This is an optimization exercise on Yosys and OpenROAD, whose aim is small area and a short achievable clock period, not a production implementation. The RTL was checked by simulation tests, not by an equivalence proof against the original design. Not every run is shown, and edits may drop behaviour that the tests do not exercise.

--- flow/design.v: outline only ---
// module dff: 16 lines
// module filter: 4992 lines
// module fa_cell: 4 lines
module filter #(parameter DATA_WIDTH = 16) (
    input clk,
    input rst_n,
    input signed [DATA_WIDTH-1:0] FilterIn,
    input ValidIn,
    output signed [32:0] data_out,
    output reg ValidOut);
  // ...
==> flow/flow/run.sh <==
#!/bin/bash
# Layout: the standard flow (standard.sh) unchanged, except that timing repair
# aims at a larger setup margin (a shorter period than the 10.5 ns clock) and the
# port buffers are plain buffers instead of delay cells.  make's full output goes
# to make_finish.log here; each ORFS step keeps its own log under orfs/logs/.
set -uo pipefail
bash standard.sh SETUP_SLACK_MARGIN=6.25 'BUFFER_PORTS_ARGS=-buffer_cell sky130_fd_sc_hd__buf_4' finish > make_finish.log 2>&1
status=$?
tail -n 40 make_finish.log
exit $status
==> flow/standard.sh <==
#!/bin/bash
# synth_recipe.tcl (not shown) runs the flow's synth.tcl, then flattens the netlist and writes it again
# the make line also repeats each setting of config.mk as NAME=value (left out here)
make -C /OpenROAD-flow-scripts/flow DESIGN_CONFIG=/design/flow/config.mk WORK_HOME=/design/flow/orfs CLKGATE_MAP_FILE= SYNTH_SCRIPT=/design/flow/synth_recipe.tcl "${@:-finish}"
==> flow/config.mk <==
export PLATFORM = sky130hd
export DESIGN_NAME = filter
export DESIGN_NICKNAME = filter
export VERILOG_FILES = /design/flow/design.v
export SDC_FILE = /design/flow/constraint.sdc
export NUM_CORES = 4
export LEC_CHECK = 0
export CAP_MARGIN = 20
export CORE_MARGIN = 2
export CORE_UTILIZATION = 65
export SETUP_SLACK_MARGIN = 5
export SLEW_MARGIN = 20
export SYNTH_HIERARCHICAL = 1
export TNS_END_PERCENT = 100
==> flow/constraint.sdc <==
create_clock -name core_clock -period 10.5 [get_ports {clk}]
set_input_delay 2.1000 -clock core_clock [delete_from_list [all_inputs] [get_ports {clk}]]
set_output_delay 2.1000 -clock core_clock [all_outputs]
set_load 0.01 [all_outputs]
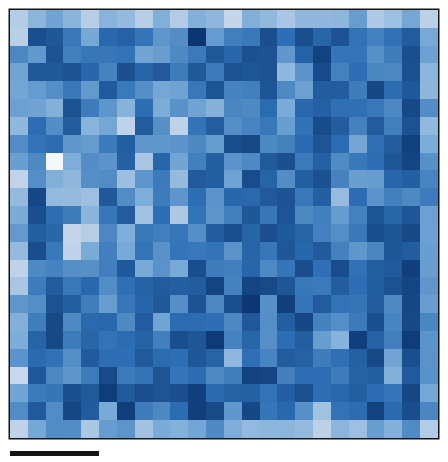
Figure 1: run 1, cell density map.
Scale bar: 50 um. The die is cut into 24 by 24 equal tiles; white is low, dark blue is high, 0 to 100% covered.
mean over tiles: 68%
tiles over 75% full: 39%
fullest tile: 98%
Core ar.: 55300 um2
Initial Utilization: 65.9%
post-layout util: 73.2%

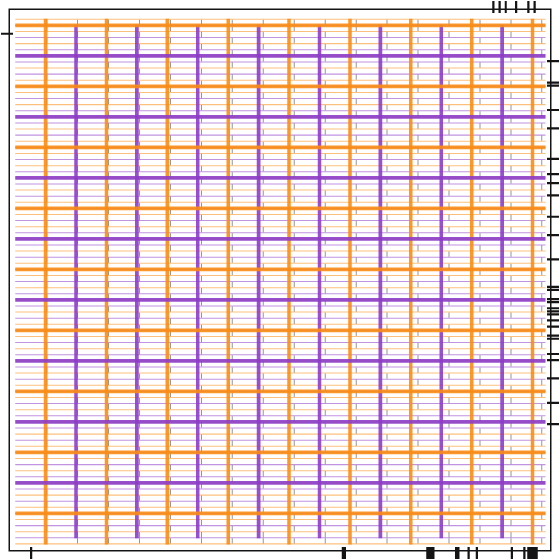
Figure 2: run 1, power grid.
Pins as bars on the die edge. Tap cells in gray.
| color | net |
|---|---|
| orange | VSS |
| purple | VDD |
signal pins: 53
tap cells: 748
met4 straps: 17
rows: 86
met5 straps: 17
die width: 241 um
DIE HEIGHT: 241 um

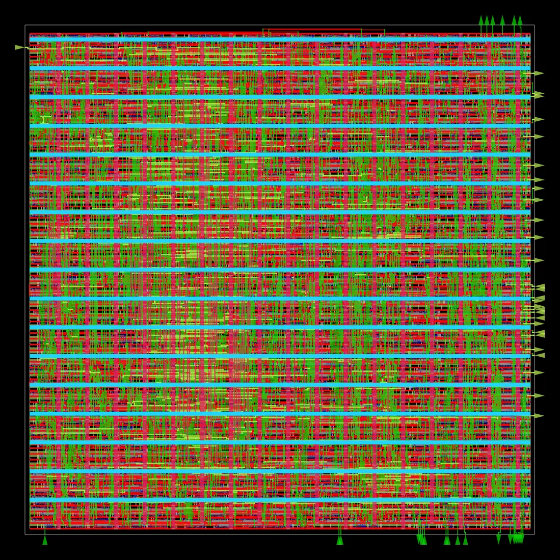
Figure 3: run 1, the whole layout, all layers.
Die ar.: 58000 um2
Post-Route WL: 91.0 mm
Non-Filler Instances: 3390
Core Rows: 86
I/O pin count: 53

==> impl_metrics.ini, run 1 <==
[status]
status = no timing/DRC/antenna violations

[logic_synthesis]
yosys_register_bits = 557
seq_area_frac_synth_pct = 37.2
netlist_area_um2 = 36400
syn_avg_cell_area_um2 = 14.6
synthesis.nets = 3453
syn_inst = 2491
synth-main-ff-cell = dfrtp_1
yosysWarningCount = 7

[routing]
dr.pass1.iters = 5
wl_per_cell_um = 26.8
vias = 19984
ant_nets = 0

[worst_setup_path]
critical_path_arrival_ns = 2.25
required_ns = 8.40
path_max_fanout = 3
rrSetupSlack_ns = 6.27

[placed_design]
placed_area_um2 = 37900
gp_congestion = 0.991
port_buffers = 52

[timing]
fmax_mhz = 230
rsz0062_at_grt = true
final_max_slew_viol_count = 0
period_share_pct = 41.4
whs_ns = 0.344

[grt]
grt_pass1_wl_mm = 140
grt_pass1_vias = 22989
grt_start_max_net_pins = 161

[clock_tree]
clk_pin_slew_ns = 0.06
cts_tree = yes
clock_latency_ns = 0.64

[layout]
layout.nets = 3553
-- run 1: stage by stage --
step | std cells | worst slack (ns)
6_report | 3390 | 6.15
5_1_grt | 3388 | 6.04
4_1_cts | 3376 | 6.09
3_5_place_dp | 3252 | 5.04
3_3_place_gp | 3252 | 5.17
2_1_floorplan | 2491 | 5.86
-- run 1: repair_timing --
item	in CTS	in global routing
setup buffers	15	12
hold buffers	0	0
gates resized for setup	90	63
pin swaps	29	15
endpoints found under the setup margin	89	51
-- run 1: cell families (layout without fill, tap and decap cells) --
| family | after synthesis | count (layout) | share of synthesized area [%] |
|---|---|---|---|
| other | 0 | 2 | 0 |
| multiplexers | 4 | 4 | 0.110 |
| flip-flops | 557 | 557 | 37.2 |
| AO/OA/AOI/OAI | 340 | 340 | 5.73 |
| AND/OR/NAND/NOR | 288 | 288 | 3.64 |
| XOR/XNOR | 114 | 114 | 2.74 |
| buffers and inverters | 244 | 393 | 2.87 |
| adder cells (fa/ha/maj) | 944 | 944 | 47.7 |
-- run 1: layout make-up --
type | count | area (um2) | share of cell area [%]
clock buffers | 78 | 1640 | 4.05
multi-input cells | 1690 | 22500 | 55.5
flip-flops and latches | 557 | 13700 | 33.7
diodes | 2 | 5.00 | 0.0124
clock inverters | 31 | 343 | 0.846
repair buffers | 83 | 663 | 1.64
inverters | 201 | 786 | 1.94
well taps | 748 | 936 | 2.31
-- run 1: worst max-delay path, stage by stage (launching register included) --
cell and delay [ns]:
dfxtp_2 0.34, a21oi_4 0.17, o21bai_2 0.11, a21o_1 0.22, a21oi_4 0.23, o21ai_4 0.09
a21oi_2 0.15, xnor2_1 0.15, buf_4 0.15
-- run 1: placed cells by master, fill, tap and decap left out, types with 60 or more instances in the layout --
| cell type | count |
|---|---|
| buf_4 | 78 |
| dfrtp_1 | 337 |
| dfxtp_1 | 88 |
| o21ai_0 | 63 |
| fa_1 | 729 |
| ha_1 | 185 |
| dfrtp_2 | 62 |
| a21oi_1 | 105 |
| nand2_1 | 72 |
| nor2_1 | 90 |
| xnor2_1 | 71 |
| inv_1 | 183 |
| clkbuf_16 | 60 |
-- run 1: routing by layer --
| metal | vias to the layer above | track usage [%] | share of wire, % |
|---|---|---|---|
| met3 | 248 | 6.93 | 7.0 |
| met1 | 10692 | 45.1 | 40 |
| met4 | 0 | 14.4 | 5.1 |
| met2 | 742 | 55.7 | 48 |
| li1 | 8302 | - | - |
| met5 | - | 0 | 0 |
Figure 4. Routed metal per tile (run 1).
Scale bar: 50 um. The die is cut into 24 by 24 equal tiles; white is low, dark blue is high, scaled to the fullest tile. Values are wire area over tile area, all layers added.
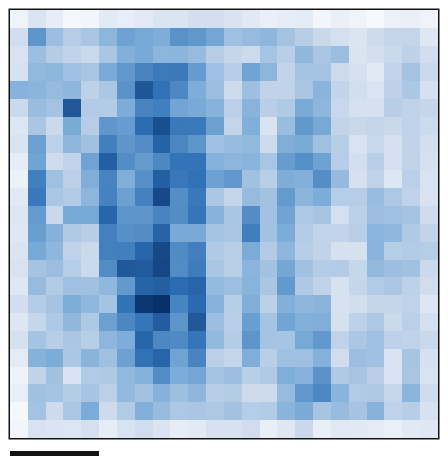

==> inputs of run 2 (changes only) <==
--- a/flow/config.mk
+++ b/flow/config.mk
@@ -9,3 +9,3 @@
 export CORE_MARGIN = 2
-export CORE_UTILIZATION = 65
+export CORE_UTILIZATION = 25
 export SETUP_SLACK_MARGIN = 5
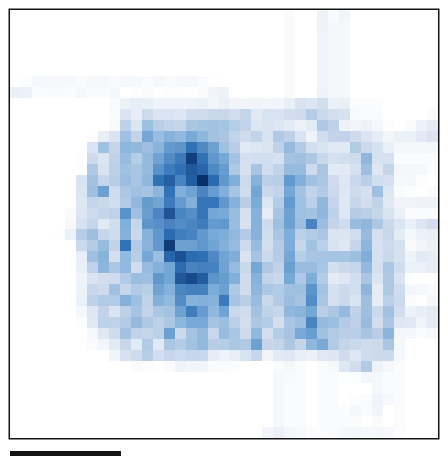
Figure 5: run 2, routed metal per tile.
Scale bar: 100 um. The die is cut into 39 by 39 equal tiles; white is low, dark blue is high, scaled to the fullest tile. Values are wire area over tile area, all layers added.
tiles over half the peak: 7.8%
fullest tile: 0.63
densest ninth of the die: middle
emptiest ninth of the die: top left
Post-Route WL: 91.9 mm
All-Layer GR Usage: 12.8%
via count: 19535
routed length per placed instance: 20.1 um

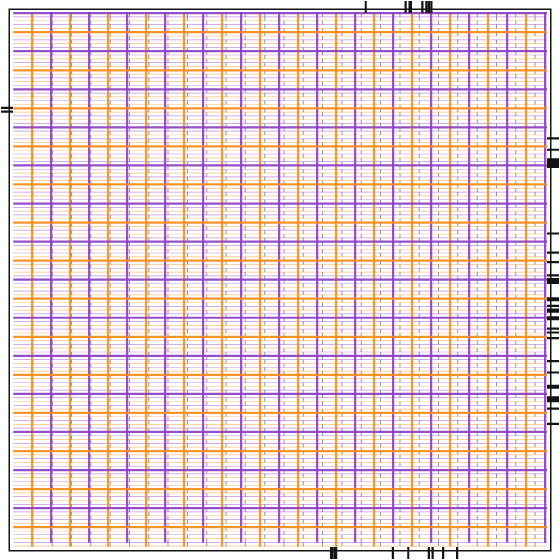
Figure 6: run 2, power grid.
Pins as bars on the die edge. Tap cells in gray.
| color | net |
|---|---|
| purple | VDD |
| orange | VSS |
met4 straps: 28
met5 straps: 28
rows: 140
DIE HEIGHT: 386 um
die width: 386 um
Core ar.: 145000 um2

==> run 2 against run 1 <==
  * Still clean on timing, DRC and antenna
  * Final area rose by 4.3%
  * Synthesized area did not move
  * Sequential cell count did not move
  * Final cell count rose by 35%
  * First-iteration DRC count fell by 14%
  * Critical path depth did not move
  * Clock skew rose by 0.0083 ns
  * Critical endpoint is now data_out[31]
==> impl_metrics.ini, run 2 <==
[status]
status = no timing/DRC/antenna violations

[timing]
setup_slack_ns = 6.06
rsz0062_at_grt = true
final_max_slew_viol_count = 0
fmax_mhz = 225
period_share_pct = 42.3
tns_ns = 0

[worst_setup_path]
critPathKind = reg -> out
crit_slowest_cell = dfxtp_2
start_kind = register
critPathMaxStageDelay_ns = 0.33
rrSetupSlack_ns = 6.31
critical_path_arrival_ns = 2.34
path_buf_inv = 1
crit_family = compound AO/OA/AOI/OAI gates
path_max_fanout = 3
cpMostUsedCell = a21oi_4
path_depth = 8
required_ns = 8.40
crit_chain = a21oi_4, o21bai_4, a21o_1, a21oi_4, o21ai_4, a21oi_2, xnor2_2, buf_4

[logic_synthesis]
seq_area_frac_synth_pct = 37.2
netlist_area_um2 = 36400
yosysWarningCount = 7
synth-main-ff-cell = dfrtp_1
syn_avg_cell_area_um2 = 14.6
synthesis.nets = 3453
syn_inst = 2491
yosys_register_bits = 557
synth-edff-count = 0
synth_cell_types = 63

[layout]
final_cell_mix = 727 x fa_1, 343 x dfrtp_1, 184 x ha_1, 183 x inv_1, 104 x a21oi_1
layout.nets = 3566
final_common_cell = fa_1

[routing]
dr.pass1.iters = 4
ant_nets = 0

[grt]
grt_start_max_net_pins = 99
grt_pass1_vias = 22112
grt_pass1_wl_mm = 141

[placed_design]
gp_congestion = 0.920
dp_cells = 4424
post-place-ws_ns = 5.03
port_buffers = 52

[floorplan]
start_util_pct = 25.1
num_io_pins = 53

[clock_tree]
clk_pin_slew_ns = 0.06
cts_tree = yes
clock_latency_ns = 0.65
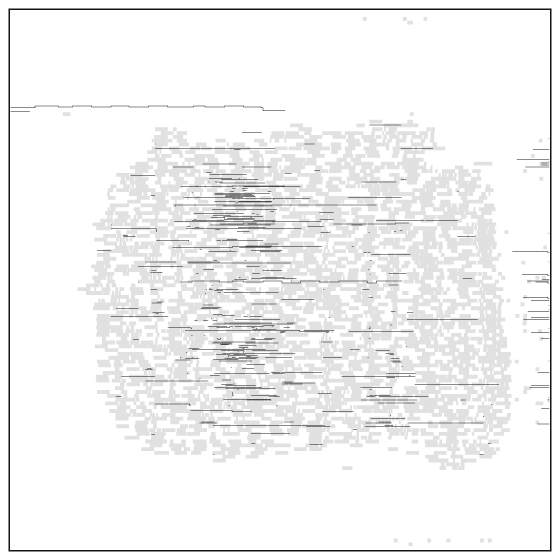
Figure 7: run 2, met3 routing.
Cells faint in the background.
nets with wire on the layer: 210
main direction: horizontal
share of all routed wire: 5.9%
longest straight run: 145 um
met3 usage: 2.39%

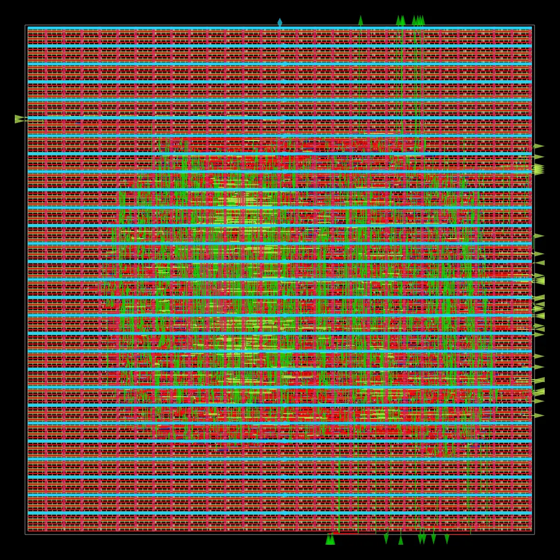
Figure 8: run 2, the whole layout, all layers.
Core Rows: 140
post-layout util: 29.1%
fin area: 42300 um2
Die ar.: 149000 um2
Non-Filler Instances: 4570

## run 2: cell types whose count changed in the layout (fill, tap and decap cells not counted), sizes merged, moves of 2 or more
cell      change
clkinvlp      -5
buf          +13
bufinv        +2
inv           +2
## run 2: final cells by class
class / count / area [um2] / area share (%)
antenna: 1 / 2.50 / 0.00592
clock inverter: 29 / 370 / 0.877
multi-input combinational: 1690 / 22600 / 53.5
clock buffer: 79 / 1660 / 3.93
inverter: 201 / 788 / 1.87
tap: 1917 / 2400 / 5.68
sequential: 557 / 13700 / 32.3
timing repair buffer: 96 / 768 / 1.82
## run 2: per-layer routing
metal	vias up	GRT usage (%)	wire length, um
li1	8297	-	-
met1	10532	17.7	41500
met2	542	20.4	42000
met3	164	2.39	5390
met4	0	3.86	3030
met5	-	0	0
## run 2: kinds of logic after synthesis
logic type	synth area share, %
compound gates	5.73
xor+xnor	2.74
fa+ha+maj	47.7
buf+inv	2.87
flops	37.2
mux	0.110
simple gates	3.64
## run 2: stage by stage
| step | hold slack, ns | area [um2] |
|---|---|---|
| after detailed placement | 0.335 | 39400 |
| final | 0.345 | 42300 |
| after CTS | 0.343 | 41900 |
| after floorplan | 0.331 | 36900 |
| after global routing | 0.352 | 42300 |
| after global placement | 0.332 | 39400 |
## run 2: what timing repair did
action / CTS / global route
endpoints found under the setup margin: 91 / 49
buffers inserted: 16 / 21
resized for setup: 101 / 72
cloned: 0 / 0
pin swaps: 36 / 28
hold buffers: 0 / 0
Figure 9. Cell density map (run 2).
Scale bar: 100 um. The die is cut into 39 by 39 equal tiles; white is low, dark blue is high, 0 to 100% covered.
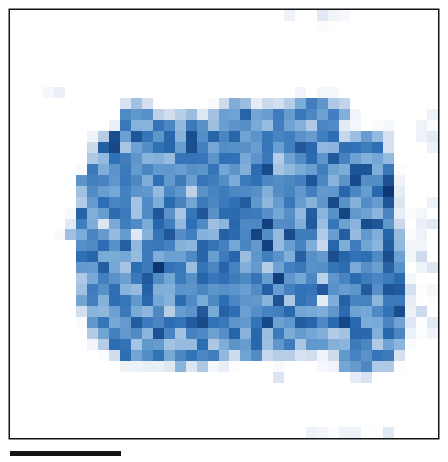

==> inputs of run 3 (changes only) <==
--- a/flow/design.v
+++ b/flow/design.v
@@ -243,6 +243,2 @@
 reg rg_32;
-reg rq_4;
-reg rq_5;
-reg rq_6;
-reg rq_7;
 reg rq_8;
@@ -4335,164 +4331,164 @@
 assign g2276 = g2183 & g2177;
-assign g2277 = rq_4 & rg_0;
-assign g2278 = rg_4 | g2277;
-assign g2279 = rq_4 & g2022;
-assign g2280 = rq_5 & rg_1;
-assign g2281 = rg_5 | g2280;
-assign g2282 = rq_5 & g2090;
-assign g2283 = rq_6 & rg_2;
-assign g2284 = rg_6 | g2283;
-assign g2285 = rq_6 & g2186;
-assign g2286 = rq_7 & rg_3;
-assign g2287 = rg_7 | g2286;
-assign g2288 = rq_7 & g2189;
-assign g2289 = rq_8 & rg_4;
-assign g2290 = rg_8 | g2289;
-assign g2291 = rq_8 & rq_4;
-assign g2292 = rq_9 & rg_5;
-assign g2293 = rg_9 | g2292;
-assign g2294 = rq_9 & rq_5;
-assign g2295 = rq_10 & rg_6;
-assign g2296 = rg_10 | g2295;
-assign g2297 = rq_10 & rq_6;
-assign g2298 = rq_11 & rg_7;
-assign g2299 = rg_11 | g2298;
-assign g2300 = rq_11 & rq_7;
-assign g2301 = rq_12 & rg_8;
-assign g2302 = rg_12 | g2301;
-assign g2303 = rq_12 & rq_8;
-assign g2304 = rq_13 & rg_9;
-assign g2305 = rg_13 | g2304;
-assign g2306 = rq_13 & rq_9;
-assign g2307 = rq_14 & rg_10;
-assign g2308 = rg_14 | g2307;
-assign g2309 = rq_14 & rq_10;
-assign g2310 = rq_15 & rg_11;
-assign g2311 = rg_15 | g2310;
-assign g2312 = rq_15 & rq_11;
-assign g2313 = rq_16 & rg_12;
-assign g2314 = rg_16 | g2313;
-assign g2315 = rq_16 & rq_12;
-assign g2316 = rq_17 & rg_13;
-assign g2317 = rg_17 | g2316;
-assign g2318 = rq_17 & rq_13;
-assign g2319 = rq_18 & rg_14;
-assign g2320 = rg_18 | g2319;
-assign g2321 = rq_18 & rq_14;
-assign g2322 = rq_19 & rg_15;
-assign g2323 = rg_19 | g2322;
-assign g2324 = rq_19 & rq_15;
-assign g2325 = rq_20 & rg_16;
-assign g2326 = rg_20 | g2325;
-assign g2327 = rq_20 & rq_16;
-assign g2328 = rq_21 & rg_17;
-assign g2329 = rg_21 | g2328;
-assign g2330 = rq_21 & rq_17;
-assign g2331 = rq_22 & rg_18;
-assign g2332 = rg_22 | g2331;
-assign g2333 = rq_22 & rq_18;
-assign g2334 = rq_23 & rg_19;
-assign g2335 = rg_23 | g2334;
-assign g2336 = rq_23 & rq_19;
-assign g2337 = rq_24 & rg_20;
-assign g2338 = rg_24 | g2337;
-assign g2339 = rq_24 & rq_20;
-assign g2340 = rq_25 & rg_21;
-assign g2341 = rg_25 | g2340;
-assign g2342 = rq_25 & rq_21;
-assign g2343 = rq_26 & rg_22;
-assign g2344 = rg_26 | g2343;
-assign g2345 = rq_26 & rq_22;
-assign g2346 = rq_27 & rg_23;
-assign g2347 = rg_27 | g2346;
-assign g2348 = rq_27 & rq_23;
-assign g2349 = rq_28 & rg_24;
-assign g2350 = rg_28 | g2349;
-assign g2351 = rq_28 & rq_24;
-assign g2352 = rq_29 & rg_25;
-assign g2353 = rg_29 | g2352;
-assign g2354 = rq_29 & rq_25;
-assign g2355 = rq_30 & rg_26;
-assign g2356 = rg_30 | g2355;
-assign g2357 = rq_30 & rq_26;
-assign g2358 = rq_31 & rg_27;
-assign g2359 = rg_31 | g2358;
-assign g2360 = rq_31 & rq_27;
-assign g2361 = rq_32 & rg_28;
-assign g2362 = rg_32 | g2361;
-assign g2363 = rq_32 & rq_28;
-assign g2364 = g2291 & rg_0;
-assign g2365 = g2290 | g2364;
-assign g2366 = g2291 & g2022;
-assign g2367 = g2294 & rg_1;
-assign g2368 = g2293 | g2367;
-assign g2369 = g2294 & g2090;
-assign g2370 = g2297 & rg_2;
-assign g2371 = g2296 | g2370;
-assign g2372 = g2297 & g2186;
-assign g2373 = g2300 & rg_3;
-assign g2374 = g2299 | g2373;
-assign g2375 = g2300 & g2189;
-assign g2376 = g2303 & g2278;
-assign g2377 = g2302 | g2376;
-assign g2378 = g2303 & g2279;
-assign g2379 = g2306 & g2281;
-assign g2380 = g2305 | g2379;
-assign g2381 = g2306 & g2282;
-assign g2382 = g2309 & g2284;
-assign g2383 = g2308 | g2382;
-assign g2384 = g2309 & g2285;
-assign g2385 = g2312 & g2287;
-assign g2386 = g2311 | g2385;
-assign g2387 = g2312 & g2288;
-assign g2388 = g2315 & g2290;
-assign g2389 = g2314 | g2388;
-assign g2390 = g2315 & g2291;
-assign g2391 = g2318 & g2293;
-assign g2392 = g2317 | g2391;
-assign g2393 = g2318 & g2294;
-assign g2394 = g2321 & g2296;
-assign g2395 = g2320 | g2394;
-assign g2396 = g2321 & g2297;
-assign g2397 = g2324 & g2299;
-assign g2398 = g2323 | g2397;
-assign g2399 = g2324 & g2300;
-assign g2400 = g2327 & g2302;
-assign g2401 = g2326 | g2400;
-assign g2402 = g2327 & g2303;
-assign g2403 = g2330 & g2305;
-assign g2404 = g2329 | g2403;
-assign g2405 = g2330 & g2306;
-assign g2406 = g2333 & g2308;
-assign g2407 = g2332 | g2406;
-assign g2408 = g2333 & g2309;
-assign g2409 = g2336 & g2311;
-assign g2410 = g2335 | g2409;
-assign g2411 = g2336 & g2312;
-assign g2412 = g2339 & g2314;
-assign g2413 = g2338 | g2412;
-assign g2414 = g2339 & g2315;
-assign g2415 = g2342 & g2317;
-assign g2416 = g2341 | g2415;
-assign g2417 = g2342 & g2318;
-assign g2418 = g2345 & g2320;
-assign g2419 = g2344 | g2418;
-assign g2420 = g2345 & g2321;
-assign g2421 = g2348 & g2323;
-assign g2422 = g2347 | g2421;
-assign g2423 = g2348 & g2324;
-assign g2424 = g2351 & g2326;
-assign g2425 = g2350 | g2424;
-assign g2426 = g2351 & g2327;
-assign g2427 = g2354 & g2329;
-assign g2428 = g2353 | g2427;
-assign g2429 = g2354 & g2330;
-assign g2430 = g2357 & g2332;
-assign g2431 = g2356 | g2430;
-assign g2432 = g2357 & g2333;
-assign g2433 = g2360 & g2335;
-assign g2434 = g2359 | g2433;
-assign g2435 = g2360 & g2336;
-assign g2436 = g2363 & g2338;
-assign g2437 = g2362 | g2436;
-assign g2438 = g2363 & g2339;
+assign g2277 = g2192 & g2023;
+assign g2278 = g2191 | g2277;
+assign g2279 = g2192 & g2022;
+assign g2280 = g2195 & g2089;
+assign g2281 = g2194 | g2280;
+assign g2282 = g2195 & g2090;
+assign g2283 = g2198 & g2185;
+assign g2284 = g2197 | g2283;
+assign g2285 = g2198 & g2186;
+assign g2286 = g2201 & g2188;
+assign g2287 = g2200 | g2286;
+assign g2288 = g2201 & g2189;
+assign g2289 = g2204 & g2191;
+assign g2290 = g2203 | g2289;
+assign g2291 = g2204 & g2192;
+assign g2292 = g2207 & g2194;
+assign g2293 = g2206 | g2292;
+assign g2294 = g2207 & g2195;
+assign g2295 = g2210 & g2197;
+assign g2296 = g2209 | g2295;
+assign g2297 = g2210 & g2198;
+assign g2298 = g2213 & g2200;
+assign g2299 = g2212 | g2298;
+assign g2300 = g2213 & g2201;
+assign g2301 = g2216 & g2203;
+assign g2302 = g2215 | g2301;
+assign g2303 = g2216 & g2204;
+assign g2304 = g2219 & g2206;
+assign g2305 = g2218 | g2304;
+assign g2306 = g2219 & g2207;
+assign g2307 = g2222 & g2209;
+assign g2308 = g2221 | g2307;
+assign g2309 = g2222 & g2210;
+assign g2310 = g2225 & g2212;
+assign g2311 = g2224 | g2310;
+assign g2312 = g2225 & g2213;
+assign g2313 = g2228 & g2215;
+assign g2314 = g2227 | g2313;
+assign g2315 = g2228 & g2216;
+assign g2316 = g2231 & g2218;
+assign g2317 = g2230 | g2316;
+assign g2318 = g2231 & g2219;
+assign g2319 = g2234 & g2221;
+assign g2320 = g2233 | g2319;
+assign g2321 = g2234 & g2222;
+assign g2322 = g2237 & g2224;
+assign g2323 = g2236 | g2322;
+assign g2324 = g2237 & g2225;
+assign g2325 = g2240 & g2227;
+assign g2326 = g2239 | g2325;
+assign g2327 = g2240 & g2228;
+assign g2328 = g2243 & g2230;
+assign g2329 = g2242 | g2328;
+assign g2330 = g2243 & g2231;
+assign g2331 = g2246 & g2233;
+assign g2332 = g2245 | g2331;
+assign g2333 = g2246 & g2234;
+assign g2334 = g2249 & g2236;
+assign g2335 = g2248 | g2334;
+assign g2336 = g2249 & g2237;
+assign g2337 = g2252 & g2239;
+assign g2338 = g2251 | g2337;
+assign g2339 = g2252 & g2240;
+assign g2340 = g2255 & g2242;
+assign g2341 = g2254 | g2340;
+assign g2342 = g2255 & g2243;
+assign g2343 = g2258 & g2245;
+assign g2344 = g2257 | g2343;
+assign g2345 = g2258 & g2246;
+assign g2346 = g2261 & g2248;
+assign g2347 = g2260 | g2346;
+assign g2348 = g2261 & g2249;
+assign g2349 = g2264 & g2251;
+assign g2350 = g2263 | g2349;
+assign g2351 = g2264 & g2252;
+assign g2352 = g2267 & g2254;
+assign g2353 = g2266 | g2352;
+assign g2354 = g2267 & g2255;
+assign g2355 = g2270 & g2257;
+assign g2356 = g2269 | g2355;
+assign g2357 = g2270 & g2258;
+assign g2358 = g2273 & g2260;
+assign g2359 = g2272 | g2358;
+assign g2360 = g2273 & g2261;
+assign g2361 = g2276 & g2263;
+assign g2362 = g2275 | g2361;
+assign g2363 = g2276 & g2264;
+assign g2364 = rq_8 & rg_0;
+assign g2365 = rg_8 | g2364;
+assign g2366 = rq_8 & g2022;
+assign g2367 = rq_9 & rg_1;
+assign g2368 = rg_9 | g2367;
+assign g2369 = rq_9 & g2090;
+assign g2370 = rq_10 & rg_2;
+assign g2371 = rg_10 | g2370;
+assign g2372 = rq_10 & g2186;
+assign g2373 = rq_11 & rg_3;
+assign g2374 = rg_11 | g2373;
+assign g2375 = rq_11 & g2189;
+assign g2376 = rq_12 & rg_4;
+assign g2377 = rg_12 | g2376;
+assign g2378 = rq_12 & g2279;
+assign g2379 = rq_13 & rg_5;
+assign g2380 = rg_13 | g2379;
+assign g2381 = rq_13 & g2282;
+assign g2382 = rq_14 & rg_6;
+assign g2383 = rg_14 | g2382;
+assign g2384 = rq_14 & g2285;
+assign g2385 = rq_15 & rg_7;
+assign g2386 = rg_15 | g2385;
+assign g2387 = rq_15 & g2288;
+assign g2388 = rq_16 & rg_8;
+assign g2389 = rg_16 | g2388;
+assign g2390 = rq_16 & rq_8;
+assign g2391 = rq_17 & rg_9;
+assign g2392 = rg_17 | g2391;
+assign g2393 = rq_17 & rq_9;
+assign g2394 = rq_18 & rg_10;
+assign g2395 = rg_18 | g2394;
+assign g2396 = rq_18 & rq_10;
+assign g2397 = rq_19 & rg_11;
+assign g2398 = rg_19 | g2397;
+assign g2399 = rq_19 & rq_11;
+assign g2400 = rq_20 & rg_12;
+assign g2401 = rg_20 | g2400;
+assign g2402 = rq_20 & rq_12;
+assign g2403 = rq_21 & rg_13;
+assign g2404 = rg_21 | g2403;
+assign g2405 = rq_21 & rq_13;
+assign g2406 = rq_22 & rg_14;
+assign g2407 = rg_22 | g2406;
+assign g2408 = rq_22 & rq_14;
+assign g2409 = rq_23 & rg_15;
+assign g2410 = rg_23 | g2409;
+assign g2411 = rq_23 & rq_15;
+assign g2412 = rq_24 & rg_16;
+assign g2413 = rg_24 | g2412;
+assign g2414 = rq_24 & rq_16;
+assign g2415 = rq_25 & rg_17;
+assign g2416 = rg_25 | g2415;
+assign g2417 = rq_25 & rq_17;
+assign g2418 = rq_26 & rg_18;
+assign g2419 = rg_26 | g2418;
+assign g2420 = rq_26 & rq_18;
+assign g2421 = rq_27 & rg_19;
+assign g2422 = rg_27 | g2421;
+assign g2423 = rq_27 & rq_19;
+assign g2424 = rq_28 & rg_20;
+assign g2425 = rg_28 | g2424;
+assign g2426 = rq_28 & rq_20;
+assign g2427 = rq_29 & rg_21;
+assign g2428 = rg_29 | g2427;
+assign g2429 = rq_29 & rq_21;
+assign g2430 = rq_30 & rg_22;
+assign g2431 = rg_30 | g2430;
+assign g2432 = rq_30 & rq_22;
+assign g2433 = rq_31 & rg_23;
+assign g2434 = rg_31 | g2433;
+assign g2435 = rq_31 & rq_23;
+assign g2436 = rq_32 & rg_24;
+assign g2437 = rg_32 | g2436;
+assign g2438 = rq_32 & rq_24;
 assign g2439 = g2390 & rg_0;
@@ -4509,12 +4505,12 @@
 assign g2450 = g2399 & g2189;
-assign g2451 = g2402 & g2278;
+assign g2451 = g2402 & rg_4;
 assign g2452 = g2401 | g2451;
 assign g2453 = g2402 & g2279;
-assign g2454 = g2405 & g2281;
+assign g2454 = g2405 & rg_5;
 assign g2455 = g2404 | g2454;
 assign g2456 = g2405 & g2282;
-assign g2457 = g2408 & g2284;
+assign g2457 = g2408 & rg_6;
 assign g2458 = g2407 | g2457;
 assign g2459 = g2408 & g2285;
-assign g2460 = g2411 & g2287;
+assign g2460 = g2411 & rg_7;
 assign g2461 = g2410 | g2460;
@@ -4555,6 +4551,6 @@
 assign g2496 = rp_4 ^ rg_3;
-assign g2497 = rp_5 ^ g2278;
-assign g2498 = rp_6 ^ g2281;
-assign g2499 = rp_7 ^ g2284;
-assign g2500 = rp_8 ^ g2287;
+assign g2497 = rp_5 ^ rg_4;
+assign g2498 = rp_6 ^ rg_5;
+assign g2499 = rp_7 ^ rg_6;
+assign g2500 = rp_8 ^ rg_7;
 assign g2501 = rp_9 ^ g2365;
@@ -4932,60 +4928,56 @@
   rg_3 <= g2188;
-  rg_4 <= g2191;
-  rg_5 <= g2194;
-  rg_6 <= g2197;
-  rg_7 <= g2200;
-  rg_8 <= g2203;
-  rg_9 <= g2206;
-  rg_10 <= g2209;
-  rg_11 <= g2212;
-  rg_12 <= g2215;
-  rg_13 <= g2218;
-  rg_14 <= g2221;
-  rg_15 <= g2224;
-  rg_16 <= g2227;
-  rg_17 <= g2230;
-  rg_18 <= g2233;
-  rg_19 <= g2236;
-  rg_20 <= g2239;
-  rg_21 <= g2242;
-  rg_22 <= g2245;
-  rg_23 <= g2248;
-  rg_24 <= g2251;
-  rg_25 <= g2254;
-  rg_26 <= g2257;
-  rg_27 <= g2260;
-  rg_28 <= g2263;
-  rg_29 <= g2266;
-  rg_30 <= g2269;
-  rg_31 <= g2272;
-  rg_32 <= g2275;
-  rq_4 <= g2192;
-  rq_5 <= g2195;
-  rq_6 <= g2198;
-  rq_7 <= g2201;
-  rq_8 <= g2204;
-  rq_9 <= g2207;
-  rq_10 <= g2210;
-  rq_11 <= g2213;
-  rq_12 <= g2216;
-  rq_13 <= g2219;
-  rq_14 <= g2222;
-  rq_15 <= g2225;
-  rq_16 <= g2228;
-  rq_17 <= g2231;
-  rq_18 <= g2234;
-  rq_19 <= g2237;
-  rq_20 <= g2240;
-  rq_21 <= g2243;
-  rq_22 <= g2246;
-  rq_23 <= g2249;
-  rq_24 <= g2252;
-  rq_25 <= g2255;
-  rq_26 <= g2258;
-  rq_27 <= g2261;
-  rq_28 <= g2264;
-  rq_29 <= g2267;
-  rq_30 <= g2270;
-  rq_31 <= g2273;
-  rq_32 <= g2276;
+  rg_4 <= g2278;
+  rg_5 <= g2281;
+  rg_6 <= g2284;
+  rg_7 <= g2287;
+  rg_8 <= g2290;
+  rg_9 <= g2293;
+  rg_10 <= g2296;
+  rg_11 <= g2299;
+  rg_12 <= g2302;
+  rg_13 <= g2305;
+  rg_14 <= g2308;
+  rg_15 <= g2311;
+  rg_16 <= g2314;
+  rg_17 <= g2317;
+  rg_18 <= g2320;
+  rg_19 <= g2323;
+  rg_20 <= g2326;
+  rg_21 <= g2329;
+  rg_22 <= g2332;
+  rg_23 <= g2335;
+  rg_24 <= g2338;
+  rg_25 <= g2341;
+  rg_26 <= g2344;
+  rg_27 <= g2347;
+  rg_28 <= g2350;
+  rg_29 <= g2353;
+  rg_30 <= g2356;
+  rg_31 <= g2359;
+  rg_32 <= g2362;
+  rq_8 <= g2291;
+  rq_9 <= g2294;
+  rq_10 <= g2297;
+  rq_11 <= g2300;
+  rq_12 <= g2303;
+  rq_13 <= g2306;
+  rq_14 <= g2309;
+  rq_15 <= g2312;
+  rq_16 <= g2315;
+  rq_17 <= g2318;
+  rq_18 <= g2321;
+  rq_19 <= g2324;
+  rq_20 <= g2327;
+  rq_21 <= g2330;
+  rq_22 <= g2333;
+  rq_23 <= g2336;
+  rq_24 <= g2339;
+  rq_25 <= g2342;
+  rq_26 <= g2345;
+  rq_27 <= g2348;
+  rq_28 <= g2351;
+  rq_29 <= g2354;
+  rq_30 <= g2357;
+  rq_31 <= g2360;
+  rq_32 <= g2363;
 end
--- a/flow/flow/run.sh
+++ b/flow/flow/run.sh
@@ -6,3 +6,3 @@
 set -uo pipefail
-bash standard.sh SETUP_SLACK_MARGIN=6.25 'BUFFER_PORTS_ARGS=-buffer_cell sky130_fd_sc_hd__buf_4' finish > make_finish.log 2>&1
+bash standard.sh SETUP_SLACK_MARGIN=6.0 'BUFFER_PORTS_ARGS=-buffer_cell sky130_fd_sc_hd__buf_4' finish > make_finish.log 2>&1
 status=$?
--- a/flow/config.mk
+++ b/flow/config.mk
@@ -9,3 +9,3 @@
 export CORE_MARGIN = 2
-export CORE_UTILIZATION = 25
+export CORE_UTILIZATION = 65
 export SETUP_SLACK_MARGIN = 5
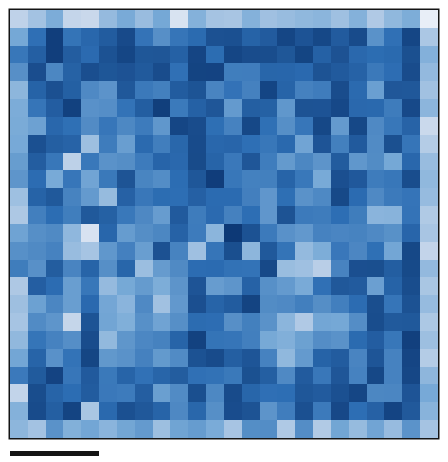
Figure 10: run 3, cell density map.
Scale bar: 50 um. The die is cut into 24 by 24 equal tiles; white is low, dark blue is high, 0 to 100% covered.
fullest tile: 96%
tiles over 75% full: 40%
mean over tiles: 68%
post-layout util: 72.7%
Core ar.: 55400 um2
Initial Utilization: 66.1%

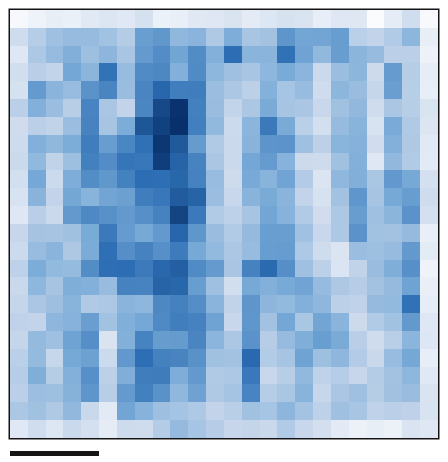
Figure 11: run 3, routed metal per tile.
Scale bar: 50 um. The die is cut into 24 by 24 equal tiles; white is low, dark blue is high, scaled to the fullest tile. Values are wire area over tile area, all layers added.
tiles over half the peak: 30%
densest ninth of the die: middle
mean over tiles: 0.27
fullest tile: 0.64
All-Layer GR Usage: 34.8%
via count: 20120
routed length per placed instance: 28.2 um

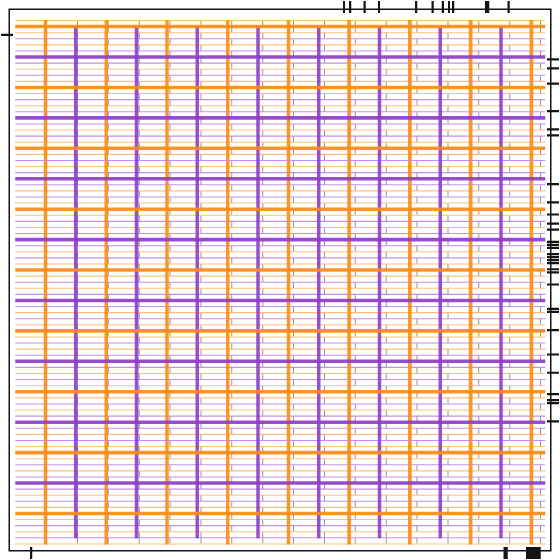
Figure 12: run 3, power grid.
Pins as bars on the die edge. Tap cells in gray.
| color | net |
|---|---|
| orange | VSS |
| purple | VDD |
met5 straps: 17
tap cells: 748
met1 rails: 87
rows: 86
signal pins: 53
DIE HEIGHT: 241 um

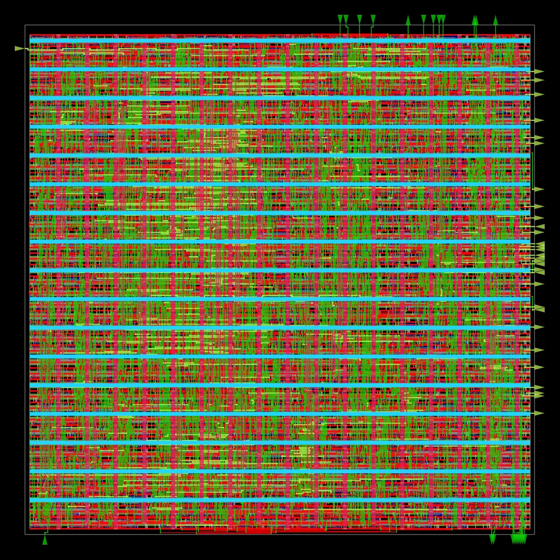
Figure 13: run 3, the whole layout, all layers.
Non-Filler Instances: 3353
Die ar.: 58200 um2
Core Rows: 86
Post-Route WL: 94.4 mm

==> run 3 against run 2 <==
  * Count of clock-buffer cells in the layout rose by 4
  * Via count rose by 3.0%
  * Synthesized cell count barely moved
  * Sequential share of layout area rose by 1.1 points
  * Global-route usage rose by 22 points
  * Routed wire length rose by 2.7%
  * Register-to-register slack got worse by 0.24 ns
==> impl_metrics.ini, run 3 <==
[worst_setup_path]
path_max_fanout = 32
path_buf_inv = 1
required_ns = 11.03
critPathMaxStageDelay_ns = 0.52
critical_path_arrival_ns = 4.98
start_kind = primary input
path_depth = 11
rrSetupSlack_ns = 6.07
crit_family = adder cells
crit_chain = buf_16, nand2_8, fa_2, fa_1, fa_2, ha_4, a21oi_2, o21bai_1, a21oi_2, o21a_1, o21ai_0
crit_slowest_cell = fa_1
critPathKind = in -> reg

[layout]
regArea_um2 = 13500
antenna_cells = 0
multi_input_area_um2 = 22600
final_common_cell = fa_1
layout.nets = 3523
final_cell_mix = 727 x fa_1, 405 x dfrtp_1, 190 x inv_1, 181 x ha_1, 101 x a21oi_1

[min_path]
min_path_type = reg -> reg

[routing]
ant_nets = 0
drt_iter0_markers = 1387
drc = 0
dr.pass1.iters = 5

[floorplan]
num_io_pins = 53
fp.dieW_um = 241

[logic_synthesis]
syn_avg_cell_area_um2 = 14.7
yosys_register_bits = 553
synth-edff-count = 0
seq_area_frac_synth_pct = 36.8
synth_cell_types = 66
syn_inst = 2492
netlist_area_um2 = 36600
yosysWarningCount = 7
yosys-top-cells-area = fa_1 41%, dfrtp_1 28%, ha_1 6.8%, dfxtp_1 4.9%, dfstp_2 4.2%
synthesis.nets = 3454
synth-main-ff-cell = dfrtp_1

[timing]
period_share_pct = 42.4
fmax_mhz = 225
tns_ns = 0
setup_slack_ns = 6.05
final_max_slew_viol_count = 0

[clock_tree]
cts-root-buf = clkbuf_16
clk_pin_slew_ns = 0.06
cts_tree = yes

[placed_design]
port_buffers = 52
gp_congestion = 0.981

[status]
status = no timing/DRC/antenna violations

[grt]
grt_pass1_vias = 23127
grt_pass1_wl_mm = 143
## run 3: changes by cell type in the layout (fill, tap and decap cells not counted), sizes merged, moves of 14 or more
cell   previous run  this run
a21o             31        70
buf              96        61
nor2             90        57
nand4             5        29
xor2             42        56
## run 3: area by class of cell
cell class              count  area share, %
repair buffers             61           1.24
flip-flops and latches    553           33.4
clock buffers              83           4.21
clock inverters            19          0.693
well taps                 748           2.32
multi-input cells        1684           56.1
inverters                 205           2.01
## run 3: cell families (layout without fill, tap and decap cells)
| logic type | count (synthesis) | count (layout) | synth area share (%) |
|---|---|---|---|
| AND/OR/NAND/NOR | 235 | 235 | 3.06 |
| XOR/XNOR | 126 | 126 | 3.01 |
| multiplexers | 4 | 4 | 0.109 |
| adder cells (fa/ha/maj) | 943 | 943 | 47.5 |
| flip-flops | 553 | 553 | 36.8 |
| AO/OA/AOI/OAI | 376 | 376 | 6.60 |
| buffers and inverters | 255 | 368 | 2.96 |
## run 3: worst reg2reg max path: cells and delay by family (launching register included)
kind,cells,cell delay (ns)
fa+ha+maj,7,3.56
flops,1,0.82
## run 3: what timing repair did
| item | in CTS | in global routing |
|---|---|---|
| gates resized for setup | 6 | 18 |
| hold buffers | 0 | 0 |
| endpoints found under the setup margin | 51 | 38 |
| pin swaps | 2 | 8 |
| setup buffers | 0 | 3 |
## run 3: stage by stage
stage / hold WS, ns / util, % / cell area (um2) / cells
4_1_cts: 0.349 / 72.5 / 40200 / 3350
6_report: 0.349 / 72.7 / 40300 / 3353
3_5_place_dp: 0.335 / 68.9 / 38200 / 3248
3_3_place_gp: 0.332 / 68.9 / 38200 / 3248
5_1_grt: 0.353 / 72.7 / 40300 / 3353
2_1_floorplan: 0.331 / - / 37200 / 2492
## run 3: routing by layer
| metal | part of all wire (%) | up-vias | wire, um | track usage, % |
|---|---|---|---|---|
| li1 | - | 8263 | - | - |
| met1 | 38 | 10828 | 35900 | 44.9 |
| met2 | 50 | 774 | 47600 | 58.8 |
| met3 | 6.4 | 255 | 6030 | 6.15 |
| met4 | 5.2 | 0 | 4870 | 15.5 |
| met5 | 0 | - | 0 | 0 |
Figure 14. Met3 routing (run 3).
Cells faint in the background.
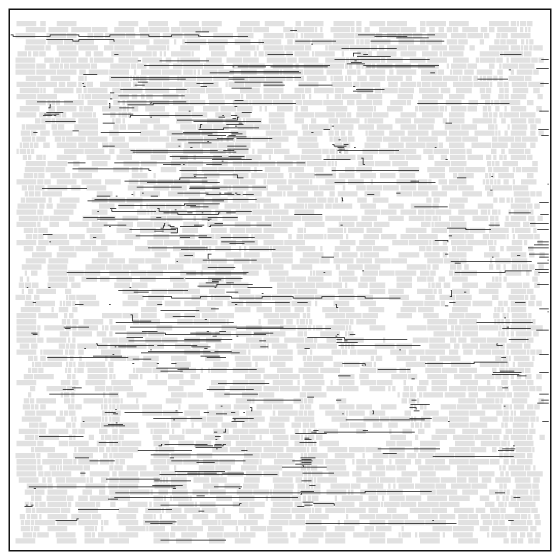

==> inputs of run 4 (changes only) <==
--- a/flow/flow/run.sh
+++ b/flow/flow/run.sh
@@ -6,3 +6,3 @@
 set -uo pipefail
-bash standard.sh SETUP_SLACK_MARGIN=6.0 'BUFFER_PORTS_ARGS=-buffer_cell sky130_fd_sc_hd__buf_4' finish > make_finish.log 2>&1
+bash standard.sh SETUP_SLACK_MARGIN=6.25 'BUFFER_PORTS_ARGS=-buffer_cell sky130_fd_sc_hd__buf_4' finish > make_finish.log 2>&1
 status=$?
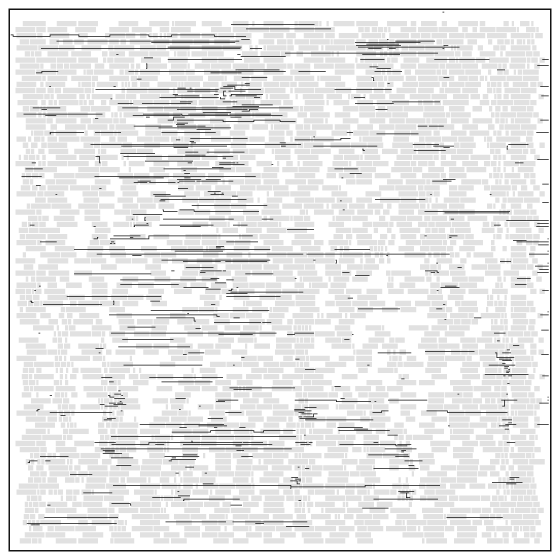
Figure 15: run 4, met3 routing.
Cells faint in the background.
longest straight run: 93.8 um
main direction: horizontal
wire length on this layer: 5870 um
share of all routed wire: 6.1%
Post-Route WL: 95.6 mm
via count: 20228

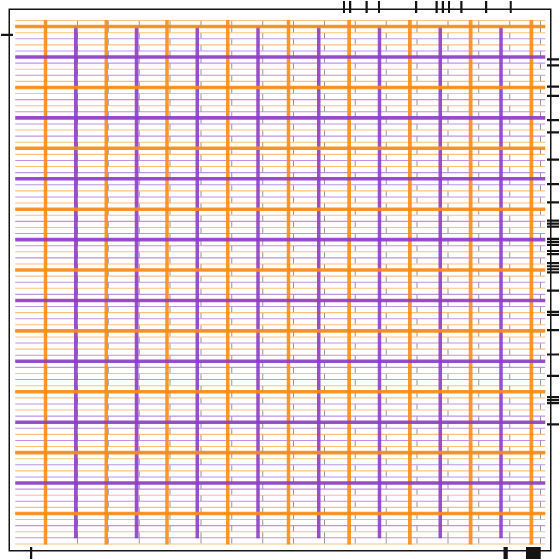
Figure 16: run 4, power grid.
Pins as bars on the die edge. Tap cells in gray.
| color | net |
|---|---|
| purple | VDD |
| orange | VSS |
met4 straps: 17
rows: 86
tap cells: 748
met5 straps: 17
die width: 241 um

==> run 4 against run 3 <==
  * Clock skew about the same
  * Final cell count up 0.42%
==> impl_metrics.ini, run 4 <==
[timing]
period_share_pct = 40.8
rsz0062_at_grt = true
final_max_slew_viol_count = 0
tns_ns = 0
fmax_mhz = 234
whs_ns = 0.345

[placed_design]
port_buffers = 52
gp_congestion = 0.986
dp_cells = 3248

[clock_tree]
clock_latency_ns = 0.63
postCtsHoldBufs = 0
cts-root-buf = clkbuf_16
cts_tree = yes
clk_pin_slew_ns = 0.06

[status]
status = no timing/DRC/antenna violations

[grt]
grt_start_max_net_pins = 156
grt_usage_pct = 35.3

[floorplan]
start_util_pct = 66.1
coreArea_um2 = 55400
num_io_pins = 53
dieArea_um2 = 58200

[logic_synthesis]
seq_area_frac_synth_pct = 36.8
yosys_register_bits = 553
synth-edff-count = 0
synth_cell_types = 66
synthesis.nets = 3454
yosys-top-cells-area = fa_1 41%, dfrtp_1 28%, ha_1 6.8%, dfxtp_1 4.9%, dfstp_2 4.2%
syn_avg_cell_area_um2 = 14.7
syn_inst = 2492
netlist_area_um2 = 36600
yosysWarningCount = 7

[worst_setup_path]
critPathKind = reg -> reg
required_ns = 11.07
start_kind = register
rrSetupSlack_ns = 6.22
critical_path_arrival_ns = 4.85
path_max_fanout = 8
rr_worst_depth = 16

[layout]
layout.nets = 3538
final_cell_mix = 722 x fa_1, 345 x dfrtp_1, 189 x inv_1, 181 x ha_1, 92 x a21oi_1
area_growth_pct = 10.9

[routing]
dr.pass1.iters = 5
wl_per_cell_um = 28.4
ant_nets = 0

[min_path]
min_path_type = reg -> reg
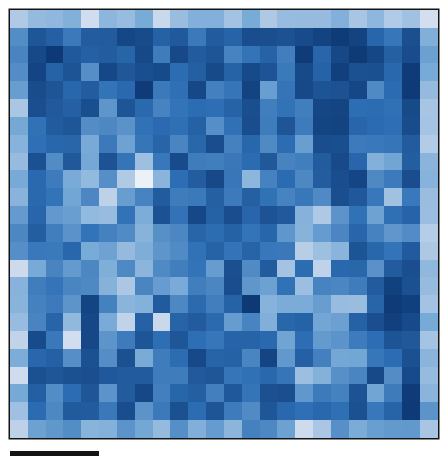
Figure 17: run 4, cell density map.
Scale bar: 50 um. The die is cut into 24 by 24 equal tiles; white is low, dark blue is high, 0 to 100% covered.
mean over tiles: 68%
fullest tile: 96%
tiles over 75% full: 43%
post-layout util: 73.3%

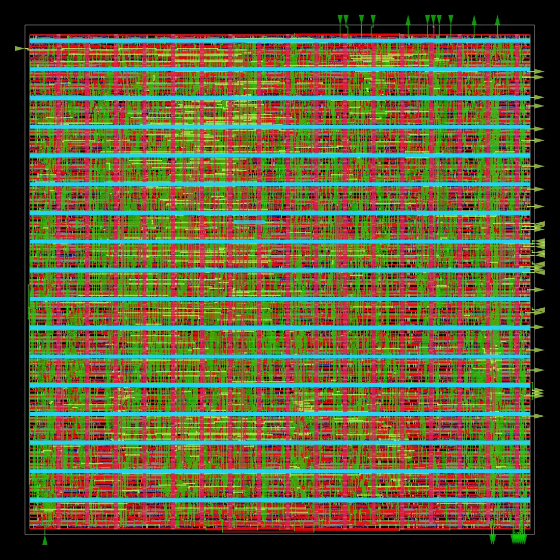
Figure 18: run 4, the whole layout, all layers.
Non-Filler Instances: 3367
fin area: 40600 um2

run 4: what timing repair did:
item                       in CTS  in global routing
setup buffers                   9                  8
gates cloned                    2                  0
setup endpoints to repair      94                 63
gates resized for setup        65                 60
pin swaps                      14                 39
run 4: worst max-delay path, stage by stage, from the launching register on:
cell and delay (ns):
dfrtp_1 0.37, ha_2 0.19, fa_2 0.35, a21o_1 0.18, a21oi_2 0.17, inv_2 0.06, a21oi_2 0.17, o21ai_2 0.08
a21o_1 0.19, a21o_1 0.19, fa_2 0.54, fa_2 0.44, fa_1 0.48, ha_4 0.35, nand4_1 0.19, nand2b_1 0.20
nand2_1 0.05
run 4: routing by layer:
| metal | global-route usage (%) | wire length, um |
|---|---|---|
| met1 | 45.6 | 36500 |
| met2 | 60.6 | 49400 |
| met3 | 6.72 | 5870 |
| met4 | 13.1 | 3800 |
| met5 | 0 | 12 |
run 4: through the flow:
step | worst slack (ns)
3_3_place_gp | 5.06
5_1_grt | 6.10
4_1_cts | 6.21
2_1_floorplan | 5.76
6_report | 6.22
3_5_place_dp | 5.00
run 4: final cells by class:
cell class                 instances  area, um2
clock buffer                      83       1680
fill                            3461      14800
inverter                         205        818
tap                              748        936
clock inverter                    17        200
multi-input combinational       1684      22700
timing repair buffer              77        696
sequential                       553      13500
run 4: kinds of logic (layout without fill, tap and decap cells):
family | Yosys count | count (layout) | synth area share (%)
flops | 553 | 553 | 36.8
simple gates | 235 | 235 | 3.06
fa+ha+maj | 943 | 943 | 47.5
mux | 4 | 4 | 0.109
buf+inv | 255 | 382 | 2.96
xor+xnor | 126 | 126 | 3.01
compound gates | 376 | 376 | 6.60
Figure 19. Routed metal per tile (run 4).
Scale bar: 50 um. The die is cut into 24 by 24 equal tiles; white is low, dark blue is high, scaled to the fullest tile. Values are wire area over tile area, all layers added.
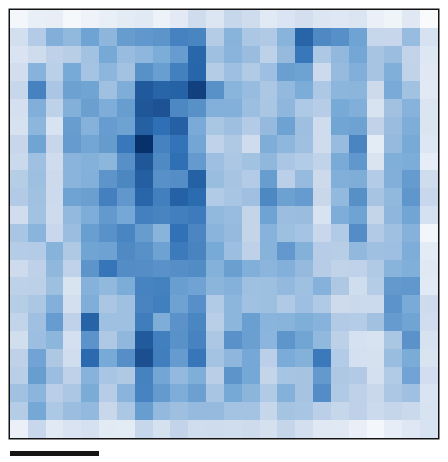

==> inputs of run 5 (changes only) <==
--- a/flow/config.mk
+++ b/flow/config.mk
@@ -9,3 +9,3 @@
 export CORE_MARGIN = 2
-export CORE_UTILIZATION = 65
+export CORE_UTILIZATION = 75
 export SETUP_SLACK_MARGIN = 5
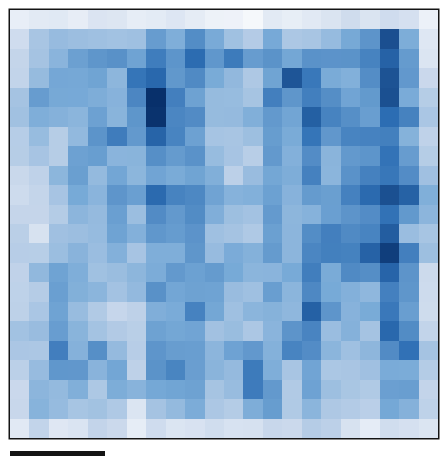
Figure 20: run 5, routed metal per tile.
Scale bar: 50 um. The die is cut into 22 by 22 equal tiles; white is low, dark blue is high, scaled to the fullest tile. Values are wire area over tile area, all layers added.
tiles over half the peak: 42%
mean over tiles: 0.39
densest ninth of the die: right middle
fullest tile: 0.83
via count: 22468
routed length per placed instance: 34.3 um
All-Layer GR Usage: 44.7%

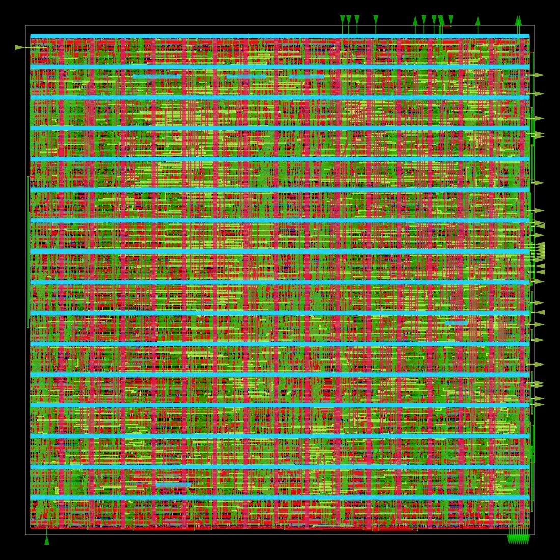
Figure 21: run 5, the whole layout, all layers.
Post-Route WL: 112 mm
post-layout util: 85.1%
die width: 225 um

==> run 5 against run 4 <==
  * Sequential cell count stayed put
  * Core utilization is 12 points higher
  * Final area is 0.46% higher
  * Via count is 11% higher
  * Setup slack worse by 0.55 ns
  * Critical path depth stayed put
  * Critical path type unchanged
==> impl_metrics.ini, run 5 <==
[floorplan]
dieArea_um2 = 50600
num_io_pins = 53

[timing]
period_share_pct = 46.0
fmax_mhz = 207
setup_slack_ns = 5.67
rsz0062_at_grt = true

[status]
status = no timing/DRC/antenna violations

[clock_tree]
postCtsHoldBufs = 0
clock_latency_ns = 0.64
clk_pin_slew_ns = 0.07
cts_tree = yes
cts-root-buf = clkbuf_16

[worst_setup_path]
critical_path_arrival_ns = 5.32
critPathMaxStageDelay_ns = 0.78
crit_slowest_cell = fa_1
path_depth = 16
critPathKind = reg -> reg
path_max_fanout = 6
crit_chain = ha_1, a21o_1, a21oi_2, o21bai_1, a21oi_2, buf_4, o21bai_1, xor2_1, fa_2, fa_1, fa_1, ha_4, a21oi_4, o21ai_2, inv_1, o21ai_1
start_kind = register
path_buf_inv = 2
required_ns = 10.99
rr_worst_depth = 16

[logic_synthesis]
synth-edff-count = 0
yosys-top-cells-area = fa_1 41%, dfrtp_1 28%, ha_1 6.8%, dfxtp_1 4.9%, dfstp_2 4.2%
syn_inst = 2492
synth_cell_types = 66
syn_avg_cell_area_um2 = 14.7
seq_area_frac_synth_pct = 36.8

[placed_design]
gp_congestion = 1.01
port_buffers = 52
post-place-ws_ns = 4.93

[routing]
drc = 0
ant_nets = 0
dr.pass1.iters = 8

[min_path]
min_path_type = reg -> reg

[grt]
grt_pass1_vias = 25184
grt_pass1_wl_mm = 159
grt_start_max_net_pins = 175

[layout]
final_cell_mix = 718 x fa_1, 352 x dfrtp_1, 183 x inv_1, 180 x ha_1, 89 x dfxtp_1
final_common_cell = fa_1
area_growth_pct = 11.4
n_fill_cell = 2060
layout.nets = 3554

[power_and_ir_drop]
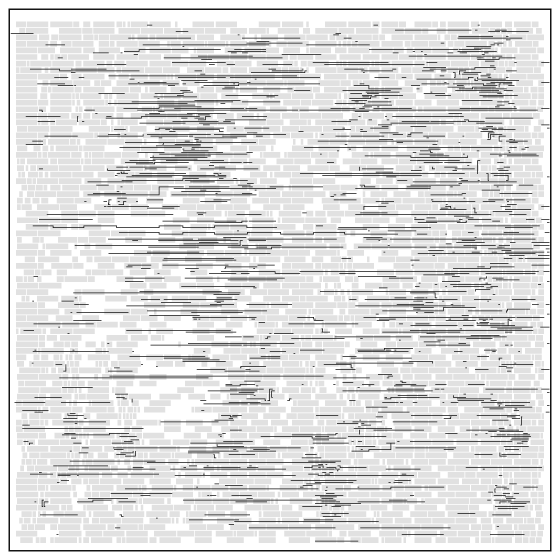
Figure 22: run 5, met3 routing.
Cells faint in the background.
share of all routed wire: 10%
longest straight run: 99.4 um
met3 usage: 10.4%

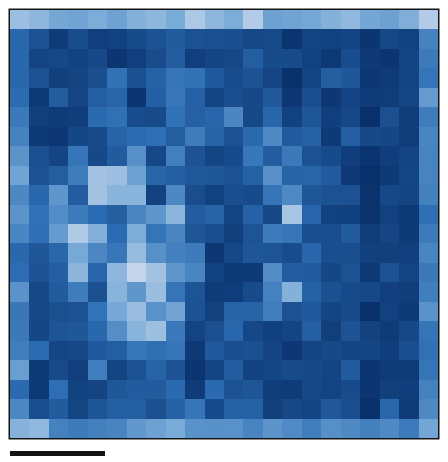
Figure 23: run 5, cell density map.
Scale bar: 50 um. The die is cut into 22 by 22 equal tiles; white is low, dark blue is high, 0 to 100% covered.
emptiest ninth of the die: left middle
mean over tiles: 79%
tiles over 75% full: 68%
fullest tile: 100%
Core ar.: 47900 um2
Initial Utilization: 76.4%

[run 5: cell counts after synthesis]
Identical to the previous run, type by type.
[run 5: timing repair]
action / in CTS / in global routing
pin swaps: 45 / 66
hold endpoints to repair: 0 / 0
endpoints found under the setup margin: 96 / 73
cloned: 2 / 0
buffers inserted: 16 / 18
resized for setup: 77 / 98
[run 5: cell type report]
| cell class | instances | area, um2 | share of cell area [%] |
|---|---|---|---|
| Multi-Input combinational cell | 1684 | 22900 | 56.2 |
| Clock buffer | 78 | 1580 | 3.86 |
| Inverter | 205 | 820 | 2.01 |
| Timing Repair Buffer | 93 | 865 | 2.12 |
| Clock inverter | 24 | 290 | 0.712 |
| Antenna cell | 1 | 2.50 | 0.00614 |
| Sequential cell | 553 | 13500 | 33.2 |
| Tap cell | 615 | 769 | 1.89 |
[run 5: kinds of logic after synthesis]
group                    count (synthesis)  synth area share [%]
adder cells (fa/ha/maj)                943                  47.5
flip-flops                             553                  36.8
multiplexers                             4                 0.109
AND/OR/NAND/NOR                        235                  3.06
AO/OA/AOI/OAI                          376                  6.60
buffers and inverters                  255                  2.96
XOR/XNOR                               126                  3.01
[run 5: metrics by stage]
| stage | instances | instance area (um2) | hold slack (ns) |
|---|---|---|---|
| 4_1_cts | 3234 | 40300 | 0.342 |
| 5_1_grt | 3252 | 40800 | 0.350 |
| 2_1_floorplan | 2492 | 37200 | 0.331 |
| 6_report | 3253 | 40800 | 0.344 |
| 3_5_place_dp | 3114 | 38000 | 0.335 |
| 3_3_place_gp | 3114 | 38000 | 0.332 |
[run 5: metal layers]
metal	up-vias	wire [um]	track usage (%)
li1	8334	-	-
met1	11823	36700	54.9
met2	1721	55100	74.3
met3	580	11300	10.4
met4	10	8330	25.5
met5	-	70	0
Figure 24. Power grid (run 5).
Pins as bars on the die edge. Tap cells in gray.
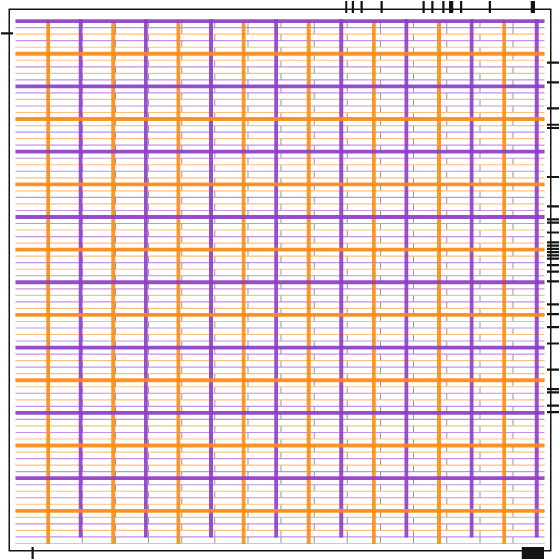

==> inputs of run 6 (changes only) <==
--- a/flow/config.mk
+++ b/flow/config.mk
@@ -9,3 +9,3 @@
 export CORE_MARGIN = 2
-export CORE_UTILIZATION = 75
+export CORE_UTILIZATION = 50
 export SETUP_SLACK_MARGIN = 5
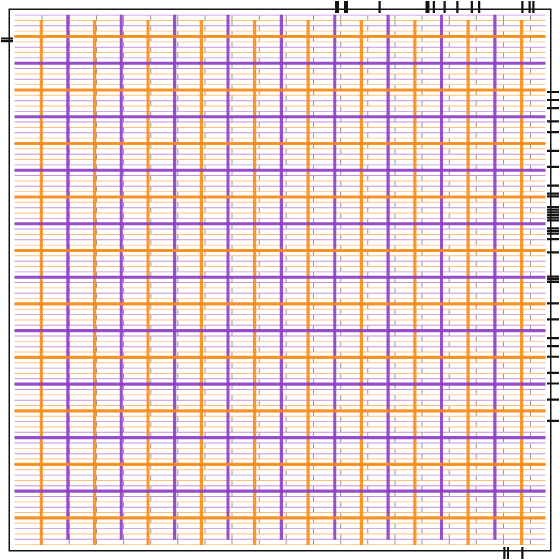
Figure 25: run 6, power grid.
Pins as bars on the die edge. Tap cells in gray.
| color | net |
|---|---|
| purple | VDD |
| orange | VSS |
tap cells: 959
signal pins: 53
rows: 99
DIE HEIGHT: 275 um
Core ar.: 72700 um2
die width: 275 um

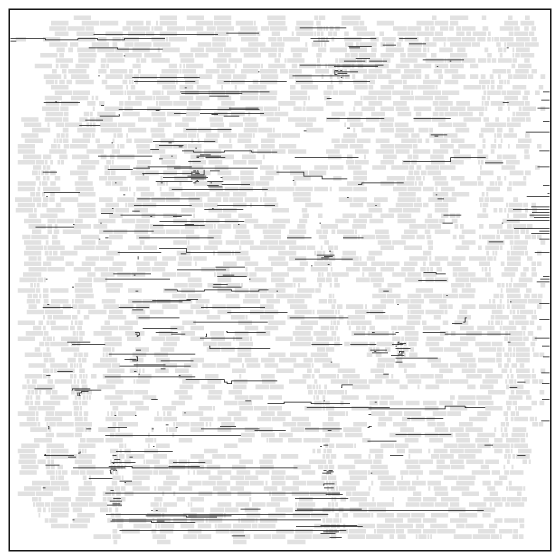
Figure 26: run 6, met3 routing.
Cells faint in the background.
share of all routed wire: 4.8%
main direction: horizontal
via count: 19939
Post-Route WL: 101 mm
met3 usage: 4.20%

==> run 6 against run 5 <==
  * Global-route usage decreased by 16 points
  * Die area increased by 49%
  * Largest cell class unchanged
  * Still clean
  * Synthesized cell count is the same
  * Critical endpoint is now r2_20_1$_DFF_PN0_
  * Count of clock-buffer cells in the layout up 8
  * Routed wire length shrank 9.4%
  * Non-clock buffer count is 13 lower
==> impl_metrics.ini, run 6 <==
[worst_setup_path]
required_ns = 11.01
path_buf_inv = 0
crit_chain = fa_1, fa_1, fa_1, fa_1, fa_1, fa_1, fa_1
rrSetupSlack_ns = 6.26
critPathMaxStageDelay_ns = 0.65
cpMostUsedCell = fa_1
critical_path_arrival_ns = 4.75
start_kind = register
crit_family = adder cells
path_max_fanout = 4

[routing]
drt_iter0_markers = 1254
drc = 0

[logic_synthesis]
yosys-top-cells-area = fa_1 41%, dfrtp_1 28%, ha_1 6.8%, dfxtp_1 4.9%, dfstp_2 4.2%
synth-main-ff-cell = dfrtp_1
yosysWarningCount = 7
netlist_area_um2 = 36600
synthesis.nets = 3454
yosys_register_bits = 553
seq_area_frac_synth_pct = 36.8
synth-edff-count = 0
syn_inst = 2492

[placed_design]
gp_congestion = 0.969
port_buffers = 52

[clock_tree]
clock_latency_ns = 0.64
cts-root-buf = clkbuf_16
cts_tree = yes

[floorplan]
num_rows = 99
dieArea_um2 = 75400
num_io_pins = 53

[layout]
area_growth_pct = 12.5
final_cell_mix = 722 x fa_1, 338 x dfrtp_1, 188 x inv_1, 181 x ha_1, 96 x a21oi_1
final_common_cell = fa_1

[timing]
period_share_pct = 40.3

[status]
status = no timing/DRC/antenna violations
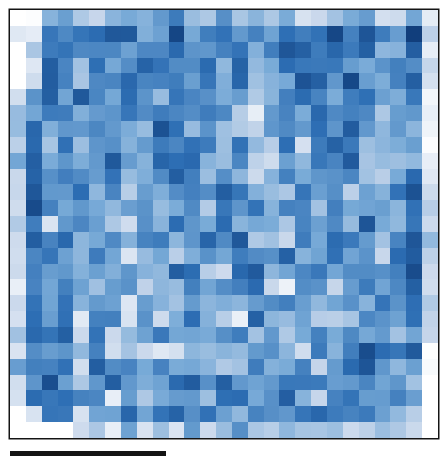
Figure 27: run 6, cell density map.
Scale bar: 100 um. The die is cut into 27 by 27 equal tiles; white is low, dark blue is high, 0 to 100% covered.
mean over tiles: 53%
nearly empty tiles: 2.2%
fullest tile: 94%
tiles over 75% full: 13%
Initial Utilization: 50.4%
post-layout util: 56.6%

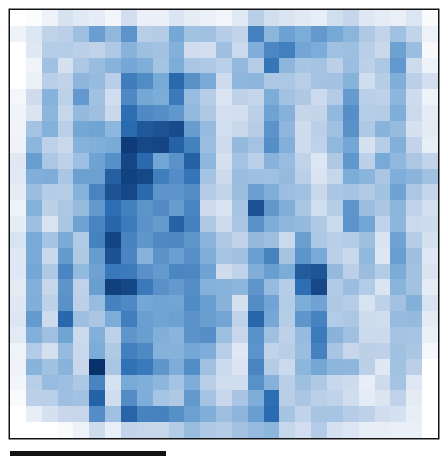
Figure 28: run 6, routed metal per tile.
Scale bar: 100 um. The die is cut into 27 by 27 equal tiles; white is low, dark blue is high, scaled to the fullest tile. Values are wire area over tile area, all layers added.
fullest tile: 0.54
nearly empty tiles: 1.8%
tiles over half the peak: 27%
routed length per placed instance: 28.1 um
All-Layer GR Usage: 28.3%

[run 6: cell counts after synthesis]
No cell type changed its count.
[run 6: logic make-up after synthesis]
| family | after synthesis | synth area share [%] |
|---|---|---|
| adder cells (fa/ha/maj) | 943 | 47.5 |
| flip-flops | 553 | 36.8 |
| AO/OA/AOI/OAI | 376 | 6.60 |
| buffers and inverters | 255 | 2.96 |
| AND/OR/NAND/NOR | 235 | 3.06 |
| XOR/XNOR | 126 | 3.01 |
| multiplexers | 4 | 0.109 |
[run 6: metal layers]
metal | vias up | GRT usage (%) | share of wire, %
met5 | - | 0 | 0
met4 | 0 | 9.27 | 3.6
met3 | 202 | 4.20 | 4.8
met2 | 577 | 48.7 | 51
met1 | 10852 | 37.1 | 41
li1 | 8308 | - | -
[run 6: what timing repair did]
item | 4_1_cts | 5_1_grt
setup endpoints to repair | 99 | 58
gates cloned | 2 | 0
setup buffers | 8 | 12
resized for setup | 75 | 62
pin swaps | 8 | 33
[run 6: metrics by stage]
step                std cells  cell area (um2)  util, %  worst slack (ns)
finish                   3595            41200     56.6              6.26
global route             3595            41200     56.6              6.13
CTS                      3583            40900     56.3              6.22
detailed placement       3459            38500     52.9              4.96
global placement         3459            38500     52.9              5.02
floorplan                2492            37200        -              5.76
[run 6: final cells by class]
cell class	count	area (um2)	area share (%)
timing repair buffer	80	698	1.70
clock inverter	28	357	0.866
sequential	553	13600	32.9
inverter	205	826	2.00
multi-input combinational	1684	22700	55.2
clock buffer	86	1820	4.41
tap	959	1200	2.91
[run 6: worst register-to-register path: cells and delay by family, from the launching register on]
kind	cells	cell delay, ns
DFF	1	0.65
adders and majority gates	7	3.48
Figure 29. The whole layout, all layers (run 6).
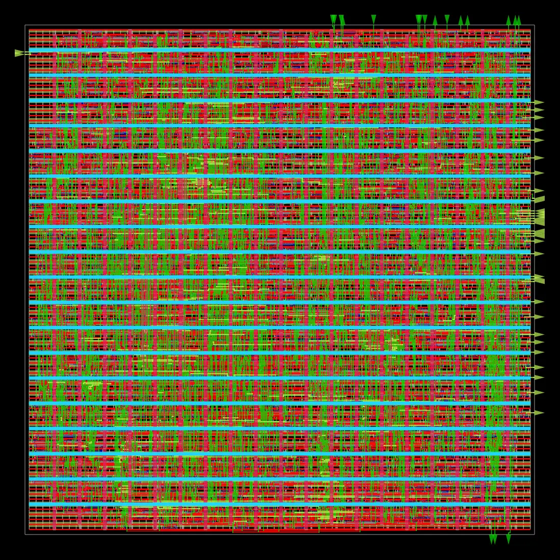

==> inputs of run 7 (changes only) <==
--- a/flow/config.mk
+++ b/flow/config.mk
@@ -9,3 +9,3 @@
 export CORE_MARGIN = 2
-export CORE_UTILIZATION = 50
+export CORE_UTILIZATION = 40
 export SETUP_SLACK_MARGIN = 5
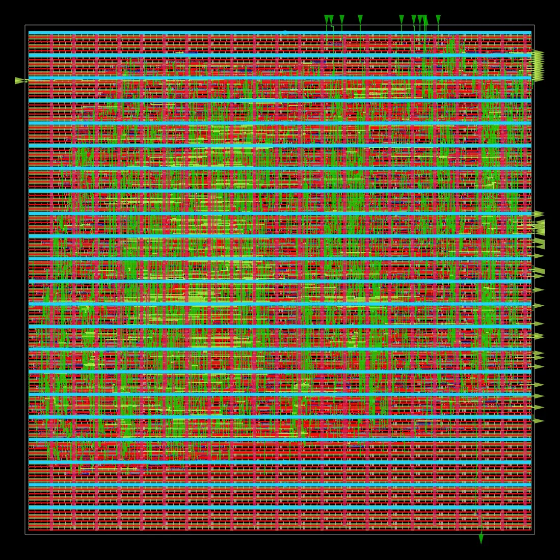
Figure 30: run 7, the whole layout, all layers.
post-layout util: 45.7%
Non-Filler Instances: 3815
Die ar.: 94000 um2
Core Rows: 110
fin area: 41300 um2

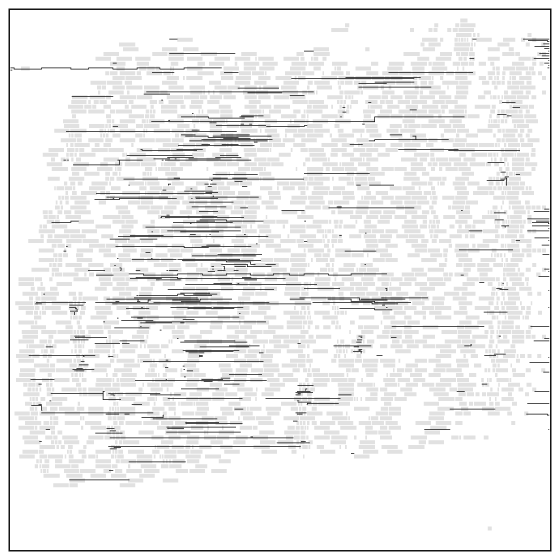
Figure 31: run 7, met3 routing.
Cells faint in the background.
wire length on this layer: 6410 um
main direction: horizontal
nets with wire on the layer: 259
longest straight run: 127 um
met3 usage: 4.93%
via count: 19875

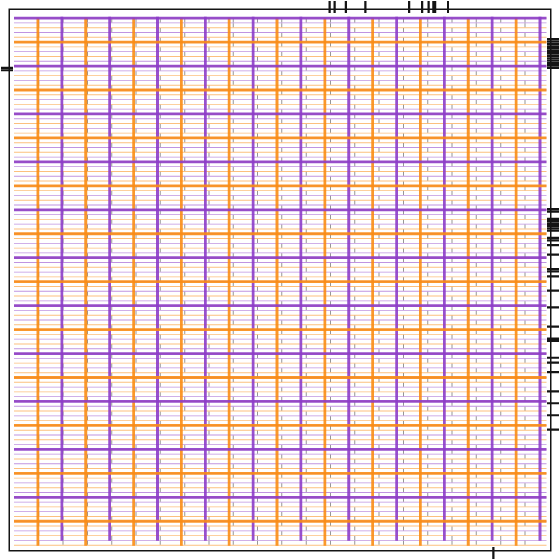
Figure 32: run 7, power grid.
Pins as bars on the die edge. Tap cells in gray.
| color | net |
|---|---|
| orange | VSS |
| purple | VDD |
rows: 110
met4 straps: 22
Core ar.: 90400 um2

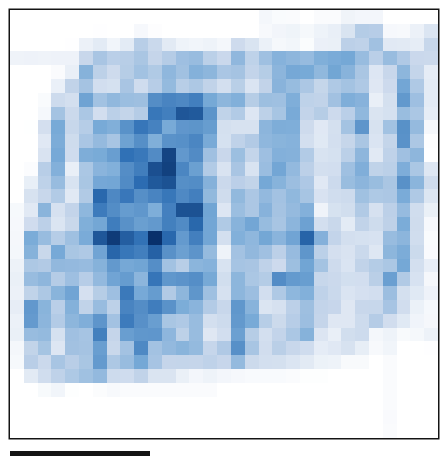
Figure 33: run 7, routed metal per tile.
Scale bar: 100 um. The die is cut into 31 by 31 equal tiles; white is low, dark blue is high, scaled to the fullest tile. Values are wire area over tile area, all layers added.
densest ninth of the die: middle
nearly empty tiles: 20%
emptiest ninth of the die: bottom right
mean over tiles: 0.16
All-Layer GR Usage: 21.2%
routed length per placed instance: 25.2 um

==> run 7 against run 6 <==
  * Still clean
  * Register-to-register slack improved by 0.04 ns
  * Final cell count rose by 6.1%
  * Critical path depth stayed put
  * Count of clock-buffer cells in the layout is 5 lower
  * Clock skew grew 0.023 ns
  * Final area grew 0.30%
  * Sequential cell count unchanged
  * Setup slack better by 0.042 ns
  * Synthesized cell count unchanged
  * Via count decreased by 0.32%
  * Critical path type unchanged
==> impl_metrics.ini, run 7 <==
[status]
status = no timing/DRC/antenna violations

[floorplan]
num_io_pins = 53
fp.dieW_um = 307
die_h_um = 307
start_util_pct = 40.5

[clock_tree]
cts-root-buf = clkbuf_16
clock_latency_ns = 0.66

[logic_synthesis]
syn_avg_cell_area_um2 = 14.7
yosys_register_bits = 553
synth-edff-count = 0
synth_cell_types = 66
netlist_area_um2 = 36600
synth-main-ff-cell = dfrtp_1
seq_area_frac_synth_pct = 36.8
synthesis.nets = 3454

[worst_setup_path]
rrSetupSlack_ns = 6.31
critPathMaxStageDelay_ns = 0.64
cpMostUsedCell = fa_1
path_buf_inv = 0
crit_slowest_cell = dfrtp_1
path_depth = 7
required_ns = 11.07
rr_worst_depth = 7

[timing]
final_max_slew_viol_count = 0
rsz0062_at_grt = true
tns_ns = 0
setup_slack_ns = 6.31
period_share_pct = 39.9

[grt]
grt_pass1_wl_mm = 146
grt_pass1_vias = 23133

[routing]
dr.pass1.iters = 5
drc = 0
wirelength_mm = 96.0

[placed_design]
post-place-ws_ns = 4.93
gp_congestion = 0.937
port_buffers = 52

[layout]
antenna_cells = 0

[min_path]
min_path_type = reg -> reg
## run 7: kinds of logic (layout without fill, tap and decap cells)
group | after synthesis | after routing | synth area share (%)
buffers and inverters | 255 | 402 | 2.96
adder cells (fa/ha/maj) | 943 | 943 | 47.5
flip-flops | 553 | 553 | 36.8
multiplexers | 4 | 4 | 0.109
XOR/XNOR | 126 | 126 | 3.01
AND/OR/NAND/NOR | 235 | 235 | 3.06
AO/OA/AOI/OAI | 376 | 376 | 6.60
## run 7: per-layer routing
layer,share of wire (%),global-route usage [%]
met5,0,0
met2,48,35.1
met1,42,28.0
met3,6.7,4.93
met4,3.2,6.45
## run 7: worst reg2reg max path: stages, from the launching register on
cell and delay (ns):
dfrtp_1 0.64, fa_1 0.52, fa_1 0.46, fa_1 0.47
fa_1 0.51, fa_1 0.47, fa_1 0.46, fa_1 0.58
## run 7: final cells by class
cell class	instances	area (um2)
clock buffer	81	1770
clock inverter	32	289
fill	7863	49100
inverter	205	813
multi-input combinational	1684	22700
sequential	553	13600
tap	1176	1470
timing repair buffer	84	751
## run 7: stage by stage
stage                     hold WS (ns)  cells  area (um2)
after global routing             0.347   3815       41300
after CTS                        0.340   3794       41000
after global placement           0.332   3676       38700
after floorplan                  0.331   2492       37200
after detailed placement         0.335   3676       38700
final                            0.338   3815       41300
## run 7: timing repair
| item | in CTS | in global routing |
|---|---|---|
| setup buffers | 4 | 20 |
| endpoints found under the setup margin | 92 | 52 |
| hold buffers | 0 | 0 |
| cloned | 1 | 1 |
| resized for setup | 57 | 59 |
| pin swaps | 8 | 26 |
Figure 34. Cell density map (run 7).
Scale bar: 100 um. The die is cut into 31 by 31 equal tiles; white is low, dark blue is high, 0 to 100% covered.
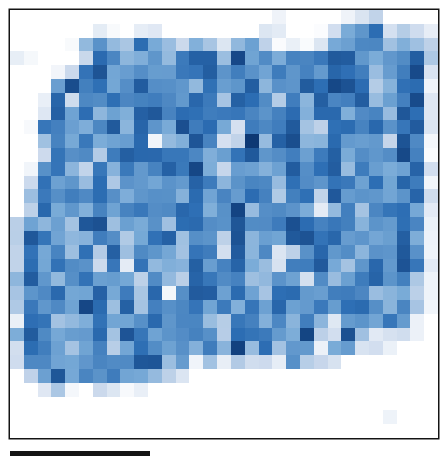

==> inputs of run 8 (changes only) <==
--- a/flow/config.mk
+++ b/flow/config.mk
@@ -9,3 +9,3 @@
 export CORE_MARGIN = 2
-export CORE_UTILIZATION = 40
+export CORE_UTILIZATION = 30
 export SETUP_SLACK_MARGIN = 5
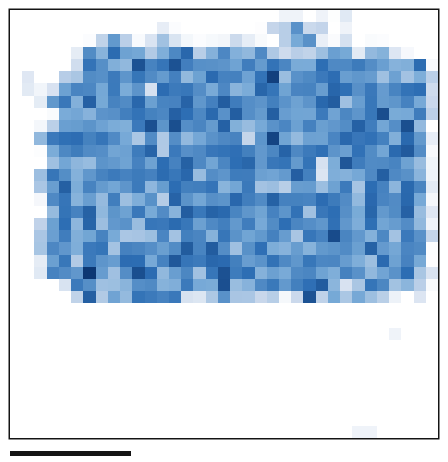
Figure 35: run 8, cell density map.
Scale bar: 100 um. The die is cut into 35 by 35 equal tiles; white is low, dark blue is high, 0 to 100% covered.
fullest tile: 97%
mean over tiles: 32%
nearly empty tiles: 42%
densest ninth of the die: middle
tiles over 75% full: 6.9%
Core ar.: 121000 um2
Initial Utilization: 30.2%

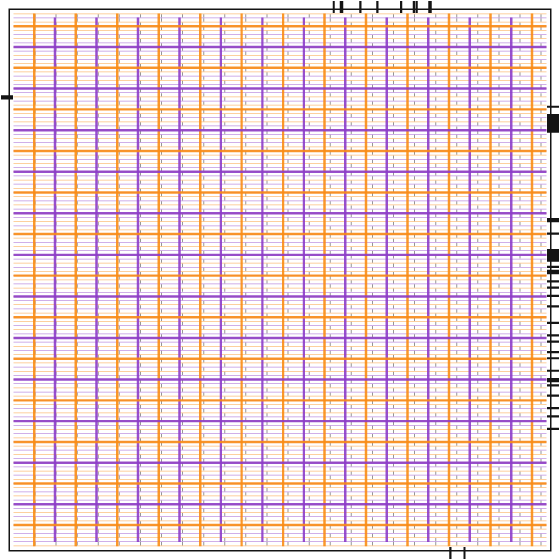
Figure 36: run 8, power grid.
Pins as bars on the die edge. Tap cells in gray.
| color | net |
|---|---|
| orange | VSS |
| purple | VDD |
rows: 128
signal pins: 53
met4 straps: 25
met1 rails: 129
DIE HEIGHT: 353 um

==> run 8 against run 7 <==
  * Still clean on timing, DRC and antenna
  * Die area increased by 33%
  * Clock skew decreased by 0.020 ns
  * Routed wire length decreased by 1.9%
  * Setup slack improved by 0.0028 ns
  * Hold slack got worse by 0.0029 ns
  * Final cell count increased by 11%
==> impl_metrics.ini, run 8 <==
[status]
status = no timing/DRC/antenna violations

[logic_synthesis]
yosys_register_bits = 553
yosys-top-cells-area = fa_1 41%, dfrtp_1 28%, ha_1 6.8%, dfxtp_1 4.9%, dfstp_2 4.2%
syn_inst = 2492
yosysWarningCount = 7
syn_avg_cell_area_um2 = 14.7

[worst_setup_path]
crit_slowest_cell = fa_2
critPathKind = in -> reg
path_buf_inv = 2
required_ns = 11.01
critPathMaxStageDelay_ns = 0.56

[placed_design]
gp_congestion = 0.906

[layout]
regArea_um2 = 13600
final_cell_mix = 726 x fa_1, 337 x dfrtp_1, 190 x inv_1, 181 x ha_1, 97 x a21oi_1
n_fill_cell = 11735

[grt]
grt_pass1_vias = 22290
grt_usage_pct = 15.4

[floorplan]
num_rows = 128
num_io_pins = 53

[timing]
period_share_pct = 39.9
final_max_slew_viol_count = 0

[routing]
drc = 0
drt_iter0_markers = 1418
dr.pass1.iters = 5

[clock_tree]
clock_latency_ns = 0.64
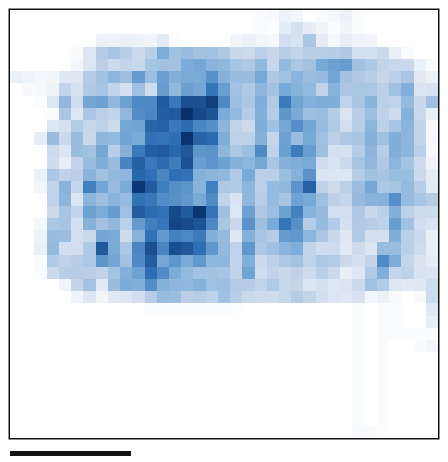
Figure 37: run 8, routed metal per tile.
Scale bar: 100 um. The die is cut into 35 by 35 equal tiles; white is low, dark blue is high, scaled to the fullest tile. Values are wire area over tile area, all layers added.
mean over tiles: 0.12
tiles over half the peak: 13%
densest ninth of the die: middle
routed length per placed instance: 22.2 um
via count: 19656

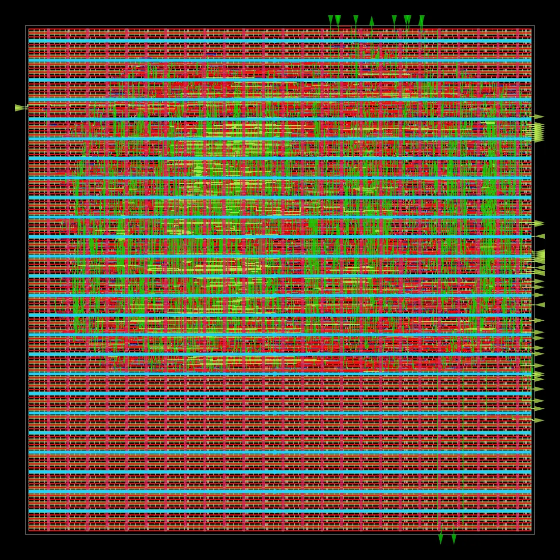
Figure 38: run 8, the whole layout, all layers.
Die ar.: 125000 um2
Post-Route WL: 94.2 mm
die width: 353 um

run 8: changes by cell type in the layout (fill, tap and decap cells not counted), sizes merged:
cell      change
clkinvlp      -1
clkinv        +4
buf          -15
bufinv        +1
clkbuf        -4
inv           -5
run 8: layout make-up:
type / count / share of cell area, %
Tap cell: 1625 / 4.88
Sequential cell: 553 / 32.6
Multi-Input combinational cell: 1684 / 54.5
Timing Repair Buffer: 69 / 1.52
Clock inverter: 31 / 0.691
Clock buffer: 77 / 3.90
Inverter: 205 / 1.95
run 8: per-layer routing:
metal / part of all wire, % / vias up / track usage, %
li1: - / 8293 / -
met1: 45 / 10566 / 22.1
met2: 45 / 648 / 23.7
met3: 7.2 / 149 / 3.65
met4: 2.5 / 0 / 3.86
met5: 0 / - / 0
run 8: stage by stage:
| stage | utilization [%] | instances | instance area (um2) | worst slack, ns |
|---|---|---|---|---|
| 2_1_floorplan | - | 2492 | 37200 | 5.76 |
| 3_3_place_gp | 32.4 | 4124 | 39300 | 5.03 |
| 3_5_place_dp | 32.4 | 4124 | 39300 | 4.92 |
| 4_1_cts | 34.1 | 4236 | 41400 | 6.26 |
| 5_1_grt | 34.3 | 4244 | 41600 | 6.24 |
| 6_report | 34.3 | 4244 | 41600 | 6.31 |
run 8: what timing repair did:
| item | 4_1_cts | 5_1_grt |
|---|---|---|
| gates cloned | 1 | 1 |
| hold buffers | 0 | 0 |
| setup endpoints to repair | 90 | 42 |
| resized for setup | 63 | 50 |
| setup buffers | 3 | 6 |
| pin swaps | 12 | 19 |
run 8: kinds of logic (layout without fill, tap and decap cells):
family | after synthesis | after routing | synth area share [%]
adder cells (fa/ha/maj) | 943 | 943 | 47.5
flip-flops | 553 | 553 | 36.8
AO/OA/AOI/OAI | 376 | 376 | 6.60
buffers and inverters | 255 | 382 | 2.96
AND/OR/NAND/NOR | 235 | 235 | 3.06
XOR/XNOR | 126 | 126 | 3.01
multiplexers | 4 | 4 | 0.109
Figure 39. Met3 routing (run 8).
Cells faint in the background.
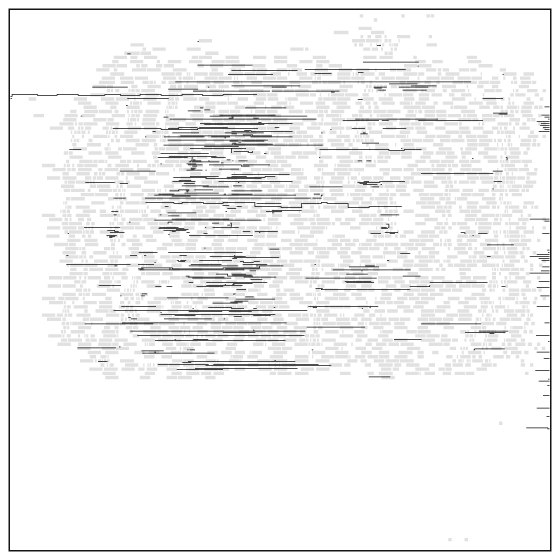

==> inputs of run 9 (changes only) <==
--- a/flow/config.mk
+++ b/flow/config.mk
@@ -9,3 +9,3 @@
 export CORE_MARGIN = 2
-export CORE_UTILIZATION = 30
+export CORE_UTILIZATION = 20
 export SETUP_SLACK_MARGIN = 5
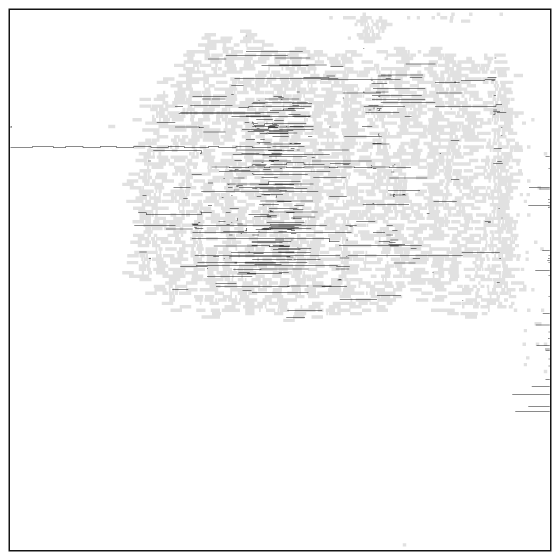
Figure 40: run 9, met3 routing.
Cells faint in the background.
wire length on this layer: 6360 um
nets with wire on the layer: 243
share of all routed wire: 6.6%
longest straight run: 127 um
main direction: horizontal
via count: 19707
met3 usage: 2.23%

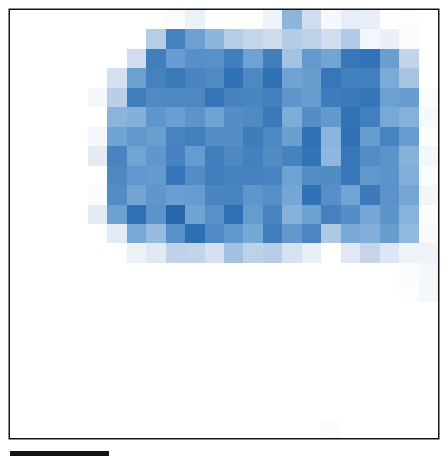
Figure 41: run 9, cell density map.
Scale bar: 100 um. The die is cut into 22 by 22 equal tiles; white is low, dark blue is high, 0 to 100% covered.
nearly empty tiles: 57%
tiles over 75% full: 0.40%
mean over tiles: 21%
densest ninth of the die: top middle
fullest tile: 78%
Core ar.: 182000 um2
post-layout util: 23.3%
Initial Utilization: 20.1%

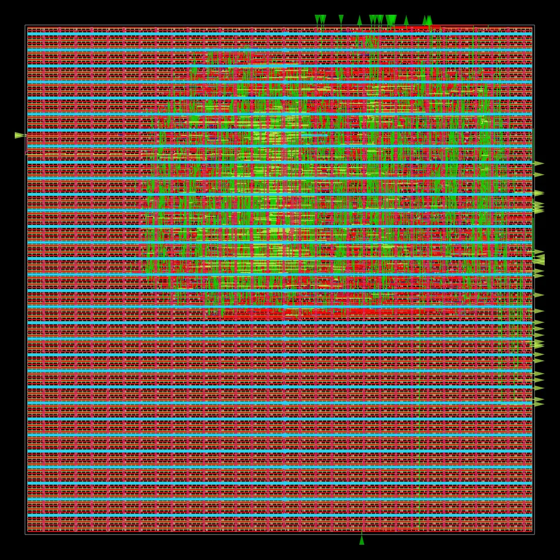
Figure 42: run 9, the whole layout, all layers.
Core Rows: 157
Non-Filler Instances: 5004

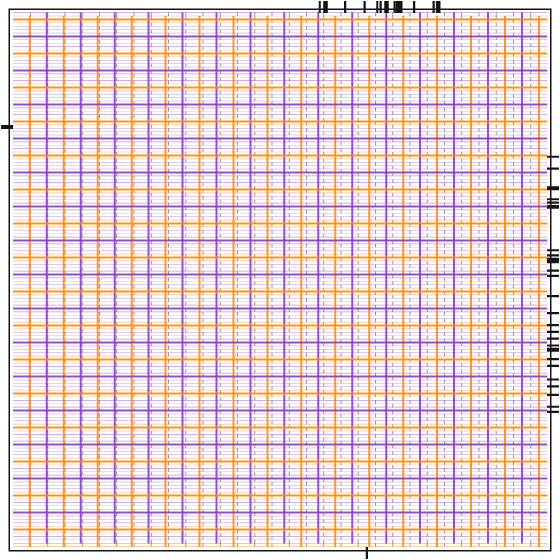
Figure 43: run 9, power grid.
Pins as bars on the die edge. Tap cells in gray.
| color | net |
|---|---|
| purple | VDD |
| orange | VSS |
met5 straps: 31
rows: 157
signal pins: 53
met1 rails: 158
DIE HEIGHT: 432 um
die width: 432 um

==> run 9 against run 8 <==
  * Register-to-register slack got worse by 0.07 ns
  * Sequential cell count unchanged
  * Non-clock buffer count rose by 1
  * Core utilization shrank 11 points
  * Final area rose by 2.4%
  * Setup slack got worse by 0.068 ns
  * Hold slack improved by 0.011 ns
  * First-iteration DRC count rose by 8.3%
  * Synthesized area unchanged
  * Global-route usage down 4.9 points
  * Critical endpoint is now rg_18$_DFF_P_
  * Highest routed layer is now met5
==> impl_metrics.ini, run 9 <==
[status]
status = no timing/DRC/antenna violations

[logic_synthesis]
synth_xor_area_share_pct = 3.01
yosysWarningCount = 7
synth_mux_area_share_pct = 0.109
yosys-top-cells-area = fa_1 41%, dfrtp_1 28%, ha_1 6.8%, dfxtp_1 4.9%, dfstp_2 4.2%
synth_top_family_by_area = adder cells
synthesis.nets = 3454
synth-compound-area-share_pct = 6.60
netlist_area_um2 = 36600

[timing]
whs_ns = 0.346
period_share_pct = 40.6
rsz0062_at_grt = true
tns_ns = 0
fmax_mhz = 235

[grt]
grt_pass1_vias = 22222

[routing]
drt_iter0_markers = 1536
wirelength_mm = 97.1
drc = 0
ant_nets = 0

[layout]
final_cell_mix = 730 x fa_1, 351 x dfrtp_1, 189 x inv_1, 181 x ha_1, 94 x a21oi_1
final_common_cell = fa_1
area_growth_pct = 16.4

[clock_tree]
postCtsHoldBufs = 0
cts-root-buf = clkbuf_16
cts_tree = yes

[worst_setup_path]
required_ns = 11.08
rr_worst_depth = 16

[min_path]
min_path_type = reg -> reg

[floorplan]
num_io_pins = 53

[placed_design]
port_buffers = 52
## run 9: cell counts after synthesis
No cell type changed its count.
## run 9: cells by family after synthesis
group                      Yosys count
muxes                                4
buffers and inverters              255
and+or+nand+nor                    235
DFF                                553
adders and majority gates          943
AOI/OAI and AO/OA                  376
xor gates and xnor gates           126
## run 9: area by class of cell
type	count	area [um2]	share of cell area, %
tap	2385	2980	7.00
timing repair buffer	70	666	1.56
inverter	205	813	1.91
sequential	553	13500	31.8
multi-input combinational	1684	22700	53.3
clock buffer	82	1700	4.00
clock inverter	25	189	0.443
## run 9: critical path, cell delays in order (launching register included)
cell     delay, ns
dfrtp_1       0.40
ha_4          0.17
fa_2          0.34
a21o_1        0.20
a21oi_2       0.16
inv_2         0.07
buf_6         0.11
a21o_1        0.16
a21oi_2       0.17
xnor2_2       0.14
fa_1          0.47
fa_1          0.50
fa_1          0.53
ha_4          0.35
buf_6         0.11
nand4_1       0.16
o21ai_1       0.16
## run 9: per-layer routing
metal	GRT usage (%)	wire length, um	vias up
met4	2.67	2510	2
met1	14.3	42800	10659
met2	17.0	45400	619
li1	-	-	8277
met3	2.23	6360	150
met5	0	20	-
## run 9: what timing repair did
action / 4_1_cts / 5_1_grt
buffers inserted: 6 / 7
pin swaps: 11 / 29
gates cloned: 1 / 1
gates resized for setup: 63 / 48
setup endpoints to repair: 91 / 57
## run 9: stage by stage
stage / instance area [um2] / worst slack [ns] / std cells / util, %
CTS: 42400 / 6.22 / 4996 / 23.2
global route: 42600 / 6.09 / 5004 / 23.3
floorplan: 37200 / 5.76 / 2492 / -
global placement: 40200 / 4.98 / 4882 / 22.1
finish: 42600 / 6.24 / 5004 / 23.3
detailed placement: 40200 / 4.94 / 4882 / 22.1
Figure 44. Routed metal per tile (run 9).
Scale bar: 100 um. The die is cut into 22 by 22 equal tiles; white is low, dark blue is high, scaled to the fullest tile. Values are wire area over tile area, all layers added.
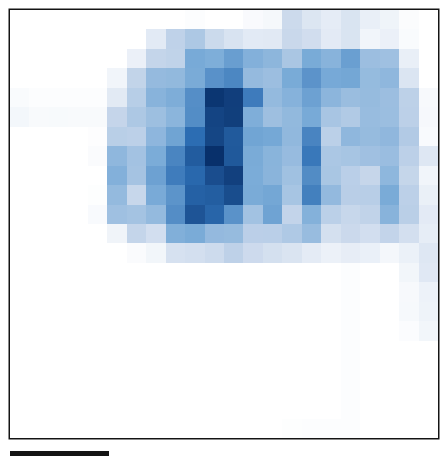

==> inputs of run 10 (changes only) <==
--- a/flow/config.mk
+++ b/flow/config.mk
@@ -9,3 +9,3 @@
 export CORE_MARGIN = 2
-export CORE_UTILIZATION = 20
+export CORE_UTILIZATION = 25
 export SETUP_SLACK_MARGIN = 5
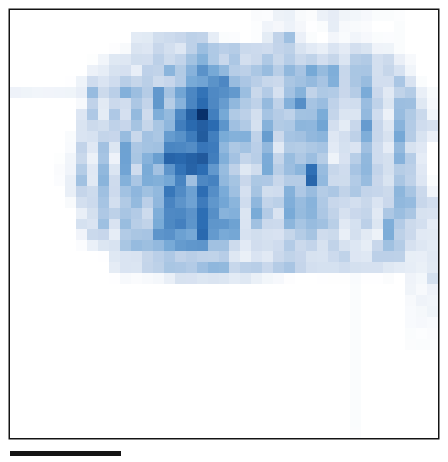
Figure 45: run 10, routed metal per tile.
Scale bar: 100 um. The die is cut into 39 by 39 equal tiles; white is low, dark blue is high, scaled to the fullest tile. Values are wire area over tile area, all layers added.
mean over tiles: 0.10
nearly empty tiles: 49%
tiles over half the peak: 6.4%
densest ninth of the die: middle
routed length per placed instance: 20.9 um
All-Layer GR Usage: 12.8%

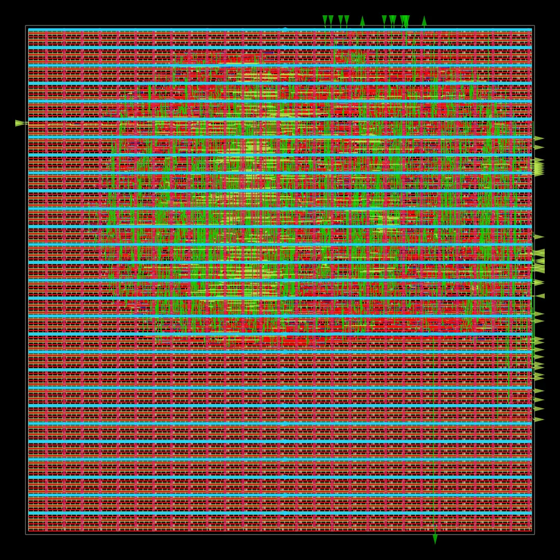
Figure 46: run 10, the whole layout, all layers.
Post-Route WL: 94.6 mm
Die ar.: 150000 um2
post-layout util: 28.8%
Core Rows: 140
Non-Filler Instances: 4530

==> run 10 against run 9 <==
  * Sequential cell count unchanged
  * Critical path depth decreased by 1
  * Via count decreased by 0.64%
==> impl_metrics.ini, run 10 <==
[logic_synthesis]
synth-compound-area-share_pct = 6.60
syn_avg_cell_area_um2 = 14.7
synth_cell_types = 66
synth_simple_gate_area_share_pct = 3.06
synth_mux_area_share_pct = 0.109
yosysWarningCount = 7
synth_top_family_by_area = adder cells
netlist_area_um2 = 36600
synth-edff-count = 0
syn_inst = 2492
synthAdderAreaFrac_pct = 47.5
yosys-top-cells-area = fa_1 41%, dfrtp_1 28%, ha_1 6.8%, dfxtp_1 4.9%, dfstp_2 4.2%
synthesis.nets = 3454

[routing]
ant_nets = 0
wl_met1_mm = 42.6
wl_met2_mm = 42.9
wl_met3_mm = 6.51
drc = 0

[layout]
final_common_cell = fa_1
layout.nets = 3533
area_growth_pct = 14.5

[worst_setup_path]
path_depth = 15
crit_slowest_cell = fa_1
path_max_fanout = 8
rr_worst_depth = 15
critical_path_arrival_ns = 4.77
crit_chain = ha_1, a21o_1, a21oi_2, o21bai_1, a21oi_2, o21ai_0, a21oi_1, xnor2_1, fa_1, fa_1, fa_1, ha_4, nand4_1, nand2b_1, nand2_1
critPathKind = reg -> reg
critPathMaxStageDelay_ns = 0.56
cpMostUsedCell = fa_1
start_kind = register

[clock_tree]
postCtsHoldBufs = 0
cts-root-buf = clkbuf_16
clk_pin_slew_ns = 0.07
clock_latency_ns = 0.64
cts_tree = yes

[min_path]
min_path_type = reg -> reg

[placed_design]
port_buffers = 52

[status]
status = no timing/DRC/antenna violations

[grt]
grt_pass1_wl_mm = 144
grt_pass1_vias = 22143

[timing]
fmax_mhz = 238
period_share_pct = 39.9
final_max_slew_viol_count = 0
tns_ns = 0
rsz0062_at_grt = true

[floorplan]
start_util_pct = 25.2
num_io_pins = 53
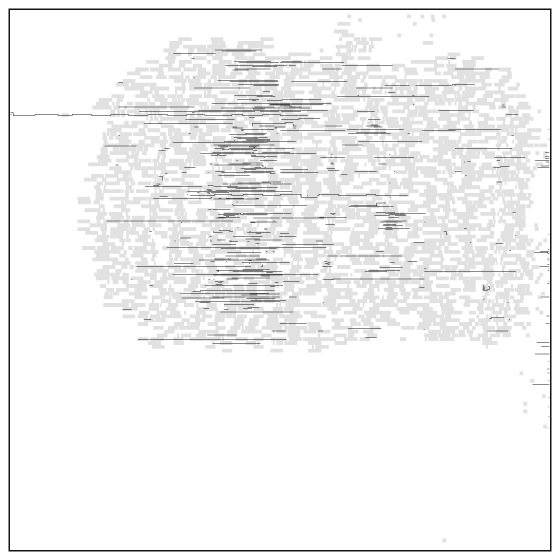
Figure 47: run 10, met3 routing.
Cells faint in the background.
nets with wire on the layer: 258
longest straight run: 114 um
main direction: horizontal
wire length on this layer: 6510 um
met3 usage: 2.49%
via count: 19581

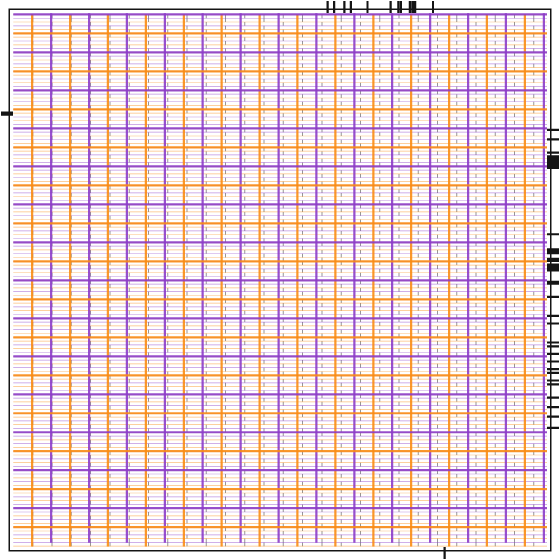
Figure 48: run 10, power grid.
Pins as bars on the die edge. Tap cells in gray.
| color | net |
|---|---|
| purple | VDD |
| orange | VSS |
met1 rails: 141
met4 straps: 28
tap cells: 1917
met5 straps: 28
rows: 140
DIE HEIGHT: 387 um
Core ar.: 146000 um2

run 10: cell counts after synthesis:
No cell type changed its count.
run 10: worst register-to-register path, cell delays in order (launching register included):
cell and delay [ns]:
dfstp_2 0.55, ha_1 0.23, a21o_1 0.20, a21oi_2 0.18, o21bai_1 0.10, a21oi_2 0.23
o21ai_0 0.11, a21oi_1 0.19, xnor2_1 0.11, fa_1 0.47, fa_1 0.56, fa_1 0.45
ha_4 0.34, nand4_1 0.18, nand2b_1 0.19, nand2_1 0.06
run 10: repair_timing:
action,in CTS,in global routing
gates cloned,1,1
pin swaps,14,11
hold endpoints to repair,0,0
setup buffers,7,6
endpoints found under the setup margin,98,59
gates resized for setup,67,45
run 10: cell type report:
cell class              count  area (um2)
fillers                 14546      104000
multi-input cells        1684       22700
flip-flops and latches    553       13500
well taps                1917        2400
clock buffers              76        1550
inverters                 205         825
repair buffers             71         619
clock inverters            22         274
diodes                      2        5.00
run 10: layer usage:
metal  up-vias  global-route usage (%)
met4         0                    3.04
li1       8278                       -
met1     10463                    18.3
met3       167                    2.49
met2       673                    20.2
met5         -                       0
run 10: logic make-up (layout without fill, tap and decap cells):
kind of cell / after synthesis / in the layout
xor gates and xnor gates: 126 / 126
DFF: 553 / 553
and+or+nand+nor: 235 / 235
muxes: 4 / 4
adders and majority gates: 943 / 943
other: 0 / 2
AOI/OAI and AO/OA: 376 / 376
buffers and inverters: 255 / 374
run 10: through the flow:
step           hold slack (ns)  instances  area [um2]
6_report                 0.346       4530       41900
5_1_grt                  0.352       4528       41900
4_1_cts                  0.345       4521       41700
3_5_place_dp             0.335       4415       39700
3_3_place_gp             0.332       4415       39700
2_1_floorplan            0.331       2492       37200
Figure 49. Cell density map (run 10).
Scale bar: 100 um. The die is cut into 39 by 39 equal tiles; white is low, dark blue is high, 0 to 100% covered.
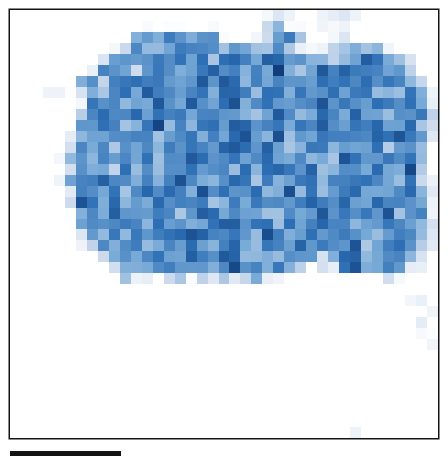

==> inputs of run 11 (changes only) <==
--- a/flow/config.mk
+++ b/flow/config.mk
@@ -10,2 +10,3 @@
 export CORE_UTILIZATION = 25
+export PLACE_DENSITY = 0.8
 export SETUP_SLACK_MARGIN = 5
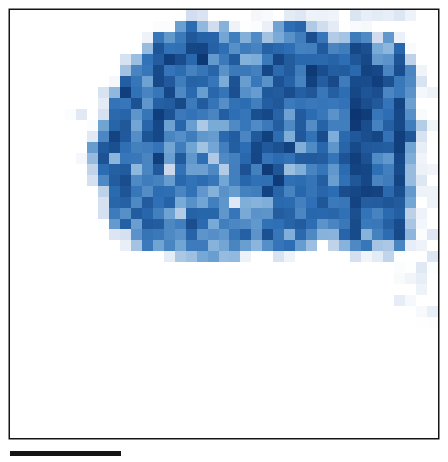
Figure 50: run 11, cell density map.
Scale bar: 100 um. The die is cut into 39 by 39 equal tiles; white is low, dark blue is high, 0 to 100% covered.
fullest tile: 98%
mean over tiles: 27%
tiles over 75% full: 16%
nearly empty tiles: 58%
post-layout util: 29.1%
Initial Utilization: 25.2%

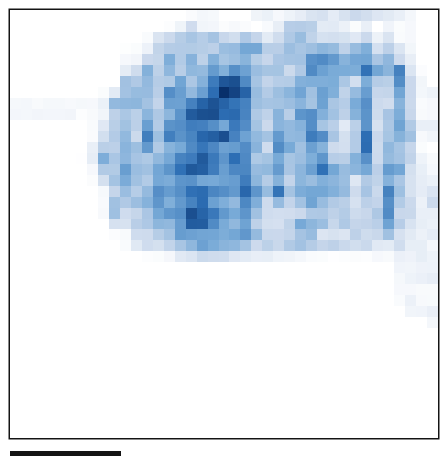
Figure 51: run 11, routed metal per tile.
Scale bar: 100 um. The die is cut into 39 by 39 equal tiles; white is low, dark blue is high, scaled to the fullest tile. Values are wire area over tile area, all layers added.
mean over tiles: 0.11
densest ninth of the die: top middle
tiles over half the peak: 11%
fullest tile: 0.66
nearly empty tiles: 55%
via count: 20235
routed length per placed instance: 21.2 um
Post-Route WL: 96.2 mm
All-Layer GR Usage: 13.0%

==> run 11 against run 10 <==
  * Largest cell class unchanged
  * Sequential share of layout area shrank 0.25 points
  * Via count increased by 3.3%
  * Non-clock buffer count up 13
  * Still clean on timing, DRC and antenna
  * Register-to-register slack got worse by 0.02 ns
  * Clock skew rose by 0.036 ns
  * Critical endpoint is now r2_18_1$_DFF_PN1_
==> impl_metrics.ini, run 11 <==
[routing]
top_layer_used = met5
dr.pass1.iters = 7
ant_nets = 0
drt_iter0_markers = 1735

[logic_synthesis]
synth_top_family_by_area = adder cells
synth_cell_types = 66
synthesis.nets = 3454
seq_area_frac_synth_pct = 36.8
netlist_area_um2 = 36600
synth_xor_area_share_pct = 3.01
synth-edff-count = 0
synth_simple_gate_area_share_pct = 3.06
syn_inst = 2492

[floorplan]
num_io_pins = 53
coreArea_um2 = 146000
num_rows = 140

[clock_tree]
cts-root-buf = clkbuf_16
clk_pin_slew_ns = 0.08
cts_tree = yes
postCtsHoldBufs = 0

[worst_setup_path]
critical_path_arrival_ns = 4.79
critPathKind = reg -> reg
rr_worst_depth = 7
start_kind = register
path_max_fanout = 6

[timing]
period_share_pct = 40.2
final_max_slew_viol_count = 0
fmax_mhz = 237

[grt]
grt_pass1_wl_mm = 146
grt_pass1_vias = 22956
grt_start_max_net_pins = 185

[layout]
final_cell_mix = 714 x fa_1, 342 x dfrtp_1, 188 x inv_1, 180 x ha_1, 89 x dfxtp_1
design_area_um2 = 42300
n_fill_cell = 14194
final_common_cell = fa_1

[placed_design]
gp_congestion = 0.954

[status]
status = no timing/DRC/antenna violations

[min_path]
min_path_type = reg -> reg
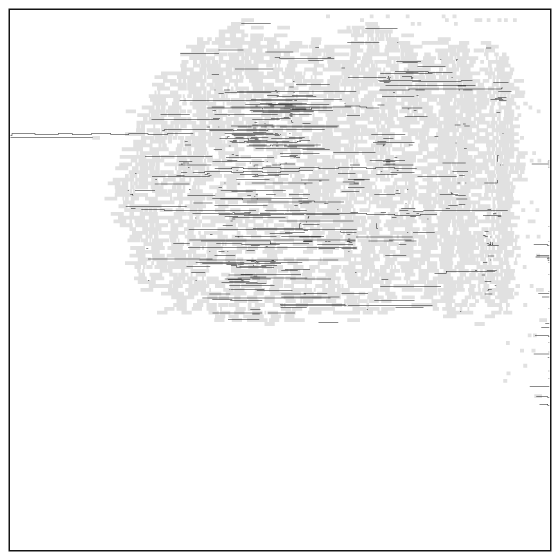
Figure 52: run 11, met3 routing.
Cells faint in the background.
nets with wire on the layer: 299
wire length on this layer: 7440 um
met3 usage: 3.10%

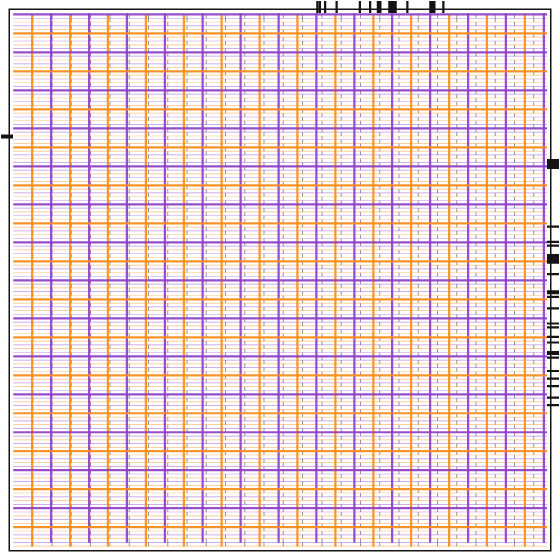
Figure 53: run 11, power grid.
Pins as bars on the die edge. Tap cells in gray.
| color | net |
|---|---|
| purple | VDD |
| orange | VSS |
rows: 140
tap cells: 1917
signal pins: 53
met1 rails: 141
met5 straps: 28
die width: 387 um

==> run 11: metrics by stage <==
| step | setup slack [ns] | cells | hold slack, ns |
|---|---|---|---|
| after floorplan | 5.76 | 2492 | 0.331 |
| after global placement | 5.05 | 4413 | 0.331 |
| after detailed placement | 5.02 | 4413 | 0.335 |
| after CTS | 6.18 | 4524 | 0.335 |
| after global routing | 6.14 | 4546 | 0.357 |
| final | 6.28 | 4546 | 0.335 |
==> run 11: kinds of logic after synthesis <==
logic type,Yosys count
adders and majority gates,943
DFF,553
AOI/OAI and AO/OA,376
buffers and inverters,255
and+or+nand+nor,235
xor gates and xnor gates,126
muxes,4
==> run 11: repair_timing <==
action / CTS / global route
setup endpoints to repair: 97 / 53
gates resized for setup: 69 / 88
gates cloned: 2 / 0
setup buffers: 6 / 21
pin swaps: 14 / 48
==> run 11: final cells by class <==
class,count,area [um2],share of cell area [%]
Tap cell,1917,2400,5.67
Timing Repair Buffer,84,764,1.81
Sequential cell,553,13600,32.0
Inverter,205,820,1.94
Clock buffer,74,1520,3.59
Clock inverter,29,429,1.01
Multi-Input combinational cell,1684,22800,53.9
==> run 11: critical path, cell delays in order (launching register included) <==
cell     delay, ns
dfrtp_4       0.60
fa_1          0.57
fa_1          0.45
fa_1          0.43
fa_1          0.47
fa_2          0.61
fa_1          0.47
fa_2          0.58
==> run 11: routing by layer <==
layer  vias to the layer above  track usage (%)
met1                     10921             17.1
met4                         2             3.61
met3                       200             3.10
met5                         -                0
li1                       8309                -
met2                       803             21.2
Figure 54. The whole layout, all layers (run 11).
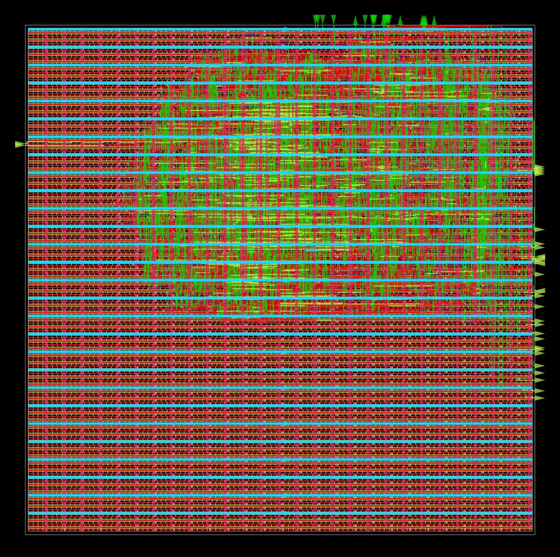

==> inputs of run 12 (changes only) <==
--- a/flow/config.mk
+++ b/flow/config.mk
@@ -10,3 +10,3 @@
 export CORE_UTILIZATION = 25
-export PLACE_DENSITY = 0.8
+export PLACE_DENSITY = 0.45
 export SETUP_SLACK_MARGIN = 5
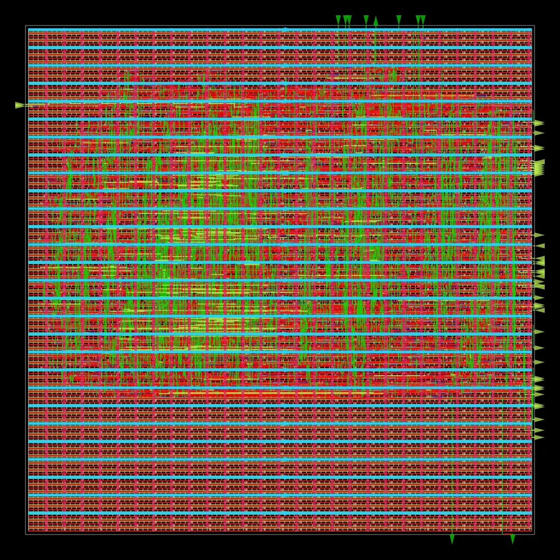
Figure 55: run 12, the whole layout, all layers.
post-layout util: 29.1%
Non-Filler Instances: 4549
fin area: 42300 um2
Post-Route WL: 103 mm

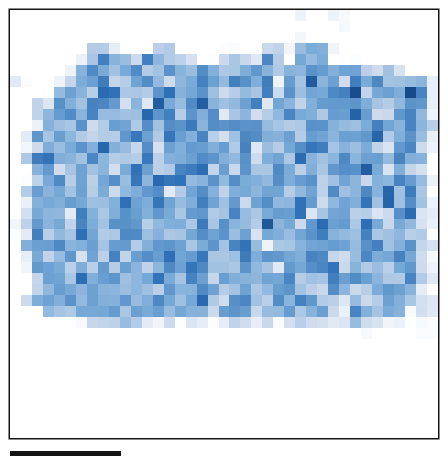
Figure 56: run 12, cell density map.
Scale bar: 100 um. The die is cut into 39 by 39 equal tiles; white is low, dark blue is high, 0 to 100% covered.
mean over tiles: 27%
tiles over 75% full: 1.4%
densest ninth of the die: middle
nearly empty tiles: 40%
fullest tile: 90%

==> run 12 against run 11 <==
  * Still clean
  * Count of clock-buffer cells in the layout increased by 10
  * Final area about the same
  * Critical path depth unchanged
  * Critical path type unchanged
==> impl_metrics.ini, run 12 <==
[status]
status = no timing/DRC/antenna violations

[floorplan]
num_rows = 140
dieArea_um2 = 150000
fp.dieW_um = 387
num_io_pins = 53
die_h_um = 387
start_util_pct = 25.2

[timing]
rsz0062_at_grt = true
final_max_slew_viol_count = 0
fmax_mhz = 238
whs_ns = 0.343
period_share_pct = 40.1

[routing]
ant_nets = 0
drt_iter0_markers = 1127
wl_per_cell_um = 22.8
drc = 0
dr.pass1.iters = 5

[logic_synthesis]
synth-main-ff-cell = dfrtp_1
yosys_register_bits = 553
synthesis.nets = 3454
netlist_area_um2 = 36600
syn_avg_cell_area_um2 = 14.7
yosys-top-cells-area = fa_1 41%, dfrtp_1 28%, ha_1 6.8%, dfxtp_1 4.9%, dfstp_2 4.2%

[clock_tree]
postCtsHoldBufs = 0
clk_pin_slew_ns = 0.07
cts-root-buf = clkbuf_16
cts_tree = yes

[worst_setup_path]
path_max_fanout = 4
start_kind = register
critPathKind = reg -> reg
crit_slowest_cell = dfrtp_1
path_buf_inv = 0
critical_path_arrival_ns = 4.79
crit_family = adder cells
cpMostUsedCell = fa_1
required_ns = 11.09
crit_chain = fa_1, fa_1, fa_1, fa_1, fa_1, fa_1, fa_1
critPathMaxStageDelay_ns = 0.66
rr_worst_depth = 7
rrSetupSlack_ns = 6.29

[grt]
grt_pass1_wl_mm = 154
grt_pass1_vias = 22123
grt_start_max_net_pins = 171

[layout]
final_cell_mix = 722 x fa_1, 334 x dfrtp_1, 185 x inv_1, 181 x ha_1, 96 x a21oi_1
area_growth_pct = 15.6
final_common_cell = fa_1

[placed_design]
gp_congestion = 0.851

[min_path]
min_path_type = reg -> reg
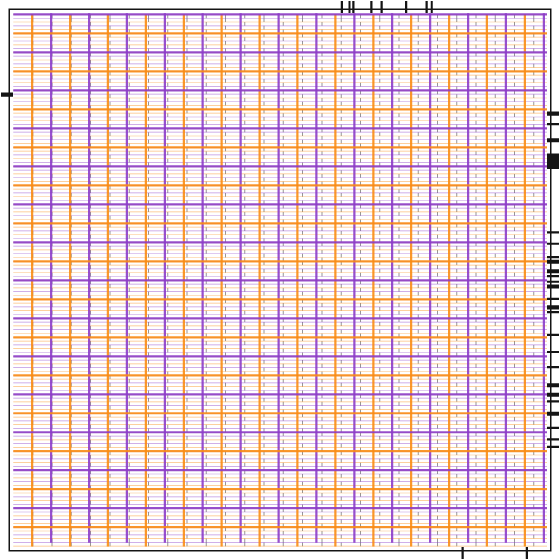
Figure 57: run 12, power grid.
Pins as bars on the die edge. Tap cells in gray.
| color | net |
|---|---|
| purple | VDD |
| orange | VSS |
signal pins: 53
met1 rails: 141

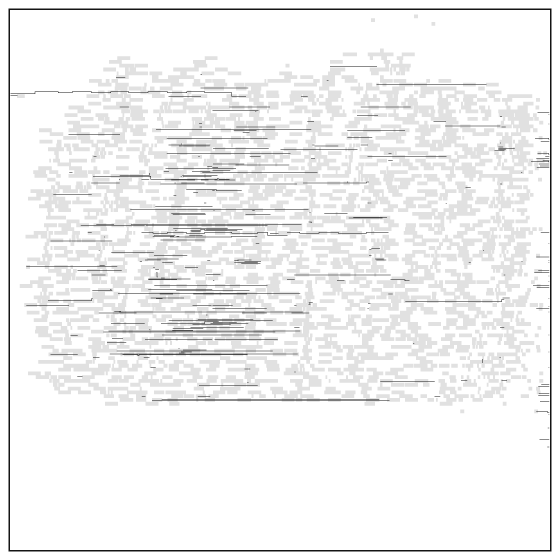
Figure 58: run 12, met3 routing.
Cells faint in the background.
main direction: horizontal
wire length on this layer: 6060 um
share of all routed wire: 5.9%
longest straight run: 170 um
nets with wire on the layer: 182
met3 usage: 3.23%
via count: 19174

## run 12: cell counts after synthesis
Identical to the previous run, type by type.
## run 12: repair_timing
action / 4_1_cts / 5_1_grt
endpoints found under the hold margin: 0 / 0
setup buffers: 6 / 8
gates resized for setup: 70 / 62
gates cloned: 1 / 1
pin swaps: 19 / 25
endpoints found under the setup margin: 99 / 61
## run 12: through the flow
stage	utilization (%)	cell area (um2)	setup slack, ns
after floorplan	-	37200	5.76
after global placement	27.3	39700	4.96
after detailed placement	27.3	39700	4.90
after CTS	28.9	42100	6.14
after global routing	29.1	42300	6.15
final	29.1	42300	6.29
## run 12: cell families after synthesis
group	share of synthesized area (%)
DFF	36.8
muxes	0.109
buffers and inverters	2.96
xor gates and xnor gates	3.01
AOI/OAI and AO/OA	6.60
adders and majority gates	47.5
and+or+nand+nor	3.06
## run 12: final cells by class
type / count / area (um2)
fillers: 14577 / 103000
clock inverters: 29 / 410
well taps: 1917 / 2400
diodes: 3 / 7.51
repair buffers: 74 / 663
clock buffers: 84 / 1730
inverters: 205 / 818
flip-flops and latches: 553 / 13600
multi-input cells: 1684 / 22700
## run 12: metal layers
metal | vias to the layer above | global-route usage, % | wire, um | share of wire (%)
met3 | 130 | 3.23 | 6060 | 5.9
met2 | 438 | 21.6 | 46000 | 44
met5 | - | 0 | 0 | 0
li1 | 8322 | - | - | -
met4 | 0 | 3.46 | 2550 | 2.5
met1 | 10284 | 20.1 | 48900 | 47
## run 12: worst reg2reg max path: cells and delay by family, from the launching register on
family / cells / cell delay (ns)
adders and majority gates: 7 / 3.50
DFF: 1 / 0.66
Figure 59. Routed metal per tile (run 12).
Scale bar: 100 um. The die is cut into 39 by 39 equal tiles; white is low, dark blue is high, scaled to the fullest tile. Values are wire area over tile area, all layers added.
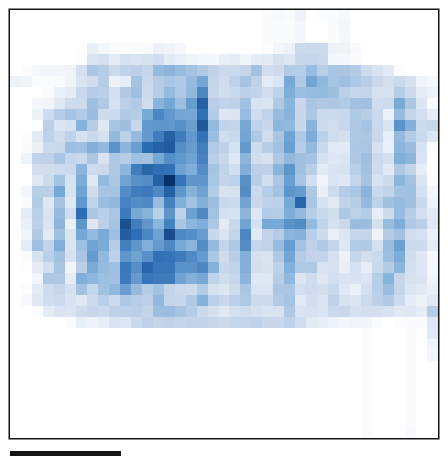

==> inputs of run 13 (changes only) <==
--- a/flow/flow/run.sh
+++ b/flow/flow/run.sh
@@ -6,3 +6,3 @@
 set -uo pipefail
-bash standard.sh SETUP_SLACK_MARGIN=6.25 'BUFFER_PORTS_ARGS=-buffer_cell sky130_fd_sc_hd__buf_4' finish > make_finish.log 2>&1
+bash standard.sh SETUP_SLACK_MARGIN=6.5 'BUFFER_PORTS_ARGS=-buffer_cell sky130_fd_sc_hd__buf_4' finish > make_finish.log 2>&1
 status=$?
--- a/flow/config.mk
+++ b/flow/config.mk
@@ -9,4 +9,3 @@
 export CORE_MARGIN = 2
-export CORE_UTILIZATION = 25
-export PLACE_DENSITY = 0.45
+export CORE_UTILIZATION = 65
 export SETUP_SLACK_MARGIN = 5
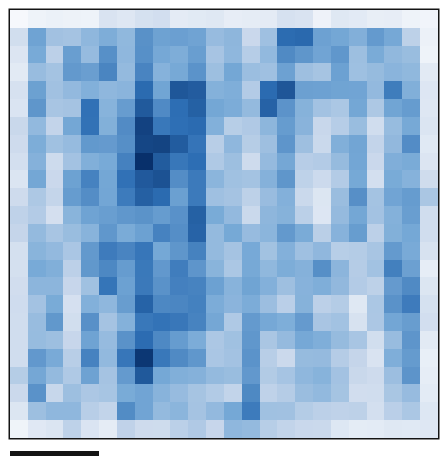
Figure 60: run 13, routed metal per tile.
Scale bar: 50 um. The die is cut into 24 by 24 equal tiles; white is low, dark blue is high, scaled to the fullest tile. Values are wire area over tile area, all layers added.
mean over tiles: 0.28
emptiest ninth of the die: bottom right
fullest tile: 0.66
tiles over half the peak: 35%
Post-Route WL: 101 mm
All-Layer GR Usage: 36.7%

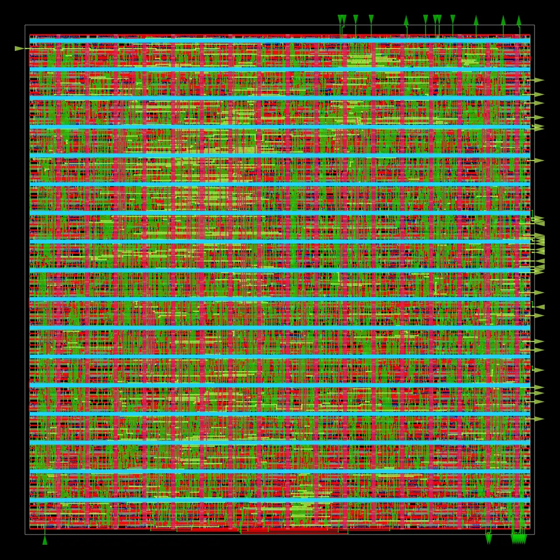
Figure 61: run 13, the whole layout, all layers.
Core Rows: 86
fin area: 42600 um2
post-layout util: 77.0%
Die ar.: 58200 um2

==> run 13 against run 12 <==
  * Sequential cell count is the same
  * Non-clock buffer count is 129 higher
  * Critical path depth rose by 9
  * Critical endpoint is now rg_25$_DFF_P_
==> impl_metrics.ini, run 13 <==
[worst_setup_path]
required_ns = 11.00
cpMostUsedCell = fa_2
crit_chain = ha_4, fa_2, a21o_1, a21oi_2, inv_2, a21oi_2, o21ai_2, a21o_1, a21o_1, fa_2, fa_2, fa_2, ha_4, a21oi_4, o21a_1, o21ai_0
start_kind = register
critPathKind = reg -> reg
path_max_fanout = 7
critPathMaxStageDelay_ns = 0.58
critical_path_arrival_ns = 4.81
crit_slowest_cell = fa_2

[logic_synthesis]
seq_area_frac_synth_pct = 36.8
synth_cell_types = 66
synth-edff-count = 0
yosys_register_bits = 553
synthesis.nets = 3454
synthAdderAreaFrac_pct = 47.5
synth_xor_area_share_pct = 3.01
yosys-top-cells-area = fa_1 41%, dfrtp_1 28%, ha_1 6.8%, dfxtp_1 4.9%, dfstp_2 4.2%
synth_simple_gate_area_share_pct = 3.06

[floorplan]
start_util_pct = 66.1

[placed_design]
dp_cells = 3247
placed_area_um2 = 38300
post-place-ws_ns = 5.02
gp_congestion = 0.970

[clock_tree]
cts_tree = yes

[timing]
fmax_mhz = 232
whs_ns = 0.328

[routing]
drt_iter0_markers = 1528

[grt]
grt_pass1_vias = 23906

[status]
status = no timing/DRC/antenna violations
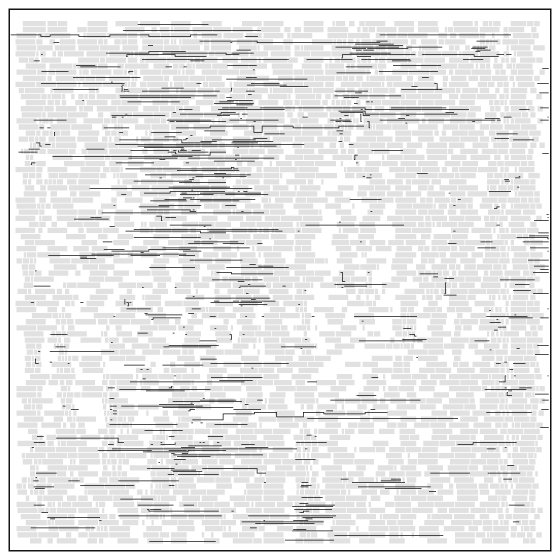
Figure 62: run 13, met3 routing.
Cells faint in the background.
main direction: horizontal
longest straight run: 84.2 um
nets with wire on the layer: 368
wire length on this layer: 6490 um
via count: 20954
met3 usage: 6.22%

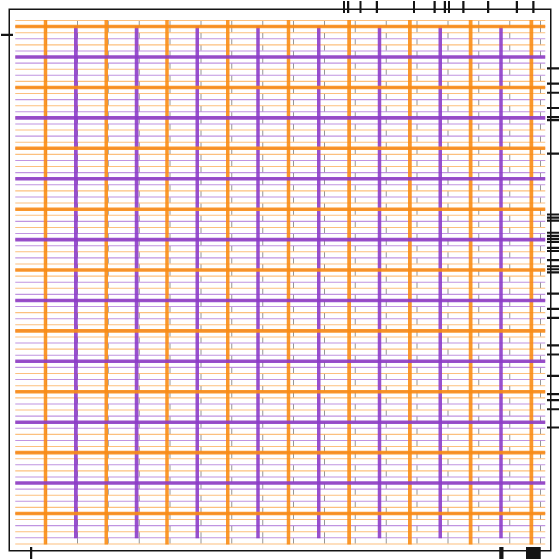
Figure 63: run 13, power grid.
Pins as bars on the die edge. Tap cells in gray.
| color | net |
|---|---|
| orange | VSS |
| purple | VDD |
tap cells: 748
rows: 86
die width: 241 um
Core ar.: 55400 um2
DIE HEIGHT: 241 um

[run 13: cell counts after synthesis]
Identical to the previous run, type by type.
[run 13: critical path, delay by kind of cell (launching register included)]
| family | cells | cell delay (ns) |
|---|---|---|
| adder cells (fa/ha/maj) | 6 | 2.33 |
| flip-flops | 1 | 0.41 |
| AO/OA/AOI/OAI | 9 | 1.39 |
| buffers and inverters | 1 | 0.06 |
[run 13: layout make-up]
class / instances / area, um2 / share of cell area, %
Timing Repair Buffer: 203 / 1790 / 4.19
Inverter: 205 / 866 / 2.03
Sequential cell: 553 / 13600 / 32.0
Multi-Input combinational cell: 1684 / 23500 / 55.2
Clock buffer: 70 / 1550 / 3.63
Antenna cell: 1 / 2.50 / 0.00587
Tap cell: 748 / 936 / 2.19
Clock inverter: 33 / 353 / 0.827
[run 13: metal layers]
| metal | up-vias | part of all wire [%] | track usage [%] |
|---|---|---|---|
| met5 | - | 0 | 0 |
| met4 | 0 | 5.1 | 15.2 |
| met3 | 263 | 6.4 | 6.22 |
| met2 | 904 | 51 | 62.9 |
| met1 | 11228 | 38 | 47.3 |
| li1 | 8559 | - | - |
[run 13: timing repair]
action                     4_1_cts  5_1_grt
setup buffers                  101       43
gates cloned                     2        0
pin swaps                      121      104
hold buffers                     0        0
setup endpoints to repair      141      109
gates resized for setup        328      116

==> re-timing with driven ports <==
The results above use ideal ports. As a check the final layouts listed here were re-extracted and re-timed, cells and wires unchanged. Step 1 (the two cells are an assumption about what drives the block):
set clk [get_ports {clk}]
set_driving_cell -lib_cell sky130_fd_sc_hd__clkbuf_16 $clk
set_driving_cell -lib_cell sky130_fd_sc_hd__buf_2 [delete_from_list [all_inputs] $clk]
Step 2 also shifts input and output timing later by t, the mid clock arrival at the registers, as if the neighbouring blocks saw the same clock. a / b / c = no drivers / after step 1 / after step 2; a / b = the first two.
run	t (ns)	setup slack, ns	worst setup path after step 2	clock arrival spread, ns
run 1	0.696	6.151 / 6.086 / 5.651	input to register	0.019 / 0.019
run 2	0.702	6.059 / 5.990 / 5.619	input to register	0.025 / 0.025
run 3	0.671	6.051 / 6.024 / 5.354	input to register	0.021 / 0.021
run 4	0.683	6.220 / 6.144 / 5.461	input to register	0.021 / 0.020
run 5	0.675	5.668 / 5.594 / 4.919	input to register	0.058 / 0.058
run 6	0.704	6.263 / 6.176 / 5.472	input to register	0.019 / 0.019
run 7	0.705	6.306 / 6.207 / 5.502	input to register	0.046 / 0.046
run 8	0.698	6.309 / 6.167 / 5.469	input to register	0.024 / 0.023
run 9	0.695	6.241 / 6.165 / 5.470	input to register	0.041 / 0.040
run 10	0.694	6.306 / 6.199 / 5.505	input to register	0.019 / 0.019
run 11	0.674	6.282 / 6.133 / 5.458	input to register	0.056 / 0.055
run 12	0.723	6.292 / 6.198 / 5.475	input to register	0.030 / 0.030
run 13	0.680	6.188 / 6.104 / 5.424	input to register	0.032 / 0.032
After both steps every run listed still meets setup and hold. For run 8, which loses most, drivers alone change the setup slack by -0.142 ns; drivers and shift together by -0.840 ns.
